Background: an optimization exercise with open tools, aiming at small area. Do not read the settings as production practice.
RTL that was checked went through simulation tests only; none was proved equivalent to the original.
The series may have gaps, and a smaller design here may also do less where the tests do not look.
No functional check of the RTL was part of runs 5 to 7.
Power and IR drop assume default switching activity.

$ cat flow/design.v
module mtm_Alu_deserializer (
  input wire clk,
  input wire rst_n,
  input wire sin,
  output reg [31:0] A,
  output reg [31:0] B,
  output reg [7:0] CTL
);
localparam IDLE = 2'd0;
localparam LOAD = 2'd1;
localparam DATA_ERR = 2'd2;
localparam STOP = 2'd3;
reg [7:0] bit_counter;
reg [1:0] state;
reg [98:0] OUT;
reg [7:0] bit_counter_v;
reg [1:0] state_v;
reg [3:0] CRC_v;
reg [98:0] OUT_v;
reg [7:0] CTL_v;
reg [31:0] A_v;
reg [31:0] B_v;
always @(posedge clk) begin
  state_v = state;
  bit_counter_v = bit_counter;
  CRC_v = 4'b0000;
  OUT_v = OUT;
  CTL_v = CTL;
  A_v = A;
  B_v = B;
  if (!rst_n) begin
    state_v = IDLE;
    bit_counter_v = 0;
    CTL_v = 8'b11111111;
    OUT_v = 99'b111111111111111111111111111111111111111111111111111111111111111111111111111111111111111111111111111;
  end
  else begin
    case(state_v)
      IDLE: begin
        if (sin == 0) begin
          bit_counter_v = 97;
          state_v = LOAD;
          OUT_v = {OUT_v,sin};
        end
        else begin
          state_v = IDLE;
        end
      end
      LOAD: begin
        if (bit_counter_v % 11 == 10 && sin == 1) begin
          state_v = LOAD;
        end
        else if (bit_counter_v == 9 && sin == 0) begin
          state_v = DATA_ERR;
          bit_counter_v = 9;
          CTL_v = 8'b11001001;
        end
        else if (bit_counter_v != 9 && bit_counter_v % 11 == 9 && sin == 1) begin
          state_v = DATA_ERR;
          bit_counter_v = 9;
          CTL_v = 8'b11001001;
        end
        else if (bit_counter_v % 11 == 0 && sin == 0) begin
          state_v = DATA_ERR;
          bit_counter_v = 0;
          CTL_v = 8'b11001001;
        end
        else if (bit_counter_v == 0 && sin == 1) begin
          OUT_v = {OUT_v,sin};
          CRC_v = nextCRC4_D68({OUT_v[96:89],OUT_v[85:78],OUT_v[74:67],OUT_v[63:56],OUT_v[52:45],OUT_v[41:34],OUT_v[30:23],OUT_v[19:12],1'b1,OUT_v[7:5]},4'b0000);
          bit_counter_v = 2;
          if (CRC_v == OUT_v[4:1]) begin
            A_v = {OUT_v[96:89],OUT_v[85:78],OUT_v[74:67],OUT_v[63:56]};
            B_v = {OUT_v[52:45],OUT_v[41:34],OUT_v[30:23],OUT_v[19:12]};
            CTL_v = OUT_v[8:1];
            state_v = STOP;
          end
          else begin
            CTL_v = 8'b10100101;
            state_v = DATA_ERR;
          end
        end
        else begin
          OUT_v = {OUT_v,sin};
          bit_counter_v = bit_counter_v - 1;
        end
      end
      DATA_ERR: begin
        if (bit_counter_v > 0) begin
          bit_counter_v = bit_counter_v - 1;
        end
        else begin
          state_v = IDLE;
          CTL_v = 8'b11111111;
        end
      end
      STOP: begin
        if (bit_counter_v > 0) begin
          bit_counter_v = bit_counter_v - 1;
        end
        else begin
          A_v = 32'b11111111111111111111111111111111;
          B_v = 32'b11111111111111111111111111111111;
          CTL_v = 32'b11111111;
          state_v = IDLE;
        end
      end
      endcase
    end
  state <= state_v;
  bit_counter <= bit_counter_v;
  OUT <= OUT_v;
  CTL <= CTL_v;
  A <= A_v;
  B <= B_v;
end
function [3:0] nextCRC4_D68;
  input [67:0] Data;
  input [3:0] crc;
  reg [67:0] d;
  reg [3:0] c;
  reg [3:0] newcrc;
begin
  d = Data;
  c = crc;
  newcrc[0] = d[66] ^ d[64] ^ d[63] ^ d[60] ^ d[56] ^ d[55] ^ d[54] ^ d[53] ^ d[51] ^ d[49] ^ d[48] ^ d[45] ^ d[41] ^ d[40] ^ d[39] ^ d[38] ^ d[36] ^ d[34] ^ d[33] ^ d[30] ^ d[26] ^ d[25] ^ d[24] ^ d[23] ^ d[21] ^ d[19] ^ d[18] ^ d[15] ^ d[11] ^ d[10] ^ d[9] ^ d[8] ^ d[6] ^ d[4] ^ d[3] ^ d[0] ^ c[0] ^ c[2];
  newcrc[1] = d[67] ^ d[66] ^ d[65] ^ d[63] ^ d[61] ^ d[60] ^ d[57] ^ d[53] ^ d[52] ^ d[51] ^ d[50] ^ d[48] ^ d[46] ^ d[45] ^ d[42] ^ d[38] ^ d[37] ^ d[36] ^ d[35] ^ d[33] ^ d[31] ^ d[30] ^ d[27] ^ d[23] ^ d[22] ^ d[21] ^ d[20] ^ d[18] ^ d[16] ^ d[15] ^ d[12] ^ d[8] ^ d[7] ^ d[6] ^ d[5] ^ d[3] ^ d[1] ^ d[0] ^ c[1] ^ c[2] ^ c[3];
  newcrc[2] = d[67] ^ d[66] ^ d[64] ^ d[62] ^ d[61] ^ d[58] ^ d[54] ^ d[53] ^ d[52] ^ d[51] ^ d[49] ^ d[47] ^ d[46] ^ d[43] ^ d[39] ^ d[38] ^ d[37] ^ d[36] ^ d[34] ^ d[32] ^ d[31] ^ d[28] ^ d[24] ^ d[23] ^ d[22] ^ d[21] ^ d[19] ^ d[17] ^ d[16] ^ d[13] ^ d[9] ^ d[8] ^ d[7] ^ d[6] ^ d[4] ^ d[2] ^ d[1] ^ c[0] ^ c[2] ^ c[3];
  newcrc[3] = d[67] ^ d[65] ^ d[63] ^ d[62] ^ d[59] ^ d[55] ^ d[54] ^ d[53] ^ d[52] ^ d[50] ^ d[48] ^ d[47] ^ d[44] ^ d[40] ^ d[39] ^ d[38] ^ d[37] ^ d[35] ^ d[33] ^ d[32] ^ d[29] ^ d[25] ^ d[24] ^ d[23] ^ d[22] ^ d[20] ^ d[18] ^ d[17] ^ d[14] ^ d[10] ^ d[9] ^ d[8] ^ d[7] ^ d[5] ^ d[3] ^ d[2] ^ c[1] ^ c[3];
  nextCRC4_D68 = newcrc;
end
endfunction
    endmodule
module mtm_Alu_core(
  input wire clk,
  input wire rst_n,
  input wire [31:0] A,
  input wire [31:0] B,
  input wire [7:0] CTL,
  output reg [31:0] C,
  output reg [7:0] CTL_out
  );
wire [2:0] OP;
assign OP = CTL[6:4];
localparam  AND = 3'b000;
localparam OR = 3'b001;
localparam ADD = 3'b100;
localparam SUB = 3'b101;
reg cr,of,zr,neg;
reg cr_v,of_v,zr_v,neg_v;
reg [31:0] C_v;
reg [7:0] CTL_out_v;
always @(posedge clk) begin
  cr_v = cr; of_v = of; zr_v = zr; neg_v = neg;
  C_v = C;
  CTL_out_v = CTL_out;
  if (!rst_n) begin
    cr_v = 0; of_v = 0; zr_v = 0; neg_v = 0;
    CTL_out_v = 8'b11111111;
    C_v = 0;
  end
  else if (CTL[7] == 0) begin
    case(OP)
      AND: begin
        C_v = A & B;
        CTL_out_v = {1'b0,cr_v,of_v,zr_v,neg_v,nextCRC3_D36({C_v,1'b0,cr_v,of_v,zr_v,neg_v},4'b0000)};
      end
      OR: begin
        C_v = A | B;
        CTL_out_v = {1'b0,cr_v,of_v,zr_v,neg_v,nextCRC3_D36({C_v,1'b0,cr_v,of_v,zr_v,neg_v},4'b0000)};
      end
      ADD: begin
        {cr_v,C_v} = A + B;
        zr_v = (C_v == 0);
        of_v = ((A[31] == 0 && B[31] == 0 && C_v[31] == 1) || (A[31] == 1 && B[31] == 1 && C_v[31] == 0));
        neg_v = (C_v[31] == 1);
        CTL_out_v = {1'b0,cr_v,of_v,zr_v,neg_v,nextCRC3_D36({C_v,1'b0,cr_v,of_v,zr_v,neg_v},4'b0000)};
      end
      SUB: begin
        {cr_v,C_v} = A - B;
        zr_v = (C_v == 0);
        of_v = ((A[31] == 0 && B[31] == 0 && C_v[31] == 1) || (A[31] == 1 && B[31] == 1 && C_v[31] == 0));
        neg_v = (A < B);
        CTL_out_v = {1'b0,cr_v,of_v,zr_v,neg_v,nextCRC3_D36({C_v,1'b0,cr_v,of_v,zr_v,neg_v},4'b0000)};
      end
      default: begin
        CTL_out_v = 8'b10010011;
      end
    endcase
    end
    else if( CTL == 8'b10100101 || CTL == 8'b11001001) begin
      CTL_out_v = CTL;
    end
    else begin
    cr_v = 0;  
    of_v = 0;
    zr_v = 0;
    neg_v = 0;
    CTL_out_v = 8'b11111111;
    end
  cr <= cr_v; of <= of_v; zr <= zr_v; neg <= neg_v;
  C <= C_v;
  CTL_out <= CTL_out_v;
end
function [2:0] nextCRC3_D36;
  input [35:0] Data;
  input [2:0] crc;
  reg [35:0] d;
  reg [2:0] c;
  reg [2:0] newcrc;
begin
  d = Data;
  c = crc;
  newcrc[0] = d[35] ^ d[32] ^ d[31] ^ d[30] ^ d[28] ^ d[25] ^ d[24] ^ d[23] ^ d[21] ^ d[18] ^ d[17] ^ d[16] ^ d[14] ^ d[11] ^ d[10] ^ d[9] ^ d[7] ^ d[4] ^ d[3] ^ d[2] ^ d[0] ^ c[2];
  newcrc[1] = d[35] ^ d[33] ^ d[30] ^ d[29] ^ d[28] ^ d[26] ^ d[23] ^ d[22] ^ d[21] ^ d[19] ^ d[16] ^ d[15] ^ d[14] ^ d[12] ^ d[9] ^ d[8] ^ d[7] ^ d[5] ^ d[2] ^ d[1] ^ d[0] ^ c[0] ^ c[2];
  newcrc[2] = d[34] ^ d[31] ^ d[30] ^ d[29] ^ d[27] ^ d[24] ^ d[23] ^ d[22] ^ d[20] ^ d[17] ^ d[16] ^ d[15] ^ d[13] ^ d[10] ^ d[9] ^ d[8] ^ d[6] ^ d[3] ^ d[2] ^ d[1] ^ c[1];
  nextCRC3_D36 = newcrc;
end
endfunction
endmodule
module mtm_Alu_serializer(
  input  wire clk,    
  input  wire rst_n,
  input wire [31:0] C,
  input wire [7:0] CTL_out,
  output reg sout
  );
  localparam IDLE = 4'd0;   
  localparam SERIAL_C = 4'd1;
  localparam SERIAL_CTL = 4'd2;
  localparam BEGIN = 4'd3;  
  localparam BEGIN_2 = 4'd4;   
  localparam FINISH = 4'd5;    
  localparam NEXT = 4'd6;
  reg [7:0] bit_counter;
  reg [7:0] byte_counter;
  reg [2:0] state;
  reg [31:0] C_nxt;
  reg [7:0] CTL_nxt;
  reg [7:0] bit_counter_v;
  reg [7:0] byte_counter_v;
  reg [2:0] state_v;
  reg [31:0] C_nxt_v;
  reg [7:0] CTL_nxt_v;
  reg sout_v;
  always @(posedge clk) begin
    bit_counter_v = bit_counter;
    byte_counter_v = byte_counter;
    state_v = state;
    C_nxt_v = C_nxt;
    CTL_nxt_v = CTL_nxt;
    sout_v = sout;
    if (!rst_n) begin
      state_v = IDLE;
      bit_counter_v = 0;
      byte_counter_v = 0;
      CTL_nxt_v = 0;
      C_nxt_v = 0;
      sout_v = 1;
    end
    else begin
      case(state_v)
        IDLE: begin
          if (CTL_out[7] == 0) begin
            state_v = BEGIN;
            C_nxt_v = C;
            CTL_nxt_v = CTL_out;
            byte_counter_v = 5;
            bit_counter_v = 31;
          end
          else if (CTL_out[7:0] == 8'b11001001 || CTL_out[7:0] == 8'b10010011 || CTL_out[7:0] == 8'b10100101) begin
            state_v = BEGIN;
            C_nxt_v = C;
            CTL_nxt_v = CTL_out;
            byte_counter_v = 1;
          end
          else begin
            sout_v = 1;
          end
        end
        BEGIN: begin
          state_v = BEGIN_2;
          sout_v = 0;
          end
        BEGIN_2: begin
          if (byte_counter_v > 1) begin
            sout_v = 0;
            state_v = SERIAL_C;
          end
          else begin
            sout_v = 1;
            state_v = SERIAL_CTL;
            bit_counter_v = 7;
          end
        end
        SERIAL_C: begin
          if ((bit_counter_v+1)% 8 == 1) begin
            sout_v = C_nxt_v[bit_counter_v];
            state_v = FINISH;
            byte_counter_v = byte_counter_v - 1;
            bit_counter_v = bit_counter_v - 1;
          end
          else begin
            sout_v = C_nxt_v[bit_counter_v];
            bit_counter_v = bit_counter_v - 1;
          end
        end
        SERIAL_CTL: begin
          if (bit_counter_v == 0) begin
            sout_v = CTL_nxt_v[bit_counter_v];
            state_v = FINISH;
            byte_counter_v = byte_counter_v - 1;
          end
          else begin
            sout_v = CTL_nxt_v[bit_counter_v];
            bit_counter_v = bit_counter_v - 1;
          end
        end
        FINISH: begin
          sout_v = 1;
          if (byte_counter_v == 0) begin
            state_v = IDLE;
            end
            else
          state_v = BEGIN;
          end
      endcase
    end
    bit_counter <= bit_counter_v;
    byte_counter <= byte_counter_v;
    state <= state_v;
    C_nxt <= C_nxt_v;
    CTL_nxt <= CTL_nxt_v;
    sout <= sout_v;
  end
endmodule
module mtm_Alu (
    input  wire clk,    
    input  wire rst_n,  
    input  wire sin,    
    output wire sout    
);
wire [31:0] A;
wire [31:0] B;
wire [31:0] C;
wire [7:0] CTL;
wire [7:0] CTL_out;
mtm_Alu_deserializer u_mtm_Alu_deserializer(
  .clk    (clk),
  .rst_n  (rst_n),
  .sin (sin),
  .A (A),
  .B  (B),
  .CTL(CTL)
);
mtm_Alu_core u_mtm_Alu_core(
  .clk    (clk),
  .rst_n  (rst_n),
  .A (A),
  .B  (B),
  .CTL(CTL),
  .C(C),
  .CTL_out(CTL_out)
);
mtm_Alu_serializer u_mtm_Alu_serializer(
  .clk(clk),
  .rst_n(rst_n),
  .C(C),
  .CTL_out(CTL_out),
  .sout(sout)
);
endmodule
$ cat flow/run.sh
#!/bin/bash
# synth_recipe.tcl (not shown) runs the flow's synth.tcl, then flattens the netlist and writes it again
# the make line also repeats each setting of config.mk as NAME=value (left out here)
make -C /OpenROAD-flow-scripts/flow DESIGN_CONFIG=/design/flow/config.mk WORK_HOME=/design/flow/orfs CLKGATE_MAP_FILE= SYNTH_SCRIPT=/design/flow/synth_recipe.tcl finish
$ cat flow/config.mk
export PLATFORM = sky130hd
export DESIGN_NAME = mtm_Alu
export DESIGN_NICKNAME = mtm_Alu
export VERILOG_FILES = /design/flow/design.v
export SDC_FILE = /design/flow/constraint.sdc
export NUM_CORES = 4
export LEC_CHECK = 0
export CAP_MARGIN = 20
export CORE_MARGIN = 2
export CORE_UTILIZATION = 40
export PLACE_DENSITY = 0.6
export SLEW_MARGIN = 20
$ cat flow/constraint.sdc
create_clock -name core_clock -period 10.0 [get_ports {clk}]
set_input_delay 2.0000 -clock core_clock [delete_from_list [all_inputs] [get_ports {clk}]]
set_output_delay 2.0000 -clock core_clock [all_outputs]
set_load 0.01 [all_outputs]
### Routed metal per tile, run 1

The die is cut into 23 by 23 equal tiles; dark purple is low, yellow is high, scaled to the fullest tile. Values are wire area over tile area, all layers added.
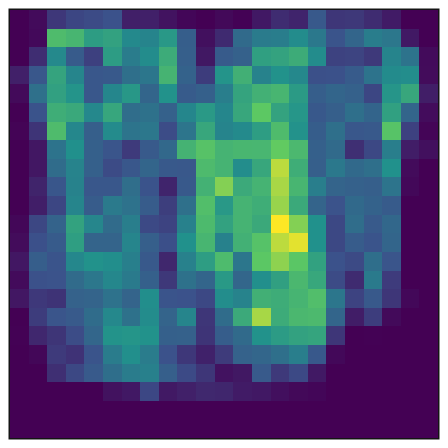
fullest tile: 0.61
tiles over half the peak: 20%
densest ninth of the die: center
nearly empty tiles: 21%
emptiest ninth of the die: south-east
final wirelength: 57600 um
Vias: 16600
Routed WL per cell: 19.4 um

### Metal layers overlaid, run 1

Scale bar: 50 um.
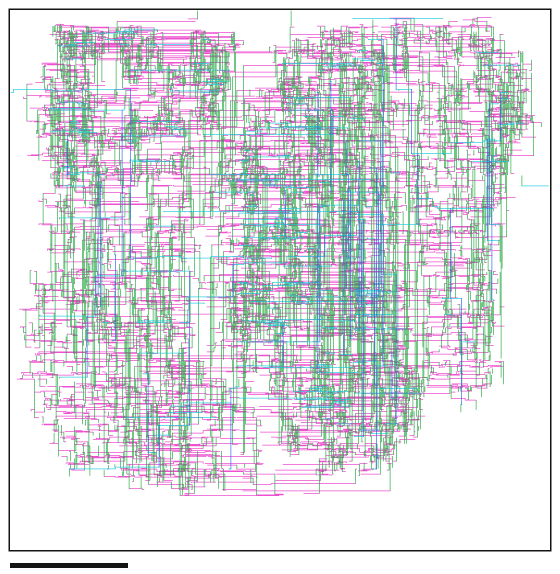
[M1] magenta | wire length: 26.4 mm
[M2] green | wire length: 26.4 mm
[M4] blue | wire length: 2010 um
[M3] cyan | wire length: 2780 um

==> run_results.csv, run 1 <==
group,metric,value,unit
synth,syn_area_per_cell,8.57,sq um
sta,finalHoldWorstSlack,449,ps
min_path,hold_path.class,"reg2reg",
global_route,grtUsageTotal,0.217,
sta,rsz0062_at_grt,"no",
sta,relSlewSlack,0.254,
placed_design,gp_congestion,1.02,
synth,netlist_top_cells_area,"dfxtp_1 22%, xnor2_1 10%, edfxtp_1 9.5%",
cts,cts-hold-fix-buffers,0,
cts,clk_latency,590,ps
die,dieArea,52200,sq um
routing,drc,0,
routing,drt_iter0_markers,1320,
worst_setup_path,cp.arrival,9560,ps
final_layout,drive_gt1_frac,0.0612,
synth,synth_top_family_by_area,"simple AND/OR/NAND/NOR gates",
cts,post_cts_resized,0,
synth,synth_flop_cell,"dfxtp_1",
sta,tns,0,ps
worst_setup_path,cp-start-kind,"register",
routing,drt-pass1-iter-count,7,
global_route,grt_pass1_vias,15700,
final_layout,fin_nets,2378,
die,fp.dieH,228,um
final_layout,multiInputGateArea,12800,sq um
synth,synth-seq-area-share,0.312,
pwr,p_per_area,222,nW/um^2
global_route,overflow,0,
sta,finalHoldViolCount,0,
placed_design,place_ws,998,ps
placed_design,dp_hpwl,44200,um
global_route,grt_max_degree,105,
cts,clock_path_buffers,3,
synth,synth_xor_area_frac,0.130,
worst_setup_path,worstSetupPathType,"reg2reg",
synth,synthesis.area,20100,sq um
synth,synth_fa_ha_area_frac,0.0691,
worst_setup_path,cp-end-kind,"register",
cts,cts_tree,"yes",
final_layout,final_cell_area,21600,sq um
synth,yosys.area_share.simple,0.180,
die,core,50000,sq um
sta,max_freq,0.109,GHz
synth,netlist_instances,2350,
global_route,antenna_found_initial,0,
global_route,grt_pass1_wl,91100,um
synth,synth_nets,2463,
worst_setup_path,crit_path_frequent_cell,"ha_1",
synth,synth-edff-count,64,
sta,tightest_slew,1120,ps
synth,synth.yosys.warnings,3,
cts,cts_buffers,31,
die,rows,82,
cts,postCtsSetupBuffers,0,
sta,worst_slack,854,ps
synth,synth_mux_area_frac,0.0968,
min_path,min_from,"u_mtm_Alu_serializer.CTL_nxt[6]$_SDFFE_PN0P_",
sta,min_period_over_period,0.915,
die,die_w,228,um
final_layout,seq_area,6290,sq um
routing,via_per_inst,5.59,
synth,async_reset_ff_frac,0,
synth,synth_largest_area_cell,"dfxtp_1",
die,start_util,0.403,
worst_setup_path,crit_slowest_cell,"dfxtp_1",
worst_setup_path,reg2reg_from,"u_mtm_Alu_deserializer.bit_counter[5]$_SDFFE_PN0P_",
routing,drtAntennaViolNets,0,
run,drv_cap,0,
cts,cts-root-buf,"clkbuf_16",
worst_setup_path,crit_fanout,47,
cts,cts.sinks,282,
pwr,ir_worst_vdd,201,uV
pwr,power_leakage,8.11,nW
placed_design,placed_area,20600,sq um
cts,clk_pin_slew,60,ps
final_layout,syn2layout_area_growth,7.37,%
cts,htreeDepth,1,
synth,synth_compound_area_frac,0.157,
synth,yosysTopAreaCellShare,0.217,
sta,skew,13.9,ps
synth,synth_seq_cells,282,
worst_setup_path,reg2reg_slack,850,ps
worst_setup_path,crit_path_start,"u_mtm_Alu_deserializer.bit_counter[5]$_SDFFE_PN0P_",
final_layout,n_fill_cell,4937,
sta,setup_viol,0,
synth,synth_cell_type_count,91,
worst_setup_path,max_stage_delay,780,ps
outcome,status,"no timing/DRC/antenna violations",
sta,post-route-min-period,9150,ps
worst_setup_path,cp.required,10410,ps
sta,maxSlewViolCount,0,
### Port wiring, run 1

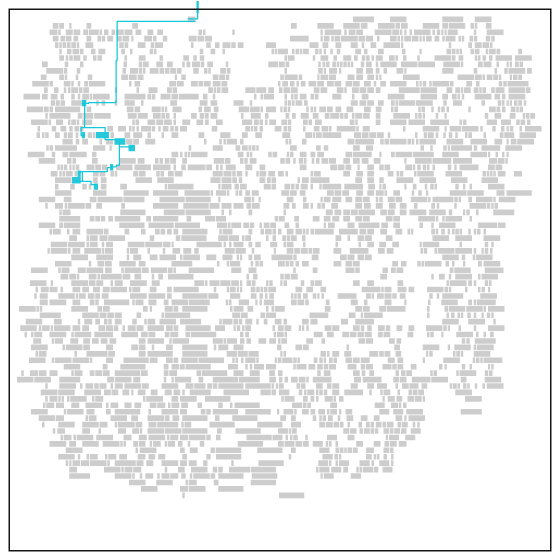
[sin] cyan | bits: 1 | direction: input | edge: north | end cells: 9 | buffers: 1 | wire: 178 um
I/O Pins: 4
Port-buffer cells: 3

-- run 1: area by class of cell --
| type | instances | share of cell area |
|---|---|---|
| antenna | 1 | 0.000116 |
| clock buffer | 41 | 0.0390 |
| clock inverter | 16 | 0.00718 |
| inverter | 137 | 0.0238 |
| multi-input combinational | 1794 | 0.592 |
| sequential | 282 | 0.291 |
| tap | 672 | 0.0389 |
| timing repair buffer | 19 | 0.00799 |
-- run 1: sequential cells by signal, summed over array words and instances (netlist names), 3 cells and up --
register	count
u_mtm_Alu_deserializer.OUT	96
u_mtm_Alu_core.C	32
u_mtm_Alu_deserializer.A	32
u_mtm_Alu_deserializer.B	32
u_mtm_Alu_serializer.C_nxt	32
u_mtm_Alu_core.CTL_out	8
u_mtm_Alu_deserializer.CTL	8
u_mtm_Alu_deserializer.bit_counter	8
u_mtm_Alu_serializer.CTL_nxt	8
u_mtm_Alu_serializer.bit_counter	8
u_mtm_Alu_serializer.byte_counter	8
u_mtm_Alu_serializer.state	3
-- run 1: cells in the final DEF (no fill, tap or decap), types with 28 or more instances in the layout --
| cell | netlist | final |
|---|---|---|
| nor2b_1 | 35 | 35 |
| nor2_1 | 146 | 146 |
| dfxtp_1 | 218 | 216 |
| xnor2_1 | 239 | 239 |
| xor2_1 | 48 | 48 |
| edfxtp_1 | 64 | 64 |
| nand2b_1 | 87 | 87 |
| clkbuf_16 | 0 | 31 |
| nor3_1 | 51 | 50 |
| a21oi_1 | 170 | 169 |
| nand3_1 | 28 | 28 |
| mux2i_1 | 116 | 116 |
| nand2_1 | 284 | 283 |
| a211oi_1 | 42 | 42 |
| ha_1 | 108 | 108 |
| o21ai_0 | 76 | 76 |
| inv_1 | 135 | 135 |
-- run 1: synth_stat cells (9+ instances only) --
cell type	instances
nor4_1	16
a21oi_1	170
mux2i_1	116
buf_1	10
and3_1	11
mux2_2	16
or4_1	10
a211oi_1	42
nor2_1	146
xor2_1	48
and2_1	9
o31ai_1	9
o21ai_0	76
a21o_1	14
nand4_1	14
o211ai_1	14
a31oi_1	14
nand2_1	284
dfxtp_1	218
edfxtp_1	64
clkbuf_1	112
or3_1	14
ha_1	108
mux4_2	27
xnor2_1	239
nor2b_1	35
o21a_1	10
o21bai_1	17
nand2b_1	87
nor3_1	51
inv_1	135
nand3_1	28
-- run 1: critical path: cells and delay by family, from the launching register on --
family / cells / cell delay, ps
AO/OA/AOI/OAI: 11 / 3510
XOR/XNOR: 1 / 270
adder cells (fa/ha/maj): 3 / 830
buffers and inverters: 3 / 730
flip-flops: 1 / 780
multiplexers: 3 / 760
AND/OR/NAND/NOR: 7 / 2070
-- run 1: routing by layer --
| metal | up-vias | GRT usage | wire length (um) | part of all wire |
|---|---|---|---|---|
| li1 | 8013 | - | - | - |
| met1 | 7941 | 0.300 | 26400 | 0.46 |
| met2 | 493 | 0.356 | 26400 | 0.46 |
| met3 | 111 | 0.0232 | 2780 | 0.048 |
| met4 | 0 | 0.0680 | 2010 | 0.035 |
| met5 | - | 0 | 0 | 0 |
-- run 1: power breakdown --
group	switching (mW)	internal, mW	leakage, nW
Sequential	0.136	1.22	2.32
Clock	0.475	0.647	0.488
Combinational	1.37	0.953	5.31
Total	1.98	2.82	8.11
-- run 1: per-stage QoR --
step                 util  std cells  total power, mW
floorplan               -       2350             3.22
global placement    0.412       2904             3.64
detailed placement  0.413       2904             3.66
CTS                 0.433       2961             4.80
global route        0.433       2961             5.08
finish              0.433       2962             4.80
-- run 1: final timing paths --
path                                                                     end  cells after the start
worst min-delay path            u_mtm_Alu_serializer.CTL_nxt[6]$_SDFFE_PN0P_                      2
worst min register to register  u_mtm_Alu_serializer.CTL_nxt[6]$_SDFFE_PN0P_                      2
worst max-delay path             u_mtm_Alu_deserializer.OUT[16]$_SDFFE_PN1P_                     28
worst max register to register   u_mtm_Alu_deserializer.OUT[16]$_SDFFE_PN1P_                     28
-- run 1: cell families after synthesis --
family | count (synthesis)
AO/OA/AOI/OAI | 482
XOR/XNOR | 292
adder cells (fa/ha/maj) | 110
buffers and inverters | 274
flip-flops | 282
multiplexers | 159
AND/OR/NAND/NOR | 751
## Run 2: files that changed since run 1, shown whole
==> flow/design.v <==
module mtm_Alu_deserializer (
  input  wire        clk,
  input  wire        rst_n,
  input  wire        sin,
  output reg  [31:0] A,
  output reg  [2:0]  op,
  output wire        shift_b,
  output wire        load_c,
  output reg  [2:0]  kind
);
localparam IDLE = 2'd0;
localparam LOAD = 2'd1;
localparam DERR = 2'd2;
localparam STOP = 2'd3;
reg [1:0] state;
reg [3:0] q;       
reg [3:0] k;       
reg [3:0] crc;
reg       msb;
reg       echo;
wire payload = (state == LOAD) && (q >= 4'd2) && (q <= 4'd9);
wire ctlpkt  = (k == 4'd8);
assign shift_b = payload && (k[3:2] == 2'b01);
assign load_c  = (state == LOAD) && ctlpkt && (q == 4'd10);
wire d  = (ctlpkt && q == 4'd2) ? 1'b1 : sin;
wire fb = crc[3] ^ d;
always @(*) begin
  kind = 3'd0;
  if (state == DERR)
    kind = 3'd2;
  else if (state == STOP) begin
    if (crc != 4'd0)
      kind = 3'd3;
    else if (!msb)
      kind = (op[1] == 1'b0) ? 3'd1 : 3'd4;
    else if (echo)
      kind = op[2] ? 3'd2 : 3'd3;
  end
end
always @(posedge clk) begin
  if (!rst_n) begin
    state <= IDLE;
  end
  else begin
    case (state)
      IDLE: begin
        if (!sin) begin
          state <= LOAD;
          q <= 4'd1;
          k <= 4'd0;
          crc <= 4'd0;
        end
      end
      LOAD: begin
        if (q == 4'd0) begin
          if (!sin) q <= 4'd1;
        end
        else if (q == 4'd1) begin
          if (sin != ctlpkt) begin
            state <= DERR;
            q <= 4'd9;
          end
          else
            q <= 4'd2;
        end
        else if (q == 4'd10) begin
          if (!sin) begin
            state <= DERR;
            q <= 4'd0;
          end
          else if (ctlpkt) begin
            state <= STOP;
            q <= 4'd2;
          end
          else begin
            q <= 4'd0;
            k <= k + 4'd1;
          end
        end
        else begin
          q <= q + 4'd1;
          crc <= {crc[2], crc[1], crc[0] ^ fb, fb};
          if (k[3:2] == 2'b00)
            A <= {A[30:0], sin};
          if (ctlpkt) begin
            if (q == 4'd2) msb <= sin;
            if (q >= 4'd3 && q <= 4'd5) op <= {op[1:0], sin};
            if (q == 4'd6)
              echo <= msb && ((op == 3'b010 && crc == 4'b0101) ||
                              (op == 3'b100 && crc == 4'b1001));
          end
        end
      end
      default: begin
        if (q != 4'd0)
          q <= q - 4'd1;
        else
          state <= IDLE;
      end
    endcase
  end
end
endmodule
module mtm_Alu_core(
  input  wire        clk,
  input  wire        sin,
  input  wire [31:0] A,
  input  wire [2:0]  op,
  input  wire        shift_b,
  input  wire        load_c,
  input  wire        shift_c,
  output reg  [31:0] B,
  output reg         cr,
  output reg         of,
  output reg         zr,
  output reg         neg
);
wire        arith = op[2];
wire        sub   = op[0];
wire [32:0] sum   = {1'b0, A} + {1'b0, sub ? ~B : B} + {32'd0, sub};
wire [31:0] C     = arith ? sum[31:0] : (sub ? (A | B) : (A & B));
wire        bw    = sum[32] ^ sub;
always @(posedge clk) begin
  if (load_c) begin
    B   <= C;
    cr  <= arith && bw;
    of  <= arith && (A[31] == B[31]) && (sum[31] != A[31]);
    neg <= arith && (sub ? bw : sum[31]);
    zr  <= arith;
  end
  else begin
    if (shift_b || shift_c)
      B <= {B[30:0], sin};
    if (shift_c && B[31])
      zr <= 1'b0;
  end
end
endmodule
module mtm_Alu_serializer(
  input  wire       clk,
  input  wire       rst_n,
  input  wire [2:0] kind,
  input  wire       cbit,
  input  wire       cr,
  input  wire       of,
  input  wire       zr,
  input  wire       neg,
  output wire       shift_c,
  output reg        sout
);
reg       busy;
reg [3:0] sq;      
reg [2:0] sk;      
reg [2:0] code;
reg [2:0] crc;
reg       se;      
wire dbit = busy && (sq >= 4'd2) && (sq <= 4'd9);
assign shift_c = dbit && !sk[2];
reg [7:0] ctl;
always @(*) begin
  case (code)
    3'd2:    ctl = 8'b11001001;
    3'd3:    ctl = 8'b10100101;
    3'd4:    ctl = 8'b10010011;
    default: ctl = {1'b0, cr, of, zr, neg, crc[2], crc[2], crc[2]};
  endcase
end
reg bitv;
always @(*) begin
  if (!sk[2])
    bitv = cbit;
  else
    bitv = ctl[4'd9 - sq];
end
wire fb = crc[2] ^ bitv;
always @(posedge clk) begin
  if (!rst_n) begin
    busy <= 1'b0;
    se   <= 1'b1;
    sout <= 1'b1;
  end
  else begin
    sout <= se;
    if (!busy) begin
      se <= 1'b1;
      if (kind != 3'd0) begin
        busy <= 1'b1;
        sq   <= 4'd0;
        sk   <= (kind == 3'd1) ? 3'd0 : 3'd4;
        code <= kind;
        crc  <= 3'd0;
      end
    end
    else if (sq == 4'd0) begin
      se <= 1'b0;
      sq <= 4'd1;
    end
    else if (sq == 4'd1) begin
      se <= sk[2];
      sq <= 4'd2;
    end
    else if (sq == 4'd10) begin
      se <= 1'b1;
      if (sk[2])
        busy <= 1'b0;
      else begin
        sk <= sk + 3'd1;
        sq <= 4'd0;
      end
    end
    else begin
      se <= bitv;
      sq <= sq + 4'd1;
      if (sk != 3'd0 || sq != 4'd2)
        crc <= {crc[1], crc[0] ^ fb, fb};
    end
  end
end
endmodule
module mtm_Alu (
    input  wire clk,    
    input  wire rst_n,  
    input  wire sin,    
    output wire sout    
);
wire [31:0] A;
wire [31:0] B;
wire [2:0]  op;
wire        shift_b;
wire        load_c;
wire [2:0]  kind;
wire        shift_c;
wire        cr, of, zr, neg;
mtm_Alu_deserializer u_mtm_Alu_deserializer(
  .clk    (clk),
  .rst_n  (rst_n),
  .sin    (sin),
  .A      (A),
  .op     (op),
  .shift_b(shift_b),
  .load_c (load_c),
  .kind   (kind)
);
mtm_Alu_core u_mtm_Alu_core(
  .clk    (clk),
  .sin    (sin),
  .A      (A),
  .op     (op),
  .shift_b(shift_b),
  .load_c (load_c),
  .shift_c(shift_c),
  .B      (B),
  .cr     (cr),
  .of     (of),
  .zr     (zr),
  .neg    (neg)
);
mtm_Alu_serializer u_mtm_Alu_serializer(
  .clk    (clk),
  .rst_n  (rst_n),
  .kind   (kind),
  .cbit   (B[31]),
  .cr     (cr),
  .of     (of),
  .zr     (zr),
  .neg    (neg),
  .shift_c(shift_c),
  .sout   (sout)
);
endmodule
==> run_results.csv, run 2 <==
group,metric,value,unit
final_layout,layout_commonest_cell,"edfxtp_1",
worst_setup_path,cp.arrival,3830,ps
cts,postCtsSetupBuffers,0,
final_layout,top_regs,"u_mtm_Alu_core.B (32), u_mtm_Alu_deserializer.A (32)",
die,dieArea,20500,sq um
worst_setup_path,cp-end-kind,"register",
routing,drtAntennaViolNets,0,
synth,synth_cell_type_count,81,
sta,finalHoldViolCount,0,
cts,clock_path_buffers,2,
cts,cts-root-buf,"clkbuf_16",
worst_setup_path,rr_endpoint,"u_mtm_Alu_core.B[27]$_DFFE_PP_",
global_route,antenna_found_initial,0,
worst_setup_path,reg2reg_from,"u_mtm_Alu_deserializer.q[0]$_DFFE_PP_",
routing,drt-pass1-iter-count,5,
cts,cts-hold-fix-buffers,0,
worst_setup_path,worstSetupPathType,"reg2reg",
worst_setup_path,endpoint,"u_mtm_Alu_core.B[27]$_DFFE_PP_",
pwr,p_per_area,173,nW/um^2
final_layout,fin_nets,869,
placed_design,placed_area,7990,sq um
synth,netlist_top_cells_area,"edfxtp_1 38%, ha_1 7.6%, a21oi_1 5.8%",
synth,synth-seq-area-share,0.392,
routing,wire_per_inst,15.5,um
pwr,power_leakage,3.08,nW
synth,synth_seq_cells,103,
cts,clk_pin_slew,70,ps
global_route,grtUsageTotal,0.171,
sta,setup_viol,0,
placed_design,place_inst,1067,
worst_setup_path,reg2regPathDepth,8,
synth,synth_most_common_cell,"edfxtp_1",
global_route,grt_pass1_wl,28100,um
cts,cts.sinks,103,
final_layout,final_cell_area,8260,sq um
global_route,use_met2,0.271,
synth,synth-edff-count,98,
min_path,hold_path.class,"reg2reg",
die,die_w,143,um
run,drv_cap,0,
final_layout,multiInputGateArea,4440,sq um
die,fp.dieH,143,um
die,rows,50,
synth,synthesis.area,7760,sq um
placed_design,numPortBuffers,3,
routing,drc,0,
worst_setup_path,crit_path_start,"u_mtm_Alu_deserializer.q[0]$_DFFE_PP_",
worst_setup_path,reg2reg_slack,6280,ps
sta,rsz0062_at_grt,"no",
worst_setup_path,cp-start-kind,"register",
synth,synth.yosys.warnings,3,
placed_design,dp_hpwl,11600,um
worst_setup_path,crit_fanout,51,
global_route,grt_use_met3,0.0201,
die,start_util,0.411,
routing,via_per_inst,5.48,
outcome,status,"no timing/DRC/antenna violations",
global_route,use_met1,0.244,
final_layout,drive_gt1_frac,0.0535,
sta,min_period_over_period,0.372,
min_path,min_from,"u_mtm_Alu_serializer.se$_SDFF_PN1_",
synth,yosysTopAreaCellShare,0.379,
global_route,grt_pass1_vias,5594,
final_layout,seq_area,3040,sq um
placed_design,gp_congestion,0.840,
routing,routed_wl,16800,um
sta,finalHoldWorstSlack,416,ps
cts,cts_tree,"yes",
sta,tns,0,ps
cts,post_cts_resized,0,
global_route,grt_max_degree,68,
synth,synth_largest_area_cell,"edfxtp_1",
pwr,ir_worst_vdd,83.1,uV
global_route,grt_most_used_layer,"met2",
sta,maxSlewViolCount,0,
sta,max_freq,0.269,GHz
final_layout,syn2layout_area_growth,6.47,%
routing,via_count,5938,
placed_design,place_ws,5980,ps
synth,syn_area_per_cell,9.26,sq um
synth,netlist_instances,838,
routing,drt_iter0_markers,413,
global_route,overflow,0,
sta,tightest_slew,906,ps
cts,htreeDepth,3,
synth,async_reset_ff_frac,0,
final_layout,mostFrequentLayoutCells,"98 x edfxtp_1, 90 x a21oi_1, 82 x nand2_1, 68 x nor2_1, 62 x o21ai_0",
synth,synth_flop_cell,"edfxtp_1",
pwr,total_power,1.43,mW
sta,worst_slack,6280,ps
sta,post-route-min-period,3720,ps
sta,relSlewSlack,0.396,
worst_setup_path,cp.required,10110,ps
final_layout,n_antenna_cell,0,
synth,synthTopCellsByCount,"98 x edfxtp_1, 90 x a21oi_1, 82 x nand2_1",
synth,synth_nets,889,
die,pin_count,4,
[run 2: final cells by class]
| type | instances | share of cell area |
|---|---|---|
| Sequential cell | 103 | 0.368 |
| Clock inverter | 5 | 0.00409 |
| Multi-Input combinational cell | 666 | 0.538 |
| Timing Repair Buffer | 9 | 0.00909 |
| Clock buffer | 11 | 0.0282 |
| Tap cell | 260 | 0.0394 |
| Inverter | 29 | 0.0132 |
[run 2: worst min path at each step]
stage / endpoint / slack, ps / cells past startpoint
2_1_floorplan: u_mtm_Alu_serializer.sout$_SDFF_PN1_ / 390 / 1
3_3_place_gp: u_mtm_Alu_serializer.sout$_SDFF_PN1_ / 390 / 1
3_5_place_dp: u_mtm_Alu_serializer.sout$_SDFF_PN1_ / 410 / 1
4_1_cts: u_mtm_Alu_serializer.sout$_SDFF_PN1_ / 420 / 1
5_1_grt: u_mtm_Alu_serializer.sout$_SDFF_PN1_ / 450 / 1
6_report: u_mtm_Alu_serializer.sout$_SDFF_PN1_ / 420 / 1
[run 2: worst max-delay path, cell delays in order, from the launching register on]
cell and delay, ps:
edfxtp_1 460, inv_1 160, ha_1 270, nand3b_1 280
or3_2 960, inv_1 680, nand2_1 380, nor2_1 190
a21oi_1 70
[run 2: logic make-up after synthesis]
kind of cell | synth area share
AOI/OAI and AO/OA | 0.230
xor gates and xnor gates | 0.0751
adders and majority gates | 0.0835
buffers and inverters | 0.0361
DFF | 0.392
muxes | 0.0163
and+or+nand+nor | 0.167
[run 2: power by group]
| group | internal [mW] | leakage [nW] | total, mW | switching [mW] |
|---|---|---|---|---|
| Combinational | 0.195 | 2.02 | 0.466 | 0.271 |
| Sequential | 0.548 | 0.937 | 0.628 | 0.0797 |
| Clock | 0.169 | 0.128 | 0.332 | 0.162 |
| Total | 0.913 | 3.08 | 1.43 | 0.513 |
[run 2: per-layer routing]
layer | routed length [um] | vias to the layer above
met5 | 0 | -
li1 | - | 3048
met3 | 365 | 18
met1 | 8590 | 2808
met2 | 7580 | 64
met4 | 291 | 0
### Cell outlines without signal wires, run 2

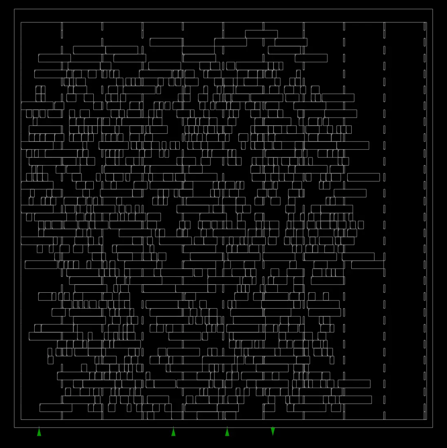
Core ar.: 18900 sq um
final std cells w/o fill: 1083
final core occ: 0.437
fillers: 1912

### Port wiring, run 2

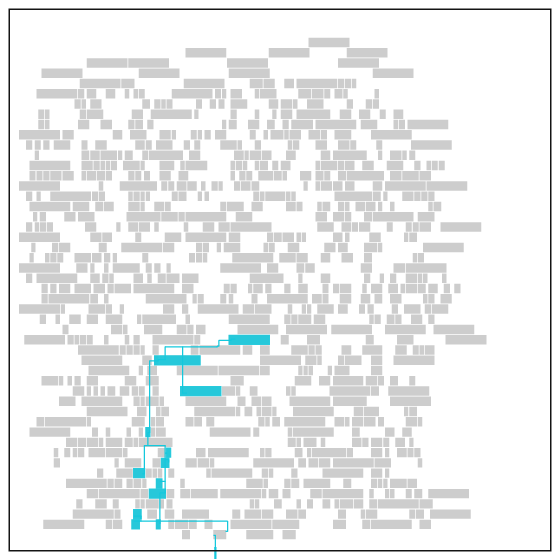
[sin] cyan | bits: 1 | direction: input | edge: south | end cells: 13 | buffers: 1 | wire: 139 um

### Clock routing, run 2

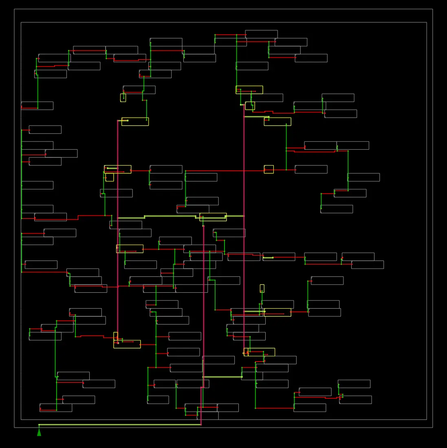
Num CTS Buffers: 9
clock skew: 9.02 ps
seq_cells: 103
clkbuf count: 11

### Routed clock nets over the placement, run 2

Scale bar: 50 um.
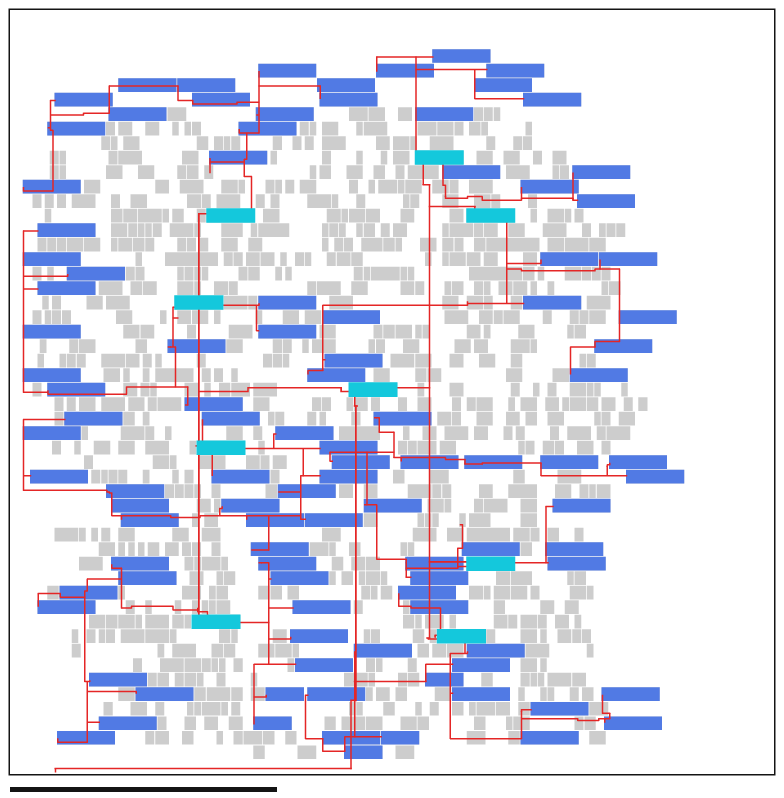
[flip-flops] blue | count: 103
[clock wires] red | length: 1480 um
[clock-net drivers] cyan | count: 9
flops lie: spread over the die
Clk Latency, worst-skew pair: 360 ps
clock share of power: 0.233
Clk power: 332 uW

## Run 3: what changed since run 2
--- a/flow/design.v
+++ b/flow/design.v
@@ -5,7 +5,8 @@
   output reg  [31:0] A,
   output reg  [2:0]  op,
   output wire        shift_b,
-  output wire        load_c,
+  output wire        alu_en,
+  output wire [1:0]  slice,
   output reg  [2:0]  kind
 );
 localparam IDLE = 2'd0;
@@ -21,7 +22,8 @@
 wire payload = (state == LOAD) && (q >= 4'd2) && (q <= 4'd9);
 wire ctlpkt  = (k == 4'd8);
 assign shift_b = payload && (k[3:2] == 2'b01);
-assign load_c  = (state == LOAD) && ctlpkt && (q == 4'd10);
+assign alu_en  = payload && ctlpkt && (q >= 4'd6);
+assign slice   = {~q[1], q[0]};
 wire d  = (ctlpkt && q == 4'd2) ? 1'b1 : sin;
 wire fb = crc[3] ^ d;
 always @(*) begin
@@ -107,7 +109,8 @@
   input  wire [31:0] A,
   input  wire [2:0]  op,
   input  wire        shift_b,
-  input  wire        load_c,
+  input  wire        alu_en,
+  input  wire [1:0]  slice,
   input  wire        shift_c,
   output reg  [31:0] B,
   output reg         cr,
@@ -115,18 +118,34 @@
   output reg         zr,
   output reg         neg
 );
-wire        arith = op[2];
-wire        sub   = op[0];
-wire [32:0] sum   = {1'b0, A} + {1'b0, sub ? ~B : B} + {32'd0, sub};
-wire [31:0] C     = arith ? sum[31:0] : (sub ? (A | B) : (A & B));
-wire        bw    = sum[32] ^ sub;
+wire       arith = op[2];
+wire       inv   = op[2] & op[0];
+wire [7:0] a     = A[8*slice +: 8];
+wire [7:0] b     = B[8*slice +: 8];
+wire       cin   = (slice == 2'd0) ? inv : cr;
+wire [8:0] c;
+wire [7:0] s;
+wire [7:0] r;
+assign c[0] = cin;
+genvar i;
+generate
+  for (i = 0; i < 8; i = i + 1) begin : g_bit
+    wire bx = b[i] ^ inv;
+    assign s[i]   = a[i] ^ bx ^ c[i];
+    assign c[i+1] = (a[i] & bx) | (c[i] & (a[i] ^ bx));
+    assign r[i]   = arith ? s[i] : (op[0] ? (a[i] | b[i]) : (a[i] & b[i]));
+  end
+endgenerate
+wire last = (slice == 2'd3);
 always @(posedge clk) begin
-  if (load_c) begin
-    B   <= C;
-    cr  <= arith && bw;
-    of  <= arith && (A[31] == B[31]) && (sum[31] != A[31]);
-    neg <= arith && (sub ? bw : sum[31]);
-    zr  <= arith;
+  if (alu_en) begin
+    B[8*slice +: 8] <= r;
+    cr <= last ? (arith & (c[8] ^ inv)) : c[8];
+    if (last) begin
+      of  <= arith && (a[7] == b[7]) && (s[7] != a[7]);
+      neg <= arith && (inv ? ~c[8] : s[7]);
+      zr  <= arith;
+    end
   end
   else begin
     if (shift_b || shift_c)
@@ -227,7 +246,8 @@
 wire [31:0] B;
 wire [2:0]  op;
 wire        shift_b;
-wire        load_c;
+wire        alu_en;
+wire [1:0]  slice;
 wire [2:0]  kind;
 wire        shift_c;
 wire        cr, of, zr, neg;
@@ -238,7 +258,8 @@
   .A      (A),
   .op     (op),
   .shift_b(shift_b),
-  .load_c (load_c),
+  .alu_en (alu_en),
+  .slice  (slice),
   .kind   (kind)
 );
 mtm_Alu_core u_mtm_Alu_core(
@@ -247,7 +268,8 @@
   .A      (A),
   .op     (op),
   .shift_b(shift_b),
-  .load_c (load_c),
+  .alu_en (alu_en),
+  .slice  (slice),
   .shift_c(shift_c),
   .B      (B),
   .cr     (cr),
==> run_results.csv, run 3 <==
group,metric,value,unit
outcome,status,"no timing/DRC/antenna violations",
die,die_w,127,um
synth,synth.yosys.warnings,3,
die,rows,45,
routing,drc,0,
placed_design,numPortBuffers,3,
placed_design,gp_congestion,0.874,
cts,post_cts_resized,0,
run,drv_cap,0,
sta,setup_viol,0,
pwr,power_leakage,2.31,nW
min_path,hold_path.class,"reg2reg",
synth,yosysTopAreaCellShare,0.484,
routing,via_per_inst,5.70,
global_route,grt_max_degree,69,
synth,synth-seq-area-share,0.501,
sta,maxSlewViolCount,0,
final_layout,n_fill_cell,1368,
pwr,ir_worst_vdd,147,uV
sta,tns,0,ps
synth,async_reset_ff_frac,0,
synth,synth-edff-count,98,
global_route,grt_pass1_wl,21200,um
pwr,total_power,1.64,mW
synth,netlist_top_cells_area,"edfxtp_1 48%, mux4_2 5.9%, a21oi_1 4.1%",
cts,cts_tree,"yes",
synth,syn_area_per_cell,10.9,sq um
pwr,p_comb_frac,0.429,
die,start_util,0.404,
sta,tightest_slew,1000,ps
cts,clk_pin_slew,70,ps
synth,synth_cell_type_count,60,
worst_setup_path,cp-end-kind,"register",
final_layout,layout_commonest_cell,"edfxtp_1",
global_route,overflow,0,
die,dieArea,16200,sq um
sta,skew,8.91,ps
final_layout,fin_nets,573,
cts,cts_buffers,9,
sta,min_period_over_period,0.559,
sta,post-route-min-period,5590,ps
synth,synth_nets,583,
final_layout,drive_gt1_frac,0.0996,
final_layout,final_cell_area,6510,sq um
final_layout,top_regs,"u_mtm_Alu_core.B (32), u_mtm_Alu_deserializer.A (32)",
final_layout,finish.utilization,0.433,
synth,synth_flop_cell,"edfxtp_1",
final_layout,mostFrequentLayoutCells,"98 x edfxtp_1, 60 x nand2_1, 50 x a21oi_1, 42 x nor2_1, 32 x inv_1",
sta,finalHoldViolCount,0,
cts,clk_latency,360,ps
pwr,internal-power,990,uW
sta,relSlewSlack,0.314,
synth,synthesis.area,6080,sq um
cts,postCtsSetupBuffers,0,
worst_setup_path,crit_fanout,17,
sta,max_freq,0.179,GHz
routing,drt_iter0_markers,391,
worst_setup_path,cp-start-kind,"register",
die,fp.dieH,127,um
global_route,grt_pass1_vias,4017,
cts,cts-root-buf,"clkbuf_16",
worst_setup_path,cp.arrival,5790,ps
cts,cts-hold-fix-buffers,0,
routing,drtAntennaViolNets,0,
cts,clock_path_buffers,2,
synth,netlist_instances,557,
synth,synthTopCellsByCount,"98 x edfxtp_1, 60 x nand2_1, 50 x a21oi_1",
routing,drt-pass1-iter-count,5,
global_route,antenna_found_initial,0,
placed_design,dp_hpwl,8900,um
final_layout,syn2layout_area_growth,7.04,%
pwr,p_per_area,251,nW/um^2
pwr,switching_share,0.395,
die,core,15000,sq um
worst_setup_path,worstSetupPathType,"reg2reg",
final_layout,n_antenna_cell,0,
synth,synth_seq_cells,103,
worst_setup_path,cp.required,10200,ps
pwr,power_switching,646,uW
pwr,seqPwrFrac,0.373,
synth,synth_largest_area_cell,"edfxtp_1",
cts,cts.sinks,103,
placed_design,placed_area,6240,sq um
sta,finalHoldWorstSlack,435,ps
pwr,power_frac_clock,0.197,
sta,rsz0062_at_grt,"no",
cts,htreeDepth,3,
die,pin_count,4,
synth,synth_most_common_cell,"edfxtp_1",
run 3: cell type report:
class	count	area, sq um	area share
Sequential cell	103	3040	0.468
Multi-Input combinational cell	389	2750	0.423
Tap cell	188	235	0.0362
Clock buffer	9	225	0.0346
Inverter	34	128	0.0196
Timing Repair Buffer	10	82.6	0.0127
Clock inverter	7	40.0	0.00615
run 3: stage by stage:
stage	cells	worst slack [ps]
5_1_grt	740	4080
2_1_floorplan	557	4000
3_5_place_dp	724	4490
6_report	740	4410
3_3_place_gp	724	4620
4_1_cts	740	4450
run 3: final timing paths:
kind | slack, ps | startpoint | to | depth (start not counted)
worst max-delay path | 4410 | u_mtm_Alu_deserializer.op[2]$_DFFE_PP_ | u_mtm_Alu_core.B[31]$_DFFE_PP_ | 16
worst min-delay path | 430 | u_mtm_Alu_serializer.se$_SDFF_PN1_ | u_mtm_Alu_serializer.sout$_SDFF_PN1_ | 1
worst max register to register | 4410 | u_mtm_Alu_deserializer.op[2]$_DFFE_PP_ | u_mtm_Alu_core.B[31]$_DFFE_PP_ | 16
worst min register to register | 430 | u_mtm_Alu_serializer.se$_SDFF_PN1_ | u_mtm_Alu_serializer.sout$_SDFF_PN1_ | 1
run 3: logic make-up (layout without fill, tap and decap cells):
group | Yosys count | after routing | share of synthesized area
AO/OA/AOI/OAI | 147 | 147 | 0.153
AND/OR/NAND/NOR | 179 | 179 | 0.142
flip-flops | 103 | 103 | 0.501
buffers and inverters | 65 | 60 | 0.0490
XOR/XNOR | 20 | 20 | 0.0311
multiplexers | 19 | 19 | 0.0650
adder cells (fa/ha/maj) | 24 | 24 | 0.0591
run 3: worst max-delay path: stages (launching register included):
cell	delay, ps
edfxtp_1	790
nand2_1	460
xnor2_1	270
fa_1	440
fa_1	390
fa_1	390
fa_1	400
fa_1	380
inv_1	80
fa_1	150
inv_1	50
fa_1	360
inv_1	90
fa_1	450
o21ai_0	440
a22oi_1	140
o21ai_0	160
run 3: power by group through the flow:
stage,registers (mW),logic (mW),clock network (mW)
finish,0.611,0.703,0.322
global route,0.621,0.777,0.344
CTS,0.610,0.700,0.331
detailed placement,0.619,0.695,0
global placement,0.619,0.675,0
floorplan,0.587,0.559,0
run 3: layer usage:
layer | track usage | up-vias | share of wire
met3 | 0.0230 | 15 | 0.046
met5 | 0 | - | 0
met4 | 0.0685 | 0 | 0.016
met1 | 0.242 | 2062 | 0.47
met2 | 0.253 | 118 | 0.47
li1 | - | 2020 | -
### Port wiring, run 3

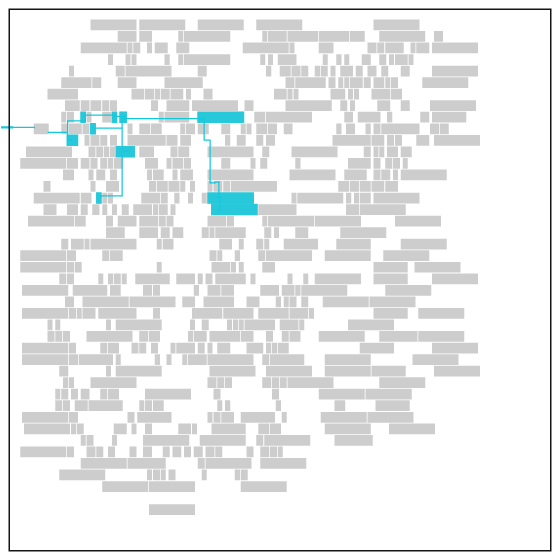

### Routed metal per tile, run 3

The die is cut into 25 by 25 equal tiles; dark purple is low, yellow is high, scaled to the fullest tile. Values are wire area over tile area, all layers added.
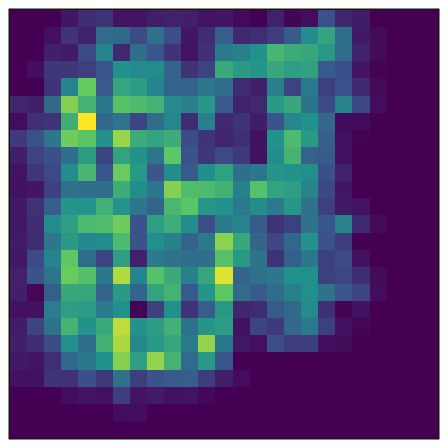
Routed WL per cell: 17.5 um
final wirelength: 12900 um
gr usage total: 0.167

### Metal layers overlaid, run 3

Scale bar: 50 um.
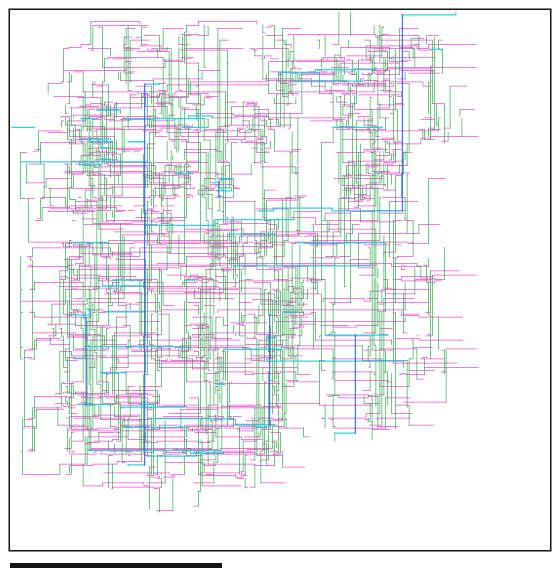
Vias: 4215

### Routed clock nets over the placement, run 3

Scale bar: 50 um.
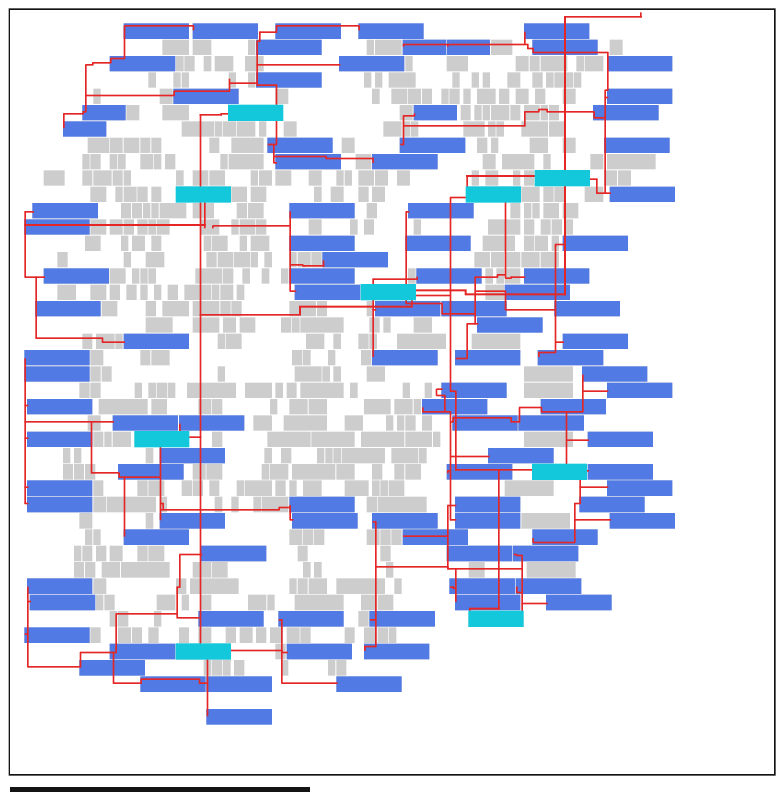
[flip-flops] blue | count: 103
[clock-net drivers] cyan | count: 9
[clock wires] red | length: 1320 um
routed clock nets: 10
flops lie: spread over the die

--- run 4 (changed files replaced; the others as in run 3) ---
==> flow/design.v <==
module mtm_Alu_deserializer (
  input  wire        clk,
  input  wire        rst_n,
  input  wire        sin,
  output reg  [31:0] A,
  output reg  [2:0]  op,
  output wire        shift_b,
  output wire        alu_en,
  output wire [2:0]  step,
  output wire        req,
  output reg  [1:0]  code
);
localparam IDLE = 2'd0;
localparam LOAD = 2'd1;
localparam DERR = 2'd2;
localparam STOP = 2'd3;
reg [1:0] state;
reg [3:0] q;
reg [3:0] k;       
reg [3:0] crc;
reg       msb;     
wire payload = (state == LOAD) && (q >= 4'd2) && (q <= 4'd9);
wire ctlpkt  = (k == 4'd8);
assign shift_b = payload && (k[3:2] == 2'b01);
assign alu_en  = ((state == LOAD) && ctlpkt && (q >= 4'd6)) || (state == STOP);
assign step    = q[2:0];
wire d  = (ctlpkt && q == 4'd2) ? 1'b1 : sin;
wire fb = crc[3] ^ d;
wire crc_ok = (crc == 4'd0);
assign req = (state == DERR) ||
             ((state == STOP) && !(crc_ok && msb && op == 3'b000));
always @(*) begin
  if (state == DERR)
    code = 2'd1;
  else if (!crc_ok)
    code = 2'd2;
  else if (!msb)
    code = op[1] ? 2'd3 : 2'd0;
  else
    code = op[2] ? 2'd1 : 2'd2;
end
always @(posedge clk) begin
  if (!rst_n) begin
    state <= IDLE;
  end
  else begin
    case (state)
      IDLE: begin
        if (!sin) begin
          state <= LOAD;
          q <= 4'd1;
          k <= 4'd0;
          crc <= 4'd0;
        end
      end
      LOAD: begin
        if (q == 4'd0) begin
          if (!sin) q <= 4'd1;
        end
        else if (q == 4'd1) begin
          if (sin != ctlpkt) begin
            state <= DERR;
            q <= 4'd4;
          end
          else
            q <= 4'd2;
        end
        else if (q == 4'd10) begin
          if (!sin) begin
            state <= DERR;
            q <= 4'd13;
          end
          else if (ctlpkt) begin
            state <= STOP;
            q <= 4'd11;
          end
          else begin
            q <= 4'd0;
            k <= k + 4'd1;
          end
        end
        else begin
          q <= q + 4'd1;
          crc <= {crc[2], crc[1], crc[0] ^ fb, fb};
          if (k[3:2] == 2'b00)
            A <= {A[30:0], sin};
          if (ctlpkt) begin
            if (q == 4'd2) msb <= sin;
            if (q >= 4'd3 && q <= 4'd5) op <= {op[1:0], sin};
            if (q == 4'd6 && msb &&
                !((op == 3'b010 && crc == 4'b0101) ||
                  (op == 3'b100 && crc == 4'b1001)))
              op <= 3'b000;
          end
        end
      end
      default: begin
        if (q == 4'd13)
          state <= IDLE;
        else
          q <= q + 4'd1;
      end
    endcase
  end
end
endmodule
module mtm_Alu_core(
  input  wire        clk,
  input  wire        sin,
  input  wire [31:0] A,
  input  wire [2:0]  op,
  input  wire        shift_b,
  input  wire        alu_en,
  input  wire [2:0]  step,
  input  wire        shift_c,
  output reg  [31:0] B,
  output reg         cr,
  output reg         of,
  output reg         zr,
  output reg         neg
);
wire       arith = op[2];
wire       inv   = op[2] & op[0];
wire [2:0] nib   = step + 3'd2;           
wire [3:0] a     = A[4*nib +: 4];
wire [3:0] b     = B[3:0];
wire       first = (step == 3'd6);
wire       last  = (step == 3'd5);
wire       cin   = first ? inv : cr;
wire [4:0] c;
wire [3:0] s;
wire [3:0] r;
assign c[0] = cin;
genvar i;
generate
  for (i = 0; i < 4; i = i + 1) begin : g_bit
    wire bx = b[i] ^ inv;
    assign s[i]   = a[i] ^ bx ^ c[i];
    assign c[i+1] = (a[i] & bx) | (a[i] & c[i]) | (bx & c[i]);
    assign r[i]   = arith ? s[i] : (op[0] ? (a[i] | b[i]) : (a[i] & b[i]));
  end
endgenerate
always @(posedge clk) begin
  if (alu_en) begin
    B  <= {r, B[31:4]};
    cr <= last ? (arith & (c[4] ^ inv)) : c[4];
    if (last) begin
      of  <= arith && (a[3] == b[3]) && (s[3] != a[3]);
      neg <= arith && (inv ? ~c[4] : s[3]);
      zr  <= arith;
    end
  end
  else begin
    if (shift_b || shift_c)
      B <= {B[30:0], sin};
    if (shift_c && B[31])
      zr <= 1'b0;
  end
end
endmodule
module mtm_Alu_serializer(
  input  wire       clk,
  input  wire       rst_n,
  input  wire       req,
  input  wire [1:0] code,
  input  wire       cbit,
  input  wire       cr,
  input  wire       of,
  input  wire       zr,
  input  wire       neg,
  output wire       shift_c,
  output reg        sout
);
reg [3:0] sq;      
reg [2:0] sk;
reg [2:0] crc;
reg       se;      
wire idle  = (sk == 3'd7);
wire dbit  = (sq >= 4'd2) && (sq <= 4'd9);
assign shift_c = !sk[2] && dbit;
reg [7:0] ctl;
always @(*) begin
  if (!sk[0])
    ctl = {1'b0, cr, of, zr, neg, crc[2], crc[2], crc[2]};
  else case (crc[1:0])
    2'd1:    ctl = 8'b11001001;
    2'd2:    ctl = 8'b10100101;
    default: ctl = 8'b10010011;
  endcase
end
wire bitv = sk[2] ? ctl[4'd9 - sq] : cbit;
wire fb   = crc[2] ^ bitv;
always @(posedge clk) begin
  if (!rst_n) begin
    sk   <= 3'd7;
    se   <= 1'b1;
    sout <= 1'b1;
  end
  else begin
    sout <= se;
    if (idle) begin
      se <= 1'b1;
      if (req) begin
        sq  <= 4'd0;
        sk  <= (code == 2'd0) ? 3'd0 : 3'd5;
        crc <= {1'b0, code};
      end
    end
    else if (sq == 4'd0) begin
      se <= 1'b0;
      sq <= 4'd1;
    end
    else if (sq == 4'd1) begin
      se <= sk[2];
      sq <= 4'd2;
    end
    else if (sq == 4'd10) begin
      se <= 1'b1;
      sq <= 4'd0;
      if (sk[2])
        sk <= 3'd7;
      else
        sk <= sk + 3'd1;
    end
    else begin
      se <= bitv;
      sq <= sq + 4'd1;
      if ((sk != 3'd0 || sq != 4'd2) && !(sk == 3'd5))
        crc <= {crc[1], crc[0] ^ fb, fb};
    end
  end
end
endmodule
module mtm_Alu (
    input  wire clk,    
    input  wire rst_n,  
    input  wire sin,    
    output wire sout    
);
wire [31:0] A;
wire [31:0] B;
wire [2:0]  op;
wire        shift_b;
wire        alu_en;
wire [2:0]  step;
wire        req;
wire [1:0]  code;
wire        shift_c;
wire        cr, of, zr, neg;
mtm_Alu_deserializer u_mtm_Alu_deserializer(
  .clk    (clk),
  .rst_n  (rst_n),
  .sin    (sin),
  .A      (A),
  .op     (op),
  .shift_b(shift_b),
  .alu_en (alu_en),
  .step   (step),
  .req    (req),
  .code   (code)
);
mtm_Alu_core u_mtm_Alu_core(
  .clk    (clk),
  .sin    (sin),
  .A      (A),
  .op     (op),
  .shift_b(shift_b),
  .alu_en (alu_en),
  .step   (step),
  .shift_c(shift_c),
  .B      (B),
  .cr     (cr),
  .of     (of),
  .zr     (zr),
  .neg    (neg)
);
mtm_Alu_serializer u_mtm_Alu_serializer(
  .clk    (clk),
  .rst_n  (rst_n),
  .req    (req),
  .code   (code),
  .cbit   (B[31]),
  .cr     (cr),
  .of     (of),
  .zr     (zr),
  .neg    (neg),
  .shift_c(shift_c),
  .sout   (sout)
);
endmodule
==> run_results.csv, run 4 <==
group,metric,value,unit
outcome,status,"no timing/DRC/antenna violations",
routing,via_per_inst,5.37,
worst_setup_path,path_depth,11,
final_layout,mostFrequentLayoutCells,"110 x nand2_1, 91 x edfxtp_1, 28 x nor2_1, 25 x a21oi_1",
synth,synth_most_common_cell,"nand2_1",
worst_setup_path,path_cells,"inv_1 -> ha_1 -> mux4_2 -> mux2_4 -> fa_1 -> fa_1 -> inv_1 -> fa_1 -> fa_1 -> xnor2_1 -> nor3b_1",
worst_setup_path,critPathTopFamily,"adder cells",
worst_setup_path,crit_buf_inv,2,
synth,yosysTopAreaCellShare,0.508,
sta,setup_viol,0,
sta,rsz0062_at_grt,"no",
synth,synth-edff-count,91,
placed_design,place_inst,650,
global_route,grt_pass1_vias,3442,
final_layout,drive_gt1_frac,0.0714,
cts,cts_buffers,9,
placed_design,dp_hpwl,7060,um
synth,synth_largest_area_cell,"edfxtp_1",
global_route,overflow,0,
die,core,13200,sq um
synth,netlist_instances,496,
pwr,switching_share,0.319,
synth,synth-seq-area-share,0.534,
pwr,power_leakage,2.16,nW
worst_setup_path,max_stage_delay,750,ps
worst_setup_path,worstSetupPathType,"reg2reg",
worst_setup_path,cp-end-kind,"register",
routing,drtAntennaViolNets,0,
die,dieArea,14400,sq um
synth,synth_nets,523,
worst_setup_path,cp-start-kind,"register",
sta,relSlewSlack,0.535,
pwr,power_switching,396,uW
worst_setup_path,crit_path_frequent_cell,"fa_1",
sta,post-route-min-period,4000,ps
worst_setup_path,crit_fanout,22,
final_layout,n_antenna_cell,0,
synth,async_reset_ff_frac,0,
global_route,grtUsageTotal,0.152,
run,drv_cap,0,
die,pin_count,4,
routing,drc,0,
cts,clk_pin_slew,70,ps
cts,cts_tree,"yes",
synth,synthesis.area,5380,sq um
sta,maxSlewViolCount,0,
placed_design,placed_area,5530,sq um
sta,max_freq,0.250,GHz
pwr,internal-power,846,uW
placed_design,gp_congestion,0.829,
pwr,p_per_area,213,nW/um^2
sta,tns,0,ps
synth,syn_area_per_cell,10.8,sq um
routing,via_count,3577,
cts,cts.sinks,98,
synth,netlist_top_cells_area,"edfxtp_1 51%, nand2_1 7.7%, ha_1 4.7%",
final_layout,syn2layout_area_growth,8.37,%
min_path,min_from,"u_mtm_Alu_serializer.se$_SDFF_PP1_",
pwr,ir_worst_vdd,110,uV
cts,cts-hold-fix-buffers,0,
worst_setup_path,crit_path_start,"u_mtm_Alu_deserializer.q[2]$_DFFE_PP_",
min_path,hold_path.class,"reg2reg",
worst_setup_path,cp.required,10180,ps
synth,synth_flop_cell,"edfxtp_1",
pwr,p_comb_frac,0.261,
sta,tightest_slew,698,ps
global_route,antenna_found_initial,0,
synth,synth_cell_type_count,66,
global_route,grt_pass1_wl,17500,um
final_layout,top_regs,"u_mtm_Alu_core.B (32), u_mtm_Alu_deserializer.A (32)",
final_layout,final_cell_area,5830,sq um
pwr,total_power,1.24,mW
min_path,worstHoldPathCells,1,
worst_setup_path,crit_slowest_cell,"edfxtp_1",
cts,htreeDepth,3,
final_layout,fin_nets,512,
cts,postCtsSetupBuffers,0,
routing,wire_per_inst,15.4,um
routing,routed_wl,10200,um
pwr,seqPwrFrac,0.452,
final_layout,n_fill_cell,1234,
die,fp.dieH,120,um
worst_setup_path,reg2reg_from,"u_mtm_Alu_deserializer.q[2]$_DFFE_PP_",
placed_design,numPortBuffers,3,
routing,drt-pass1-iter-count,5,
worst_setup_path,cp.arrival,4180,ps
die,start_util,0.408,
cts,post_cts_resized,0,
sta,min_period_over_period,0.400,
synth,synthTopCellsByCount,"110 x nand2_1, 91 x edfxtp_1, 28 x nor2_1",
cts,cts-root-buf,"clkbuf_16",
global_route,grt_max_degree,36,
synth,synth_seq_cells,98,
sta,finalHoldViolCount,0,
routing,drt_iter0_markers,168,
cts,clock_path_buffers,2,
final_layout,layout_commonest_cell,"nand2_1",
die,die_w,120,um
worst_setup_path,reg2regPathDepth,11,
synth,synth.yosys.warnings,3,
run 4: cell count changes in the layout (fill, tap and decap cells not counted), moves of 5 or more:
cell / before / now
o31ai_2: 6 / 0
a221oi_1: 8 / 2
nand2_1: 60 / 110
nor2b_1: 21 / 5
a21oi_1: 50 / 25
ha_1: 15 / 20
edfxtp_1: 98 / 91
o21ai_0: 31 / 12
mux4_2: 16 / 6
nor2_1: 42 / 28
a22oi_1: 10 / 0
inv_1: 32 / 20
run 4: logic make-up after synthesis:
logic type,synth area share
XOR/XNOR,0.0212
flip-flops,0.534
AO/OA/AOI/OAI,0.107
buffers and inverters,0.0402
adder cells (fa/ha/maj),0.0614
multiplexers,0.0586
AND/OR/NAND/NOR,0.178
run 4: path summary, 6_finish.rpt:
path                                     endpoint  slack [ps]
max reg2reg           u_mtm_Alu_core.of$_DFFE_PP_        6000
min reg2reg  u_mtm_Alu_serializer.sout$_SDFF_PN1_         410
max                   u_mtm_Alu_core.of$_DFFE_PP_        6000
min          u_mtm_Alu_serializer.sout$_SDFF_PN1_         410
run 4: per-layer routing:
| layer | up-vias | global-route usage | wire (um) |
|---|---|---|---|
| li1 | 1780 | - | - |
| met1 | 1741 | 0.217 | 5120 |
| met2 | 46 | 0.235 | 4710 |
| met3 | 10 | 0.0228 | 250 |
| met4 | 0 | 0.0574 | 161 |
| met5 | - | 0 | 0 |
run 4: area by class of cell:
type	instances	area (sq um)	share of cell area
Clock inverter	6	73.8	0.0127
Clock buffer	10	229	0.0393
Multi-Input combinational cell	347	2300	0.394
Sequential cell	98	2870	0.493
Inverter	23	86.3	0.0148
Timing Repair Buffer	6	52.6	0.00901
Tap cell	176	220	0.0378
run 4: stage by stage:
step | hold WS (ps) | setup slack, ps | utilization
2_1_floorplan | 386 | 5220 | -
3_3_place_gp | 395 | 5850 | 0.419
3_5_place_dp | 395 | 5820 | 0.419
4_1_cts | 411 | 5980 | 0.442
5_1_grt | 430 | 5780 | 0.442
6_report | 408 | 6000 | 0.442
run 4: power by group through the flow:
stage | Combinational, mW | Sequential [mW] | Clock [mW]
5_1_grt | 0.366 | 0.571 | 0.378
6_report | 0.324 | 0.562 | 0.356
3_3_place_gp | 0.318 | 0.570 | 0
2_1_floorplan | 0.291 | 0.534 | 0
4_1_cts | 0.326 | 0.562 | 0.363
3_5_place_dp | 0.324 | 0.571 | 0
### Cell outlines without signal wires, run 4

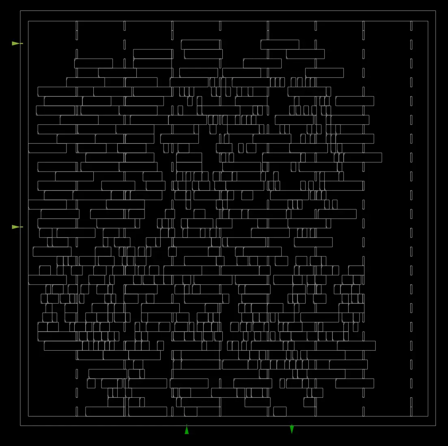
final std cells w/o fill: 666
n_taps: 176
Row Count: 42
seq_cells: 98

### Port wiring, run 4

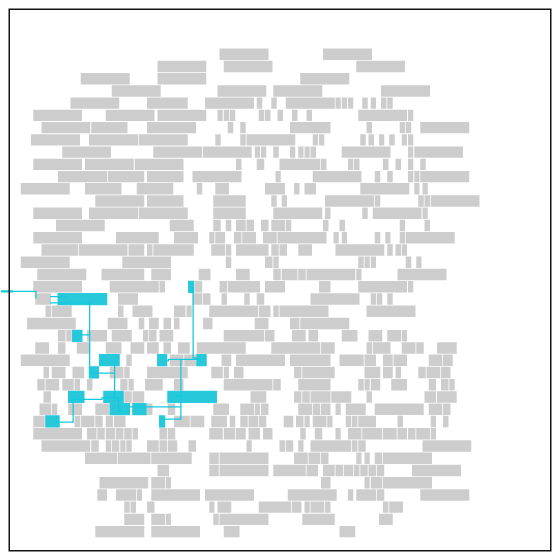
[sin] cyan | bits: 1 | direction: input | edge: west | end cells: 15 | buffers: 1 | wire: 132 um

### Clock routing, run 4

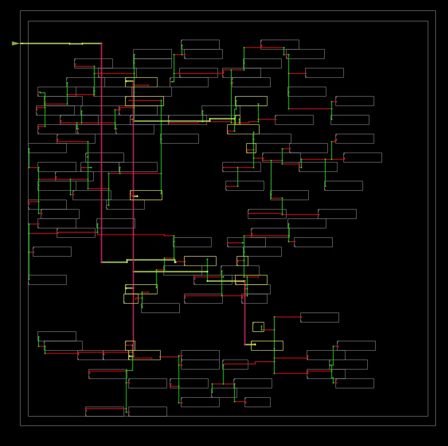
clock skew: 8.34 ps
Clk Latency, worst-skew pair: 350 ps
Clk power: 356 uW

### Routed clock nets over the placement, run 4

Scale bar: 20 um.
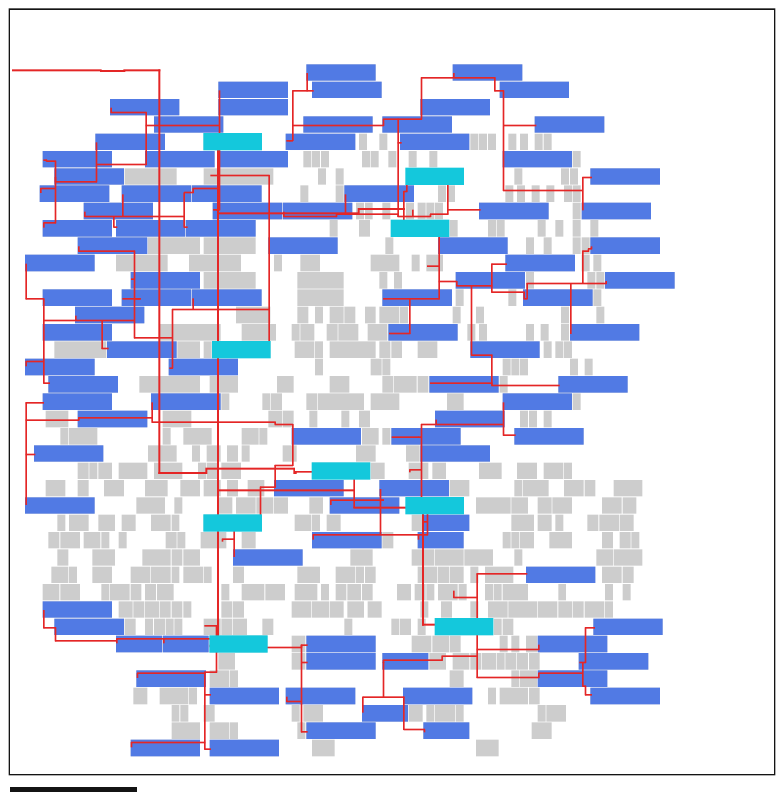
[flip-flops] blue | count: 98
[clock-net drivers] cyan | count: 9
[clock wires] red | length: 1250 um
flops lie: spread over the die
clock share of power: 0.287

==> run 5: a larger rewrite; changed files in full <==
==> flow/design.v <==
module mtm_Alu_deserializer (
  input  wire        clk,
  input  wire        rst_n,
  input  wire        sin,
  output reg  [31:0] A,
  output reg  [2:0]  op,
  output wire        shift_b,
  output wire        alu_en,
  output wire [2:0]  step,
  output wire        req,
  output reg  [1:0]  code
);
reg [3:0] q;
reg [3:0] k;
reg [3:0] crc;
reg       msb;     
wire ctlpkt  = k[3] & ~k[0];                  
wire derr    = k[3] & k[0] & ~k[1];           
wire idle    = k[3] & k[1];                   
wire inpkt   = ~k[3] | ctlpkt;                
wire stop    = ctlpkt & q[3] & q[2] & ~(q[1] & q[0]);
wire payload = inpkt & ~q[3];
assign shift_b = payload && (k[3:2] == 2'b01);
assign alu_en  = ctlpkt & ~(q[3] ^ q[2]);
assign step    = q[2:0];
wire d  = (ctlpkt && q[2:0] == 3'd7) ? 1'b1 : sin;
wire fb = crc[3] ^ d;
wire crc_ok = (crc == 4'd0);
assign req = derr || (stop && !(crc_ok && msb && op == 3'b000));
always @(*) begin
  if (derr)
    code = 2'd1;
  else if (!crc_ok)
    code = 2'd2;
  else if (!msb)
    code = op[1] ? 2'd3 : 2'd0;
  else
    code = op[2] ? 2'd1 : 2'd2;
end
wire [3:0] qd = q - 4'd1;
always @(posedge clk) begin
  if (!rst_n) begin
    k <= 4'd15;
    q <= 4'd9;
  end
  else if (derr || stop) begin
    if (q == {stop, stop, 2'b00}) begin
      k <= 4'd15;
      q <= 4'd9;
    end
    else
      q <= qd;
  end
  else if (q == 4'd9) begin
    if (!sin) begin
      q <= qd;
      k <= k + 4'd1;
      if (idle) crc <= 4'd0;
    end
  end
  else if (q == 4'd8) begin
    if (sin != ctlpkt) begin
      k <= 4'd9;
      q <= 4'd9;
    end
    else
      q <= qd;
  end
  else if (q == 4'd15) begin
    if (!sin) begin
      k <= 4'd9;
      q <= 4'd0;
    end
    else if (ctlpkt)
      q <= qd;
    else
      q <= 4'd9;
  end
  else begin
    q <= qd;
    crc <= {crc[2], crc[1], crc[0] ^ fb, fb};
    if (k[3:2] == 2'b00)
      A <= {A[30:0], sin};
    if (ctlpkt) begin
      if (q[2:0] == 3'd7) msb <= sin;
      if (q[2:0] == 3'd6 || q[2:0] == 3'd5 || q[2:0] == 3'd4) op <= {op[1:0], sin};
      if (q[2:0] == 3'd3 && msb &&
          !((op == 3'b010 && crc == 4'b0101) ||
            (op == 3'b100 && crc == 4'b1001)))
        op <= 3'b000;
    end
  end
end
endmodule
module mtm_Alu_core(
  input  wire        clk,
  input  wire        sin,
  input  wire [31:0] A,
  input  wire [2:0]  op,
  input  wire        shift_b,
  input  wire        alu_en,
  input  wire [2:0]  step,
  input  wire        shift_c,
  output reg  [31:0] B,
  output reg         cr,
  output reg         of,
  output reg         zr,
  output reg         neg
);
wire       arith = op[2];
wire       inv   = op[2] & op[0];
wire [2:0] nib   = 3'd3 - step;
wire [3:0] a     = A[4*nib +: 4];
wire [3:0] b     = B[3:0];
wire       first = (step == 3'd3);
wire       last  = (step == 3'd4);
wire       cin   = first ? inv : cr;
wire [4:0] c;
wire [3:0] s;
wire [3:0] r;
assign c[0] = cin;
genvar i;
generate
  for (i = 0; i < 4; i = i + 1) begin : g_bit
    wire bx = b[i] ^ inv;
    assign s[i]   = a[i] ^ bx ^ c[i];
    assign c[i+1] = (a[i] & bx) | (a[i] & c[i]) | (bx & c[i]);
    assign r[i]   = arith ? s[i] : (op[0] ? (a[i] | b[i]) : (a[i] & b[i]));
  end
endgenerate
always @(posedge clk) begin
  if (alu_en) begin
    B  <= {r, B[31:4]};
    cr <= last ? (arith & (c[4] ^ inv)) : c[4];
    if (last) begin
      of  <= arith && (a[3] == b[3]) && (s[3] != a[3]);
      neg <= arith && (inv ? ~c[4] : s[3]);
      zr  <= arith;
    end
  end
  else begin
    if (shift_b || shift_c)
      B <= {B[30:0], sin};
    if (shift_c && B[31])
      zr <= 1'b0;
  end
end
endmodule
module mtm_Alu_serializer(
  input  wire       clk,
  input  wire       rst_n,
  input  wire       req,
  input  wire [1:0] code,
  input  wire       cbit,
  input  wire       cr,
  input  wire       of,
  input  wire       zr,
  input  wire       neg,
  output wire       shift_c,
  output reg        sout
);
reg [3:0] sq;
reg [2:0] sk;
reg [2:0] crc;
reg       se;      
wire idle  = (sk[2:1] == 2'b11);
wire dbit  = !sq[3];
assign shift_c = !sk[2] && dbit;
reg [7:0] ctl;
always @(*) begin
  if (!sk[0])
    ctl = {1'b0, cr, of, zr, neg, crc[2], crc[2], crc[2]};
  else case (crc[1:0])
    2'd1:    ctl = 8'b11001001;
    2'd2:    ctl = 8'b10100101;
    default: ctl = 8'b10010011;
  endcase
end
wire bitv = sk[2] ? ctl[sq[2:0]] : cbit;
wire fb   = crc[2] ^ bitv;
always @(posedge clk) begin
  if (!rst_n) begin
    sk   <= 3'd7;
    se   <= 1'b1;
    sout <= 1'b1;
  end
  else begin
    sout <= se;
    if (idle) begin
      se <= 1'b1;
      if (req) begin
        sq  <= 4'd9;
        sk  <= (code == 2'd0) ? 3'd0 : 3'd5;
        crc <= {1'b0, code};
      end
    end
    else begin
      sq <= sq - 4'd1;
      if (sq == 4'd9)
        se <= 1'b0;
      else if (sq == 4'd8)
        se <= sk[2];
      else if (sq == 4'd15) begin
        se <= 1'b1;
        sq <= 4'd9;
        if (sk[2])
          sk <= 3'd7;
        else
          sk <= sk + 3'd1;
      end
      else begin
        se <= bitv;
        if ((sk != 3'd0 || sq != 4'd7) && !(sk == 3'd5))
          crc <= {crc[1], crc[0] ^ fb, fb};
      end
    end
  end
end
endmodule
module mtm_Alu (
    input  wire clk,    
    input  wire rst_n,  
    input  wire sin,    
    output wire sout    
);
wire [31:0] A;
wire [31:0] B;
wire [2:0]  op;
wire        shift_b;
wire        alu_en;
wire [2:0]  step;
wire        req;
wire [1:0]  code;
wire        shift_c;
wire        cr, of, zr, neg;
mtm_Alu_deserializer u_mtm_Alu_deserializer(
  .clk    (clk),
  .rst_n  (rst_n),
  .sin    (sin),
  .A      (A),
  .op     (op),
  .shift_b(shift_b),
  .alu_en (alu_en),
  .step   (step),
  .req    (req),
  .code   (code)
);
mtm_Alu_core u_mtm_Alu_core(
  .clk    (clk),
  .sin    (sin),
  .A      (A),
  .op     (op),
  .shift_b(shift_b),
  .alu_en (alu_en),
  .step   (step),
  .shift_c(shift_c),
  .B      (B),
  .cr     (cr),
  .of     (of),
  .zr     (zr),
  .neg    (neg)
);
mtm_Alu_serializer u_mtm_Alu_serializer(
  .clk    (clk),
  .rst_n  (rst_n),
  .req    (req),
  .code   (code),
  .cbit   (B[31]),
  .cr     (cr),
  .of     (of),
  .zr     (zr),
  .neg    (neg),
  .shift_c(shift_c),
  .sout   (sout)
);
endmodule
==> flow/config.mk <==
export PLATFORM = sky130hd
export DESIGN_NAME = mtm_Alu
export DESIGN_NICKNAME = mtm_Alu
export VERILOG_FILES = /design/flow/design.v
export SDC_FILE = /design/flow/constraint.sdc
export NUM_CORES = 4
export LEC_CHECK = 0
export CAP_MARGIN = 20
export CORE_MARGIN = 2
export CORE_UTILIZATION = 40
export CTS_BUF_LIST = sky130_fd_sc_hd__clkbuf_8
export PLACE_DENSITY = 0.6
export SLEW_MARGIN = 20
==> run_results.csv, run 5 <==
group,metric,value,unit
sta,setup_viol,0,
global_route,grt_pass1_vias,3278,
sta,max_freq,0.253,GHz
synth,synthTopCellsByCount,"83 x edfxtp_1, 30 x mux2_2, 24 x nor2_1",
pwr,power_switching,592,uW
routing,wire_per_inst,17.0,um
die,rows,41,
final_layout,layout_commonest_cell,"edfxtp_1",
synth,synth_cell_type_count,71,
placed_design,numPortBuffers,3,
final_layout,syn2layout_area_growth,6.88,%
worst_setup_path,reg2reg_from,"u_mtm_Alu_deserializer.q[2]$_SDFFE_PN0N_",
pwr,internal-power,961,uW
final_layout,mostFrequentLayoutCells,"83 x edfxtp_1, 30 x mux2_2, 24 x nor2_1, 23 x nand2_1, 23 x o21ai_0",
sta,rsz0062_at_grt,"no",
outcome,status,"no timing/DRC/antenna violations",
global_route,overflow,0,
synth,synth_nets,451,
final_layout,drive_gt1_frac,0.149,
cts,cts-root-buf,"clkbuf_8",
synth,syn_area_per_cell,12.3,sq um
sta,maxSlewViolCount,0,
global_route,grt_pass1_wl,16700,um
sta,tightest_slew,983,ps
min_path,hold_path.class,"reg2reg",
final_layout,top_regs,"u_mtm_Alu_core.B (32), u_mtm_Alu_deserializer.A (32)",
placed_design,dp_hpwl,7040,um
synth,async_reset_ff_frac,0,
cts,clk_pin_slew,100,ps
cts,cts_tree,"yes",
final_layout,n_antenna_cell,0,
run,drv_cap,0,
die,fp.dieH,118,um
sta,min_period_over_period,0.396,
placed_design,gp_congestion,0.858,
cts,postCtsSetupBuffers,0,
sta,tns,0,ps
pwr,power_leakage,1.96,nW
cts,cts-hold-fix-buffers,0,
worst_setup_path,crit_fanout,32,
synth,synthesis.area,5240,sq um
pwr,p_comb_frac,0.409,
synth,synth-seq-area-share,0.526,
final_layout,fin_nets,444,
synth,synth.yosys.warnings,3,
sta,finalHoldWorstSlack,426,ps
synth,netlist_instances,425,
synth,synth_most_common_cell,"edfxtp_1",
worst_setup_path,cp.arrival,4030,ps
sta,post-route-min-period,3960,ps
die,pin_count,4,
cts,htreeDepth,3,
synth,yosysTopAreaCellShare,0.476,
pwr,switching_share,0.381,
sta,relSlewSlack,0.340,
routing,via_per_inst,5.71,
worst_setup_path,cp-start-kind,"register",
pwr,ir_worst_vdd,176,uV
global_route,antenna_found_initial,0,
pwr,p_per_area,278,nW/um^2
worst_setup_path,cp.required,10070,ps
synth,netlist_top_cells_area,"edfxtp_1 48%, mux2_2 6.5%, dfxtp_1 5.0%",
sta,finalHoldViolCount,0,
pwr,seqPwrFrac,0.412,
worst_setup_path,max_stage_delay,960,ps
cts,clock_path_buffers,2,
cts,cts_buffers,9,
routing,drc,0,
die,die_w,118,um
cts,cts.sinks,96,
cts,post_cts_resized,0,
routing,drt-pass1-iter-count,6,
global_route,grt_max_degree,33,
worst_setup_path,path_cells,"inv_2 -> ha_1 -> nand2_1 -> clkinv_1 -> a311o_1 -> buf_4",
synth,synth_flop_cell,"edfxtp_1",
worst_setup_path,cp-end-kind,"register",
die,dieArea,14000,sq um
synth,synth-edff-count,83,
routing,drt_iter0_markers,222,
synth,synth_seq_cells,96,
worst_setup_path,worstSetupPathType,"reg2reg",
routing,drtAntennaViolNets,0,
synth,synth_largest_area_cell,"edfxtp_1",
worst_setup_path,crit_slowest_cell,"clkinv_1",
min_path,min_from,"u_mtm_Alu_serializer.se$_SDFF_PP1_",
worst_setup_path,crit_path_start,"u_mtm_Alu_deserializer.q[2]$_SDFFE_PN0N_",
die,start_util,0.412,
-- run 5: changes by cell type in the layout (fill, tap and decap cells not counted), sizes merged, moves of 4 or more --
cell	delta
a21oi	-12
and3	+4
dfxtp	+6
edfxtp	-8
inv	-4
mux2	+28
nand2	-87
nor2	-4
nor3	+7
o211ai	-5
o31ai	+5
or3	-4
or3b	-4
-- run 5: routing by layer --
layer / wire length, um / track usage / share of wire
met2: 4710 / 0.235 / 0.47
met3: 332 / 0.0251 / 0.033
met5: 0 / 0 / 0
met4: 144 / 0.0476 / 0.014
met1: 4900 / 0.207 / 0.49
-- run 5: path summary, 6_finish.rpt --
check                                                             to  slack (ps)  cells past startpoint
worst max register to register        u_mtm_Alu_core.B[31]$_DFFE_PP_        6040                      6
worst min register to register  u_mtm_Alu_serializer.sout$_SDFF_PN1_         430                      1
worst min-delay path            u_mtm_Alu_serializer.sout$_SDFF_PN1_         430                      1
worst max-delay path                  u_mtm_Alu_core.B[31]$_DFFE_PP_        6040                      6
-- run 5: logic make-up (layout without fill, tap and decap cells) --
kind of cell               count (synthesis)  after routing  share of synthesized area
AOI/OAI and AO/OA                         89             89                      0.117
xor gates and xnor gates                   9              9                     0.0151
adders and majority gates                 25             25                     0.0650
buffers and inverters                     44             41                     0.0387
DFF                                       96             96                      0.526
muxes                                     43             43                      0.116
and+or+nand+nor                          119            119                      0.122
-- run 5: metrics by stage --
| stage | instance area (sq um) | total power [mW] | utilization | cells | setup WS, ps |
|---|---|---|---|---|---|
| 5_1_grt | 5600 | 1.67 | 0.440 | 594 | 5710 |
| 3_3_place_gp | 5380 | 1.26 | 0.423 | 579 | 6030 |
| 6_report | 5600 | 1.55 | 0.440 | 594 | 6040 |
| 3_5_place_dp | 5380 | 1.28 | 0.423 | 579 | 5960 |
| 2_1_floorplan | 5240 | 1.13 | - | 425 | 5040 |
| 4_1_cts | 5600 | 1.56 | 0.440 | 594 | 6250 |
-- run 5: worst max-delay path, delay by kind of cell, from the launching register on --
| family | cells | cell delay [ps] |
|---|---|---|
| AO/OA/AOI/OAI | 1 | 640 |
| adder cells (fa/ha/maj) | 1 | 380 |
| buffers and inverters | 3 | 1470 |
| flip-flops | 1 | 690 |
| AND/OR/NAND/NOR | 1 | 460 |
-- run 5: area by class of cell --
type | count | area, sq um | share of cell area
clock inverters | 6 | 91.3 | 0.0163
multi-input cells | 285 | 2290 | 0.408
clock buffers | 9 | 124 | 0.0221
repair buffers | 6 | 52.6 | 0.00939
well taps | 172 | 215 | 0.0385
inverters | 20 | 75.1 | 0.0134
flip-flops and latches | 96 | 2750 | 0.492
-- run 5: power groups by stage --
| stage | Combinational (mW) | Clock (mW) | Sequential, mW |
|---|---|---|---|
| 2_1_floorplan | 0.541 | 0 | 0.590 |
| 3_3_place_gp | 0.618 | 0 | 0.646 |
| 3_5_place_dp | 0.630 | 0 | 0.648 |
| 4_1_cts | 0.633 | 0.285 | 0.639 |
| 5_1_grt | 0.716 | 0.299 | 0.654 |
| 6_report | 0.635 | 0.279 | 0.639 |
### Metal layers overlaid, run 5

Scale bar: 20 um.
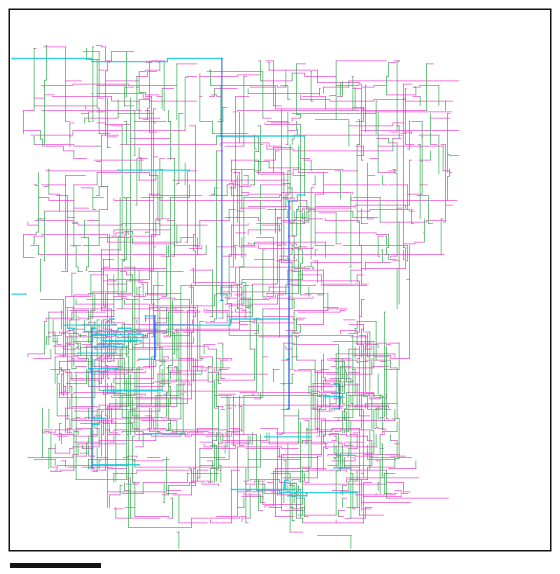
[M3] cyan | wire length: 333 um
[M1] magenta | wire length: 4900 um
[M2] green | wire length: 4710 um
[M4] blue | wire length: 144 um

### Routed metal per tile, run 5

The die is cut into 24 by 24 equal tiles; dark purple is low, yellow is high, scaled to the fullest tile. Values are wire area over tile area, all layers added.
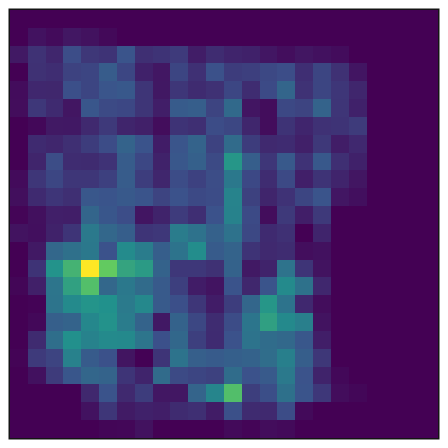
final wirelength: 10100 um
gr usage total: 0.148
Vias: 3393

### Cell outlines without signal wires, run 5

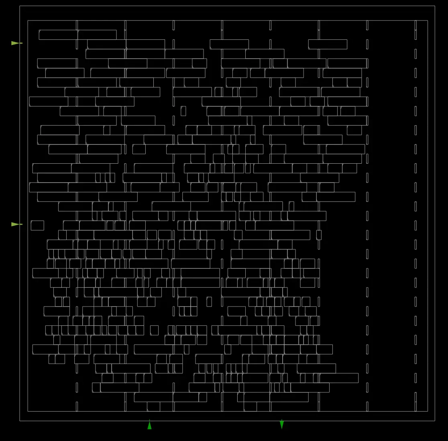
fillers: 1231
Core ar.: 12700 sq um
Seq/total area: 0.492

### Routed clock nets over the placement, run 5

Scale bar: 20 um.
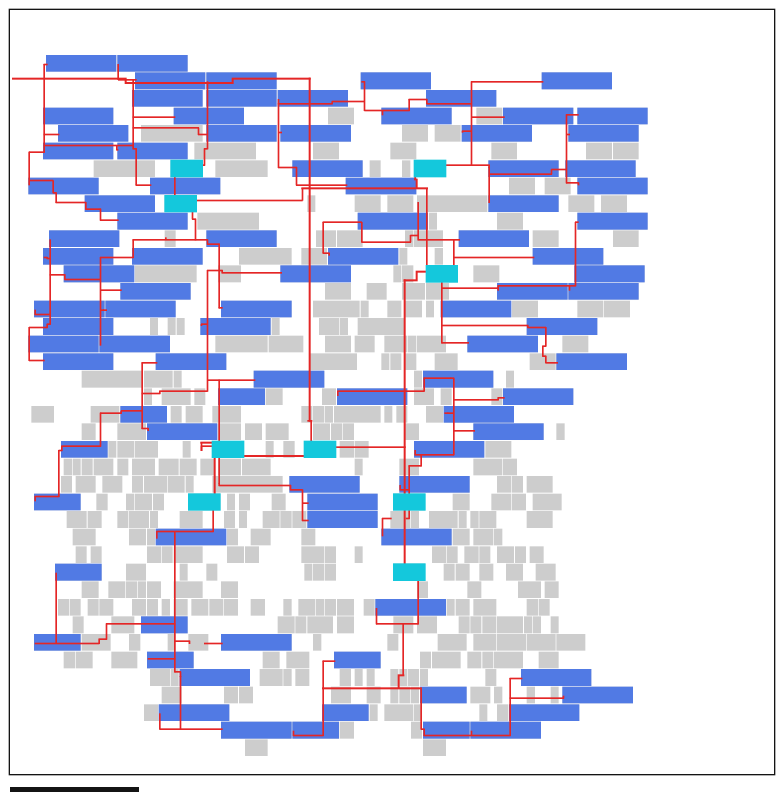
[clock wires] red | length: 1150 um
[clock-net drivers] cyan | count: 9
[flip-flops] blue | count: 96
routed clock nets: 10
flops lie: spread over the die
Clk power: 279 uW
clock skew: 13.3 ps
clock share of power: 0.179
Clk Latency, worst-skew pair: 360 ps

## Run 6: what changed since run 5
--- a/flow/design.v
+++ b/flow/design.v
@@ -109,8 +109,19 @@
 );
 wire       arith = op[2];
 wire       inv   = op[2] & op[0];
-wire [2:0] nib   = 3'd3 - step;
-wire [3:0] a     = A[4*nib +: 4];
+reg  [3:0] a;
+always @(*) begin
+  case (step)
+    3'd3:    a = A[3:0];
+    3'd2:    a = A[7:4];
+    3'd1:    a = A[11:8];
+    3'd0:    a = A[15:12];
+    3'd7:    a = A[19:16];
+    3'd6:    a = A[23:20];
+    3'd5:    a = A[27:24];
+    default: a = A[31:28];
+  endcase
+end
 wire [3:0] b     = B[3:0];
 wire       first = (step == 3'd3);
 wire       last  = (step == 3'd4);
--- a/flow/config.mk
+++ b/flow/config.mk
@@ -8,6 +8,6 @@
 export CAP_MARGIN = 20
 export CORE_MARGIN = 2
 export CORE_UTILIZATION = 40
-export CTS_BUF_LIST = sky130_fd_sc_hd__clkbuf_8
+export CTS_BUF_LIST = sky130_fd_sc_hd__clkbuf_2 sky130_fd_sc_hd__clkbuf_4 sky130_fd_sc_hd__clkbuf_8
 export PLACE_DENSITY = 0.6
 export SLEW_MARGIN = 20
==> run_results.csv, run 6 <==
group,metric,value,unit
outcome,status,"no timing/DRC/antenna violations",
synth,synth_seq_cells,96,
worst_setup_path,reg2regPathDepth,14,
sta,tns,0,ps
final_layout,drive_gt1_frac,0.0726,
worst_setup_path,path_cells,"inv_1 -> ha_1 -> a2111oi_2 -> a221o_1 -> inv_1 -> fa_1 -> fa_1 -> inv_1 -> fa_1 -> inv_1 -> fa_1 -> nand4_1 -> o21ai_0 -> a21o_1",
synth,synthesis.area,5140,sq um
final_layout,n_fill_cell,1202,
sta,max_freq,0.246,GHz
global_route,antenna_found_initial,0,
cts,cts.sinks,96,
sta,post-route-min-period,4060,ps
placed_design,numPortBuffers,3,
synth,netlist_instances,487,
synth,synth_largest_area_cell,"edfxtp_1",
synth,synth_cell_type_count,65,
routing,drc,0,
synth,netlist_top_cells_area,"edfxtp_1 48%, nand2_1 7.2%, dfxtp_1 5.1%",
sta,maxSlewViolCount,0,
placed_design,placed_area,5300,sq um
placed_design,place_ws,5930,ps
final_layout,top_regs,"u_mtm_Alu_core.B (32), u_mtm_Alu_deserializer.A (32)",
cts,clock_path_buffers,2,
sta,relSlewSlack,0.494,
placed_design,dp_hpwl,7170,um
final_layout,n_antenna_cell,0,
final_layout,seq_area,2750,sq um
sta,tightest_slew,759,ps
synth,synth.yosys.warnings,3,
die,die_w,117,um
routing,drtAntennaViolNets,0,
pwr,ir_worst_vdd,143,uV
die,pin_count,4,
worst_setup_path,crit_path_start,"u_mtm_Alu_deserializer.q[0]$_SDFFE_PN1N_",
worst_setup_path,cp.required,10150,ps
run,drv_cap,0,
die,core,12600,sq um
sta,setup_viol,0,
min_path,hold_path.class,"reg2reg",
final_layout,finish.utilization,0.437,
die,dieArea,13800,sq um
synth,synth_nets,513,
routing,drt-pass1-iter-count,6,
worst_setup_path,max_stage_delay,590,ps
synth,synth_flop_cell,"edfxtp_1",
final_layout,mostFrequentLayoutCells,"99 x nand2_1, 83 x edfxtp_1, 23 x o21ai_0, 21 x a21oi_1, 19 x ha_1",
worst_setup_path,rr_endpoint,"u_mtm_Alu_core.cr$_DFFE_PP_",
synth,synth-edff-count,83,
global_route,grt_pass1_wl,17400,um
die,rows,41,
worst_setup_path,crit_slowest_cell,"a2111oi_2",
sta,finalHoldWorstSlack,432,ps
synth,yosysTopAreaCellShare,0.485,
global_route,grt_max_degree,36,
global_route,overflow,0,
routing,drt_iter0_markers,215,
worst_setup_path,endpoint,"u_mtm_Alu_core.cr$_DFFE_PP_",
synth,async_reset_ff_frac,0,
synth,synth-seq-area-share,0.535,
worst_setup_path,cp-start-kind,"register",
cts,cts-hold-fix-buffers,0,
worst_setup_path,crit_fanout,15,
global_route,grt_pass1_vias,3452,
sta,worst_slack,5940,ps
worst_setup_path,cp.arrival,4210,ps
placed_design,gp_congestion,0.856,
routing,via_per_inst,5.58,
cts,cts_tree,"yes",
pwr,p_per_area,267,nW/um^2
final_layout,syn2layout_area_growth,6.86,%
cts,clk_pin_slew,100,ps
cts,postCtsSetupBuffers,0,
pwr,power_leakage,2.02,nW
cts,cts_buffers,9,
final_layout,fin_nets,503,
final_layout,layout_commonest_cell,"nand2_1",
synth,syn_area_per_cell,10.6,sq um
cts,post_cts_resized,0,
cts,htreeDepth,3,
worst_setup_path,reg2reg_from,"u_mtm_Alu_deserializer.q[0]$_SDFFE_PN1N_",
cts,cts-root-buf,"clkbuf_8",
die,fp.dieH,117,um
worst_setup_path,reg2reg_slack,5940,ps
die,start_util,0.409,
worst_setup_path,cp-end-kind,"register",
sta,min_period_over_period,0.406,
synth,synth_most_common_cell,"nand2_1",
final_layout,final_cell_area,5500,sq um
synth,synthTopCellsByCount,"99 x nand2_1, 83 x edfxtp_1, 23 x o21ai_0",
sta,rsz0062_at_grt,"no",
final_layout,multiInputGateArea,2200,sq um
sta,finalHoldViolCount,0,
worst_setup_path,worstSetupPathType,"reg2reg",
## run 6: changes by cell type after synthesis, sizes merged, moves of 4 or more
cell	delta
mux2	-28
nand2	+76
buf	-5
nor2b	+6
a21oi	+6
or3	+4
clkbuf	+9
nor2	-8
o211ai	+4
a222oi	+5
nand3	-6
mux4	-8
a22oi	+7
## run 6: final cells by class
cell class	instances	share of cell area
multi-input combinational	344	0.401
tap	172	0.0392
clock buffer	9	0.0225
clock inverter	7	0.0123
inverter	19	0.0130
timing repair buffer	7	0.0109
sequential	96	0.501
## run 6: cell families after synthesis
logic type               after synthesis  share of synthesized area
AND/OR/NAND/NOR                      190                      0.177
buffers and inverters                 47                     0.0370
multiplexers                           6                     0.0131
flip-flops                            96                      0.535
XOR/XNOR                              11                     0.0187
AO/OA/AOI/OAI                        112                      0.153
adder cells (fa/ha/maj)               25                     0.0662
## run 6: metal layers
layer	part of all wire	GRT usage	vias up	wire length (um)
li1	-	-	1769	-
met3	0.042	0.0384	17	441
met4	0.023	0.0610	0	243
met5	0	0	-	0
met1	0.47	0.212	1777	4910
met2	0.47	0.241	88	4950
## run 6: worst min-delay path by stage
stage | startpoint | end | slack, ps | cells after the start
detailed placement | u_mtm_Alu_serializer.se$_SDFF_PP1_ | u_mtm_Alu_serializer.sout$_SDFF_PN1_ | 390 | 1
CTS | u_mtm_Alu_serializer.se$_SDFF_PP1_ | u_mtm_Alu_serializer.sout$_SDFF_PN1_ | 430 | 1
global placement | u_mtm_Alu_serializer.se$_SDFF_PP1_ | u_mtm_Alu_serializer.sout$_SDFF_PN1_ | 400 | 1
global route | u_mtm_Alu_deserializer.A[0]$_DFFE_PP_ | u_mtm_Alu_deserializer.A[1]$_DFFE_PP_ | 470 | 0
finish | u_mtm_Alu_serializer.se$_SDFF_PP1_ | u_mtm_Alu_serializer.sout$_SDFF_PN1_ | 430 | 1
floorplan | u_mtm_Alu_serializer.se$_SDFF_PP1_ | u_mtm_Alu_serializer.sout$_SDFF_PN1_ | 390 | 1
## run 6: power breakdown
part | total (mW) | switching [mW] | internal, mW
clock | 0.253 | 0.155 | 0.0978
sequential | 0.631 | 0.0891 | 0.542
combinational | 0.584 | 0.341 | 0.244
## run 6: metrics by stage
| step | std cells | total power [mW] |
|---|---|---|
| 2_1_floorplan | 487 | 1.08 |
| 3_3_place_gp | 638 | 1.20 |
| 3_5_place_dp | 638 | 1.22 |
| 4_1_cts | 654 | 1.48 |
| 5_1_grt | 654 | 1.59 |
| 6_report | 654 | 1.47 |
## run 6: critical path, delay by kind of cell (launching register included)
kind | cells | cell delay, ps
buffers and inverters | 4 | 340
AOI/OAI and AO/OA | 4 | 1150
and+or+nand+nor | 1 | 120
adders and majority gates | 5 | 1810
DFF | 1 | 410
### Routed metal per tile, run 6

The die is cut into 23 by 23 equal tiles; dark purple is low, yellow is high, scaled to the fullest tile. Values are wire area over tile area, all layers added.
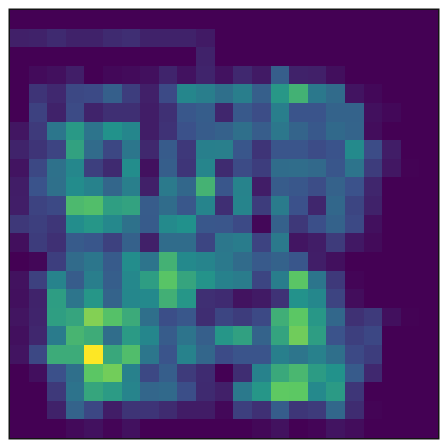
tiles over half the peak: 10%
emptiest ninth of the die: north-east
mean over tiles: 0.12
nearly empty tiles: 28%
Routed WL per cell: 16.1 um
Vias: 3651

### Metal layers overlaid, run 6

Scale bar: 20 um.
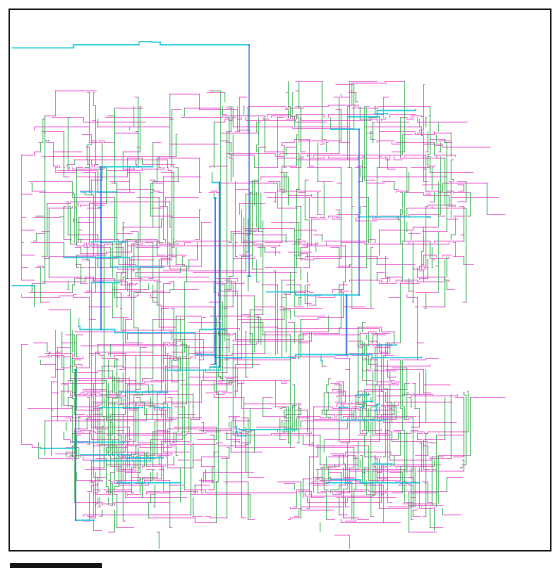
gr usage total: 0.156
final wirelength: 10500 um

### Port wiring, run 6

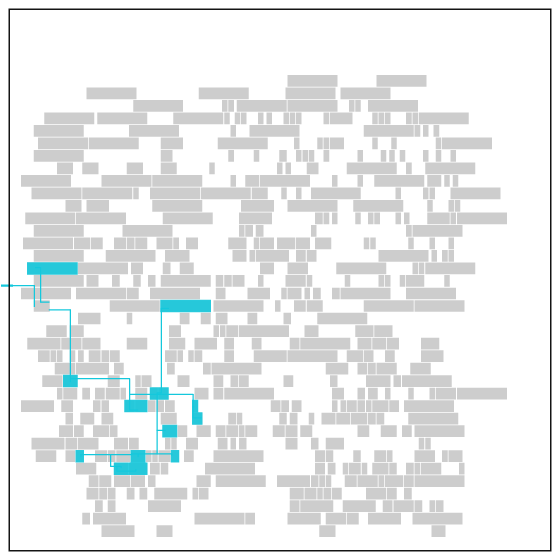

### Routed clock nets over the placement, run 6

Scale bar: 20 um.
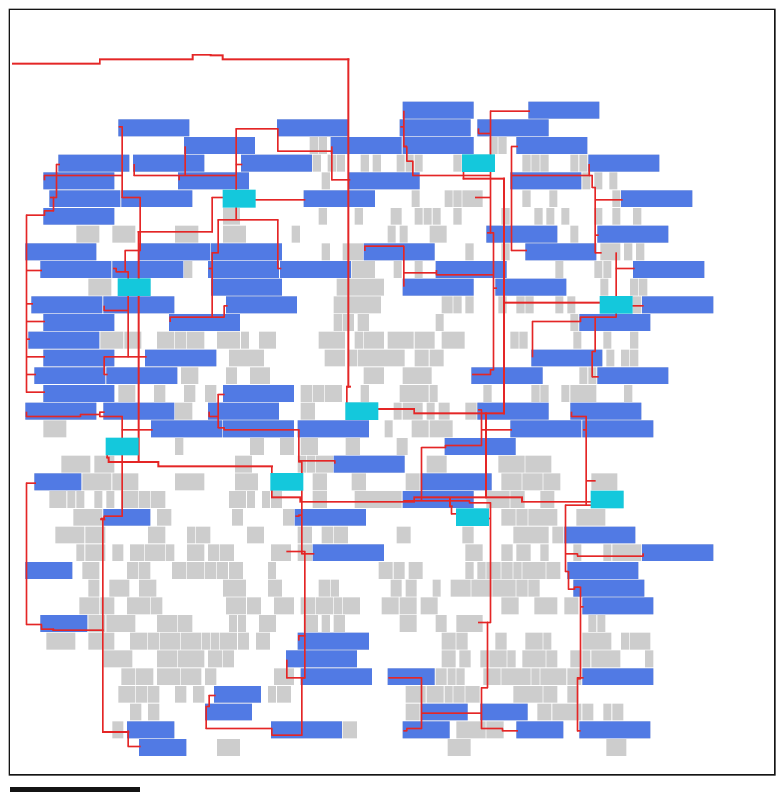
clock skew: 8.93 ps
Clk Latency, worst-skew pair: 380 ps
clock share of power: 0.172

## Run 7: what changed since run 6
--- a/flow/config.mk
+++ b/flow/config.mk
@@ -8,6 +8,8 @@
 export CAP_MARGIN = 20
 export CORE_MARGIN = 2
 export CORE_UTILIZATION = 40
-export CTS_BUF_LIST = sky130_fd_sc_hd__clkbuf_2 sky130_fd_sc_hd__clkbuf_4 sky130_fd_sc_hd__clkbuf_8
+export CTS_BUF_LIST = sky130_fd_sc_hd__clkbuf_8
+export CTS_CLUSTER_DIAMETER = 200
+export CTS_CLUSTER_SIZE = 30
 export PLACE_DENSITY = 0.6
 export SLEW_MARGIN = 20
==> run_results.csv, run 7 <==
group,metric,value,unit
outcome,status,"no timing/DRC/antenna violations",
run,drv_cap,0,
synth,synth_seq_cells,96,
synth,netlist_instances,487,
worst_setup_path,cp-end-kind,"register",
sta,max_freq,0.246,GHz
sta,skew,8.93,ps
cts,clock_path_buffers,2,
synth,async_reset_ff_frac,0,
global_route,antenna_found_initial,0,
worst_setup_path,rr_endpoint,"u_mtm_Alu_core.cr$_DFFE_PP_",
cts,cts_buffers,9,
global_route,grt_pass1_wl,17400,um
sta,post-route-min-period,4060,ps
worst_setup_path,cp-start-kind,"register",
die,start_util,0.409,
sta,finalHoldViolCount,0,
cts,clk_pin_slew,100,ps
routing,drt-pass1-iter-count,6,
pwr,power_leakage,2.02,nW
min_path,min_to,"u_mtm_Alu_serializer.sout$_SDFF_PN1_",
worst_setup_path,worstSetupPathType,"reg2reg",
cts,cts_tree,"yes",
cts,cts-hold-fix-buffers,0,
worst_setup_path,reg2reg_slack,5940,ps
pwr,internal-power,883,uW
cts,postCtsSetupBuffers,0,
final_layout,mostFrequentLayoutCells,"99 x nand2_1, 83 x edfxtp_1, 23 x o21ai_0, 21 x a21oi_1, 19 x ha_1",
placed_design,gp_congestion,0.856,
pwr,p_per_area,267,nW/um^2
routing,wire_per_inst,16.1,um
cts,clk_latency,380,ps
final_layout,n_fill_cell,1202,
synth,synth_flop_cell,"edfxtp_1",
die,dieArea,13800,sq um
pwr,total_power,1.47,mW
sta,maxSlewViolCount,0,
worst_setup_path,cp.arrival,4210,ps
pwr,power_frac_clock,0.172,
final_layout,syn2layout_area_growth,6.86,%
placed_design,numPortBuffers,3,
die,fp.dieH,117,um
min_path,worstHoldPathCells,1,
sta,tightest_slew,759,ps
routing,drtAntennaViolNets,0,
final_layout,fin_nets,503,
pwr,ir_worst_vdd,143,uV
cts,htreeDepth,3,
pwr,seqPwrFrac,0.430,
synth,yosysTopAreaCellShare,0.485,
synth,synth_largest_area_cell,"edfxtp_1",
die,die_w,117,um
routing,via_count,3651,
pwr,power_switching,584,uW
worst_setup_path,reg2reg_from,"u_mtm_Alu_deserializer.q[0]$_SDFFE_PN1N_",
global_route,grtUsageTotal,0.156,
sta,rsz0062_at_grt,"no",
routing,drc,0,
global_route,grt_max_degree,36,
min_path,hold_path.class,"reg2reg",
final_layout,drive_gt1_frac,0.0726,
pwr,p_comb_frac,0.398,
min_path,min_from,"u_mtm_Alu_serializer.se$_SDFF_PP1_",
global_route,grt_pass1_vias,3452,
die,pin_count,4,
synth,netlist_top_cells_area,"edfxtp_1 48%, nand2_1 7.2%, dfxtp_1 5.1%",
global_route,overflow,0,
final_layout,layout_commonest_cell,"nand2_1",
## run 7: worst max path at each step
stage,startpoint,endpoint,slack (ps),cells past startpoint
5_1_grt,u_mtm_Alu_deserializer.q[0]$_SDFFE_PN1N_,u_mtm_Alu_core.B[31]$_DFFE_PP_,5530,14
2_1_floorplan,rst_n,u_mtm_Alu_deserializer.A[0]$_DFFE_PP_,4930,3
3_3_place_gp,u_mtm_Alu_deserializer.q[2]$_SDFFE_PN0N_,u_mtm_Alu_core.neg$_DFFE_PP_,6030,12
6_report,u_mtm_Alu_deserializer.q[0]$_SDFFE_PN1N_,u_mtm_Alu_core.cr$_DFFE_PP_,5940,14
4_1_cts,u_mtm_Alu_deserializer.q[0]$_SDFFE_PN1N_,u_mtm_Alu_core.cr$_DFFE_PP_,5900,14
3_5_place_dp,u_mtm_Alu_deserializer.q[0]$_SDFFE_PN1N_,u_mtm_Alu_core.cr$_DFFE_PP_,5930,14
## run 7: layout make-up
type	count	area (sq um)	area share
Timing Repair Buffer	7	60.1	0.0109
Clock buffer	9	124	0.0225
Tap cell	172	215	0.0392
Sequential cell	96	2750	0.501
Multi-Input combinational cell	344	2200	0.401
Inverter	19	71.3	0.0130
Clock inverter	7	67.6	0.0123
## run 7: power by group through the flow
stage	Combinational, mW	Clock, mW	Sequential (mW)
finish	0.584	0.253	0.631
global route	0.667	0.275	0.644
CTS	0.586	0.260	0.631
detailed placement	0.582	0	0.640
global placement	0.567	0	0.637
floorplan	0.490	0	0.590
## run 7: worst max-delay path, cell delays in order (launching register included)
cell and delay [ps]:
dfxtp_1 410, inv_1 140, ha_1 420, a2111oi_2 590, a221o_1 280, inv_1 70
fa_1 430, fa_1 380, inv_1 80, fa_1 160, inv_1 50, fa_1 420
nand4_1 120, o21ai_0 90, a21o_1 190
## run 7: layer usage
layer  vias to the layer above  track usage  share of wire
li1                       1769            -              -
met1                      1777        0.212           0.47
met2                        88        0.241           0.47
met3                        17       0.0384          0.042
met4                         0       0.0610          0.023
met5                         -            0              0
## run 7: stage by stage
stage	std cells	area (sq um)	setup WS, ps	hold slack [ps]
finish	654	5500	5940	432
detailed placement	638	5300	5930	392
CTS	654	5500	5900	433
global route	654	5500	5530	470
global placement	638	5300	6030	395
floorplan	487	5140	4930	386
## run 7: cell families (layout without fill, tap and decap cells)
group,after synthesis,count (layout),synth area share
DFF,96,96,0.535
adders and majority gates,25,25,0.0662
xor gates and xnor gates,11,11,0.0187
buffers and inverters,47,42,0.0370
and+or+nand+nor,190,190,0.177
AOI/OAI and AO/OA,112,112,0.153
muxes,6,6,0.0131
### Cell outlines without signal wires, run 7

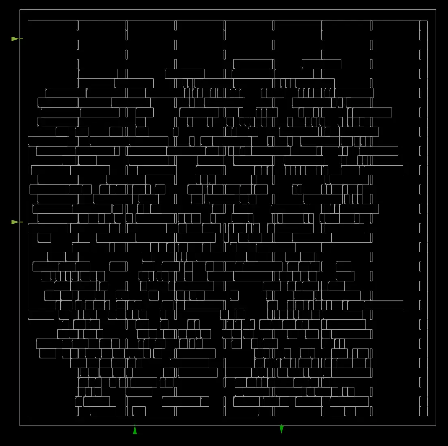
Row Count: 41
final core occ: 0.437
n_taps: 172
final std cells w/o fill: 654
seq_cells: 96

### Clock routing, run 7

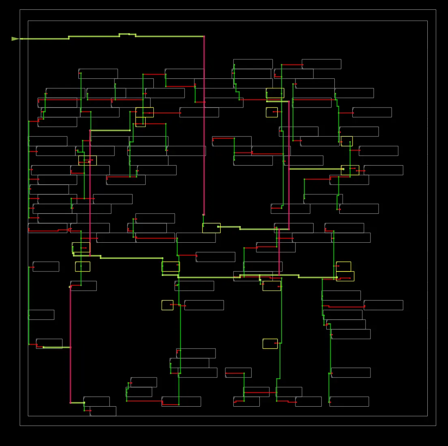
Clk power: 253 uW
clkbuf count: 9
clk sinks: 96

## Run 8: what changed since run 7
--- a/flow/design.v
+++ b/flow/design.v
@@ -8,7 +8,7 @@
   output wire        alu_en,
   output wire [2:0]  step,
   output wire        req,
-  output reg  [1:0]  code
+  output reg  [2:0]  code
 );
 reg [3:0] q;
 reg [3:0] k;
@@ -28,14 +28,9 @@
 wire crc_ok = (crc == 4'd0);
 assign req = derr || (stop && !(crc_ok && msb && op == 3'b000));
 always @(*) begin
-  if (derr)
-    code = 2'd1;
-  else if (!crc_ok)
-    code = 2'd2;
-  else if (!msb)
-    code = op[1] ? 2'd3 : 2'd0;
-  else
-    code = op[2] ? 2'd1 : 2'd2;
+  code[2] = derr | (crc_ok & msb & op[2]);
+  code[1] = ~derr & (~crc_ok | (msb & ~op[2]));
+  code[0] = ~derr & crc_ok & ~msb & op[1];
 end
 wire [3:0] qd = q - 4'd1;
 always @(posedge clk) begin
@@ -161,7 +156,7 @@
   input  wire       clk,
   input  wire       rst_n,
   input  wire       req,
-  input  wire [1:0] code,
+  input  wire [2:0] code,
   input  wire       cbit,
   input  wire       cr,
   input  wire       of,
@@ -181,11 +176,8 @@
 always @(*) begin
   if (!sk[0])
     ctl = {1'b0, cr, of, zr, neg, crc[2], crc[2], crc[2]};
-  else case (crc[1:0])
-    2'd1:    ctl = 8'b11001001;
-    2'd2:    ctl = 8'b10100101;
-    default: ctl = 8'b10010011;
-  endcase
+  else
+    ctl = {1'b1, crc, crc, 1'b1};
 end
 wire bitv = sk[2] ? ctl[sq[2:0]] : cbit;
 wire fb   = crc[2] ^ bitv;
@@ -201,8 +193,8 @@
       se <= 1'b1;
       if (req) begin
         sq  <= 4'd9;
-        sk  <= (code == 2'd0) ? 3'd0 : 3'd5;
-        crc <= {1'b0, code};
+        sk  <= (code == 3'd0) ? 3'd0 : 3'd5;
+        crc <= code;
       end
     end
     else begin
@@ -241,7 +233,7 @@
 wire        alu_en;
 wire [2:0]  step;
 wire        req;
-wire [1:0]  code;
+wire [2:0]  code;
 wire        shift_c;
 wire        cr, of, zr, neg;
 mtm_Alu_deserializer u_mtm_Alu_deserializer(
--- a/flow/config.mk
+++ b/flow/config.mk
@@ -9,7 +9,5 @@
 export CORE_MARGIN = 2
 export CORE_UTILIZATION = 40
 export CTS_BUF_LIST = sky130_fd_sc_hd__clkbuf_8
-export CTS_CLUSTER_DIAMETER = 200
-export CTS_CLUSTER_SIZE = 30
 export PLACE_DENSITY = 0.6
 export SLEW_MARGIN = 20
==> run_results.csv, run 8 <==
group,metric,value,unit
pwr,switching_share,0.388,
sta,finalHoldViolCount,0,
synth,yosysTopAreaCellShare,0.506,
die,die_w,115,um
routing,drtAntennaViolNets,0,
die,rows,40,
die,fp.dieH,115,um
synth,synth-edff-count,83,
worst_setup_path,cp.required,10140,ps
cts,cts_tree,"yes",
global_route,overflow,0,
sta,finalHoldWorstSlack,445,ps
worst_setup_path,cp-end-kind,"register",
routing,drt_iter0_markers,283,
synth,synth_seq_cells,96,
sta,maxSlewViolCount,0,
synth,synth_flop_cell,"edfxtp_1",
worst_setup_path,worstSetupPathType,"reg2reg",
synth,syn_area_per_cell,10.4,sq um
sta,tns,0,ps
worst_setup_path,reg2reg_from,"u_mtm_Alu_deserializer.q[0]$_SDFFE_PN1N_",
pwr,internal-power,850,uW
worst_setup_path,crit_slowest_cell,"a2111oi_2",
final_layout,n_antenna_cell,0,
routing,via_per_inst,5.56,
final_layout,fin_nets,492,
synth,synth-seq-area-share,0.559,
worst_setup_path,cp.arrival,4090,ps
cts,clk_latency,380,ps
placed_design,numPortBuffers,3,
pwr,power_leakage,1.94,nW
min_path,hold_path.class,"reg2reg",
pwr,ir_worst_vdd,126,uV
placed_design,dp_hpwl,6770,um
sta,min_period_over_period,0.395,
synth,synth_cell_type_count,60,
final_layout,top_regs,"u_mtm_Alu_core.B (32), u_mtm_Alu_deserializer.A (32)",
die,dieArea,13200,sq um
routing,drc,0,
worst_setup_path,cp-start-kind,"register",
cts,cts.sinks,96,
synth,synth_nets,495,
synth,synth.yosys.warnings,3,
worst_setup_path,path_cells,"inv_1 -> ha_1 -> a2111oi_2 -> nand2_1 -> nand2_1 -> inv_1 -> fa_1 -> fa_1 -> inv_1 -> fa_1 -> inv_1 -> fa_1 -> nand4_1 -> o21ai_0 -> a21o_1",
sta,post-route-min-period,3950,ps
pwr,seqPwrFrac,0.419,
synth,synth_largest_area_cell,"edfxtp_1",
cts,clock_path_buffers,2,
worst_setup_path,crit_fanout,15,
worst_setup_path,crit_path_start,"u_mtm_Alu_deserializer.q[0]$_SDFFE_PN1N_",
cts,cts-root-buf,"clkbuf_8",
pwr,p_per_area,264,nW/um^2
cts,clk_pin_slew,90,ps
sta,relSlewSlack,0.375,
global_route,antenna_found_initial,0,
synth,netlist_instances,472,
global_route,grt_pass1_vias,3393,
min_path,min_from,"u_mtm_Alu_serializer.se$_SDFF_PP1_",
sta,rsz0062_at_grt,"no",
worst_setup_path,max_stage_delay,600,ps
sta,tightest_slew,931,ps
synth,async_reset_ff_frac,0,
synth,synthTopCellsByCount,"119 x nand2_1, 83 x edfxtp_1, 27 x nor2_1",
pwr,power_switching,540,uW
die,start_util,0.410,
synth,netlist_top_cells_area,"edfxtp_1 51%, nand2_1 9.1%, dfxtp_1 5.3%",
pwr,power_frac_clock,0.180,
cts,htreeDepth,3,
synth,synthesis.area,4920,sq um
synth,synth_most_common_cell,"nand2_1",
placed_design,gp_congestion,0.894,
routing,drt-pass1-iter-count,5,
global_route,grt_max_degree,36,
outcome,status,"no timing/DRC/antenna violations",
cts,cts-hold-fix-buffers,0,
sta,max_freq,0.253,GHz
cts,post_cts_resized,0,
sta,setup_viol,0,
final_layout,drive_gt1_frac,0.0592,
final_layout,layout_commonest_cell,"nand2_1",
global_route,grt_pass1_wl,16800,um
die,pin_count,4,
run,drv_cap,0,
cts,cts_buffers,9,
final_layout,syn2layout_area_growth,6.86,%
cts,postCtsSetupBuffers,0,
final_layout,mostFrequentLayoutCells,"119 x nand2_1, 83 x edfxtp_1, 27 x nor2_1, 20 x a21oi_1, 19 x inv_1",
pwr,p_comb_frac,0.402,
## run 8: per-layer routing
| metal | vias to the layer above | global-route usage | wire length [um] |
|---|---|---|---|
| li1 | 1681 | - | - |
| met1 | 1651 | 0.236 | 4850 |
| met2 | 103 | 0.237 | 4470 |
| met3 | 14 | 0.0290 | 472 |
| met4 | 0 | 0.0707 | 163 |
| met5 | - | 0 | 0 |
## run 8: critical path: cells and delay by family (launching register included)
family	cells	cell delay [ps]
compound gates	3	880
buf+inv	4	300
fa+ha+maj	5	1800
simple gates	3	310
flops	1	420
## run 8: cell families after synthesis
group | Yosys count | share of synthesized area
compound gates | 94 | 0.132
xor+xnor | 12 | 0.0214
fa+ha+maj | 22 | 0.0615
buf+inv | 41 | 0.0341
flops | 96 | 0.559
mux | 3 | 0.00864
simple gates | 204 | 0.183
## run 8: power by group through the flow
stage                     Combinational (mW)  Clock, mW  Sequential (mW)
after floorplan                        0.454          0            0.562
after global placement                 0.546          0            0.589
after detailed placement               0.556          0            0.591
after CTS                              0.559      0.255            0.582
after global routing                   0.637      0.274            0.591
final                                  0.558      0.250            0.582
## run 8: path summary, 6_finish.rpt
kind	endpoint	slack (ps)	depth (start not counted)
max	u_mtm_Alu_core.cr$_DFFE_PP_	6050	15
min	u_mtm_Alu_serializer.sout$_SDFF_PN1_	450	1
max reg2reg	u_mtm_Alu_core.cr$_DFFE_PP_	6050	15
min reg2reg	u_mtm_Alu_serializer.sout$_SDFF_PN1_	450	1
## run 8: layout make-up
| class | count | area, sq um |
|---|---|---|
| Clock buffer | 9 | 124 |
| Clock inverter | 6 | 61.3 |
| Fill cell | 1172 | 6750 |
| Inverter | 21 | 78.8 |
| Multi-Input combinational cell | 335 | 2010 |
| Sequential cell | 96 | 2750 |
| Tap cell | 147 | 184 |
| Timing Repair Buffer | 6 | 52.6 |
## run 8: metrics by stage
stage	area [sq um]	std cells	util	total power, mW	setup slack [ps]
after floorplan	4920	472	-	1.02	4910
after global placement	5070	605	0.423	1.13	6110
after detailed placement	5070	605	0.423	1.15	6060
after CTS	5260	620	0.438	1.40	6020
after global routing	5260	620	0.438	1.50	5660
final	5260	620	0.438	1.39	6050
### Clock routing, run 8

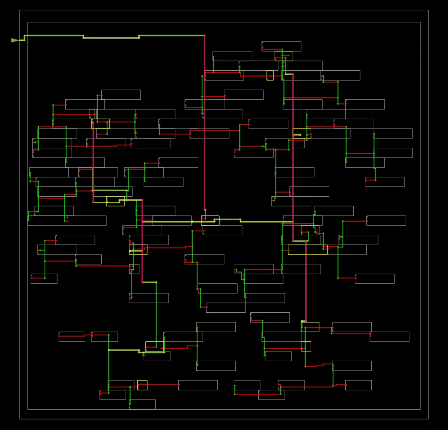
Clk power: 250 uW
clock skew: 11.0 ps

### Metal layers overlaid, run 8

Scale bar: 20 um.
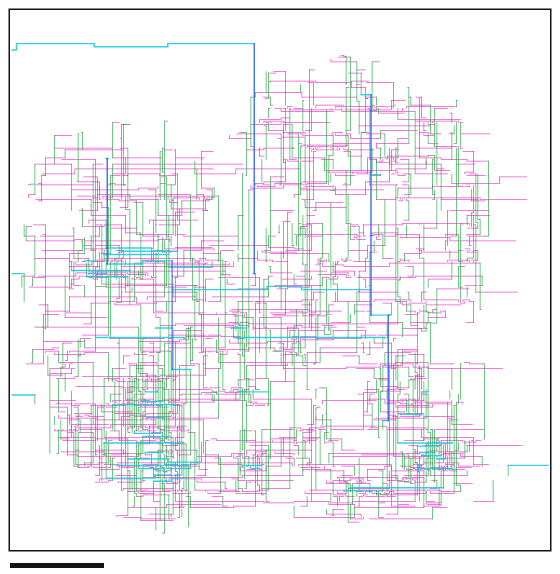
[M1] magenta | wire length: 4850 um
[M3] cyan | wire length: 473 um
[M4] blue | wire length: 164 um
[M2] green | wire length: 4470 um
final wirelength: 9950 um
gr usage total: 0.162
Vias: 3449
Routed WL per cell: 16.1 um

### Cell outlines without signal wires, run 8

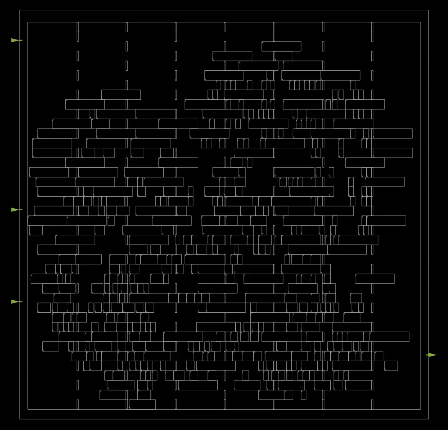
fillers: 1172
final std cells w/o fill: 620
n_taps: 147
Seq/total area: 0.523
Core ar.: 12000 sq um

### Routed metal per tile, run 8

The die is cut into 23 by 23 equal tiles; dark purple is low, yellow is high, scaled to the fullest tile. Values are wire area over tile area, all layers added.
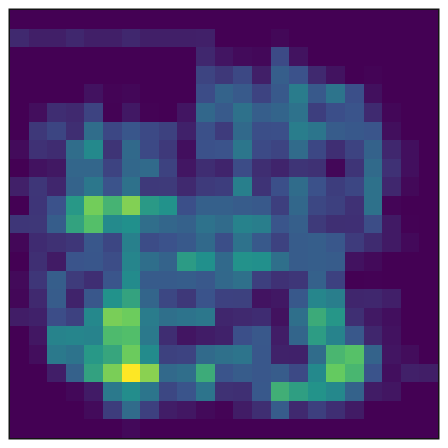
fullest tile: 0.65
nearly empty tiles: 30%
tiles over half the peak: 6.4%


==> notes/layouts.md <==
Pictures saved along the way, in no particular order.

Clock routing.
panel A
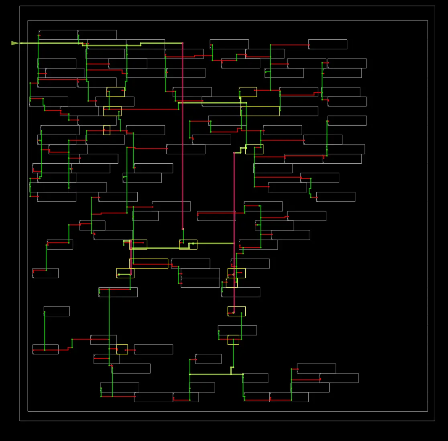
panel B
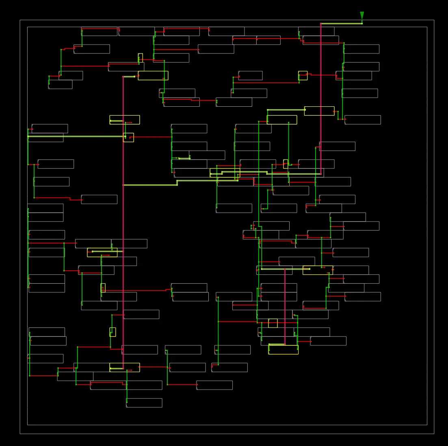
panel C
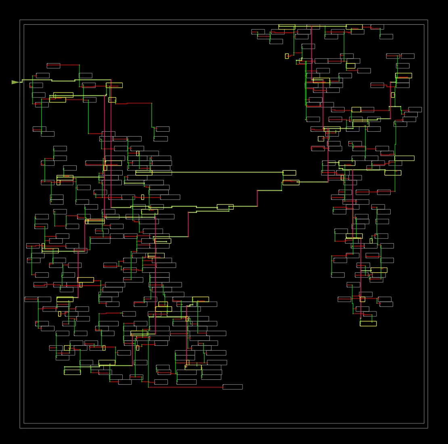
- panel B = run 3
- panel A = run 5
- panel C = run 1
The one with the most clock buffers is panel C.

port drivers added, routing unchanged:
No port has a modelled driver above. Below, the same layouts with a new extraction and two added sets of constraints. Step 1 sets driving cells, clkbuf_16 on the clock port and buf_2 on the other inputs (assumed; they add their load-dependent delay and slew). Step 2 times the ports against the registers' clock, not the clock port: input delays grow and output delays shrink by t, the midpoint of the rising clock arrivals with the driver on. Slacks: no drivers / after step 1 / after step 2; pairs: no drivers / after step 1.
run | t, ns | slack for setup (ns) | worst setup path at the end | worst data-port slew with drivers (ns)
run 1 | 0.633 | 0.854 / 0.854 / 0.854 | register to register | 0.03
run 2 | 0.392 | 6.281 / 6.281 / 5.911 | input to register | 0.03
run 3 | 0.390 | 4.409 / 4.409 / 4.409 | register to register | 0.03
run 4 | 0.384 | 6.001 / 6.001 / 5.824 | input to register | 0.03
run 5 | 0.388 | 6.040 / 6.040 / 5.945 | input to register | 0.03
run 6 | 0.414 | 5.936 / 5.936 / 5.936 | register to register | 0.03
run 7 | 0.414 | 5.936 / 5.936 / 5.936 | register to register | 0.03
run 8 | 0.403 | 6.052 / 6.052 / 6.052 | register to register | 0.03
After both steps every run listed still meets setup and hold. The setup slack of run 2, which loses most, moves by 0.000 ns with the drivers and by -0.370 ns with both steps.
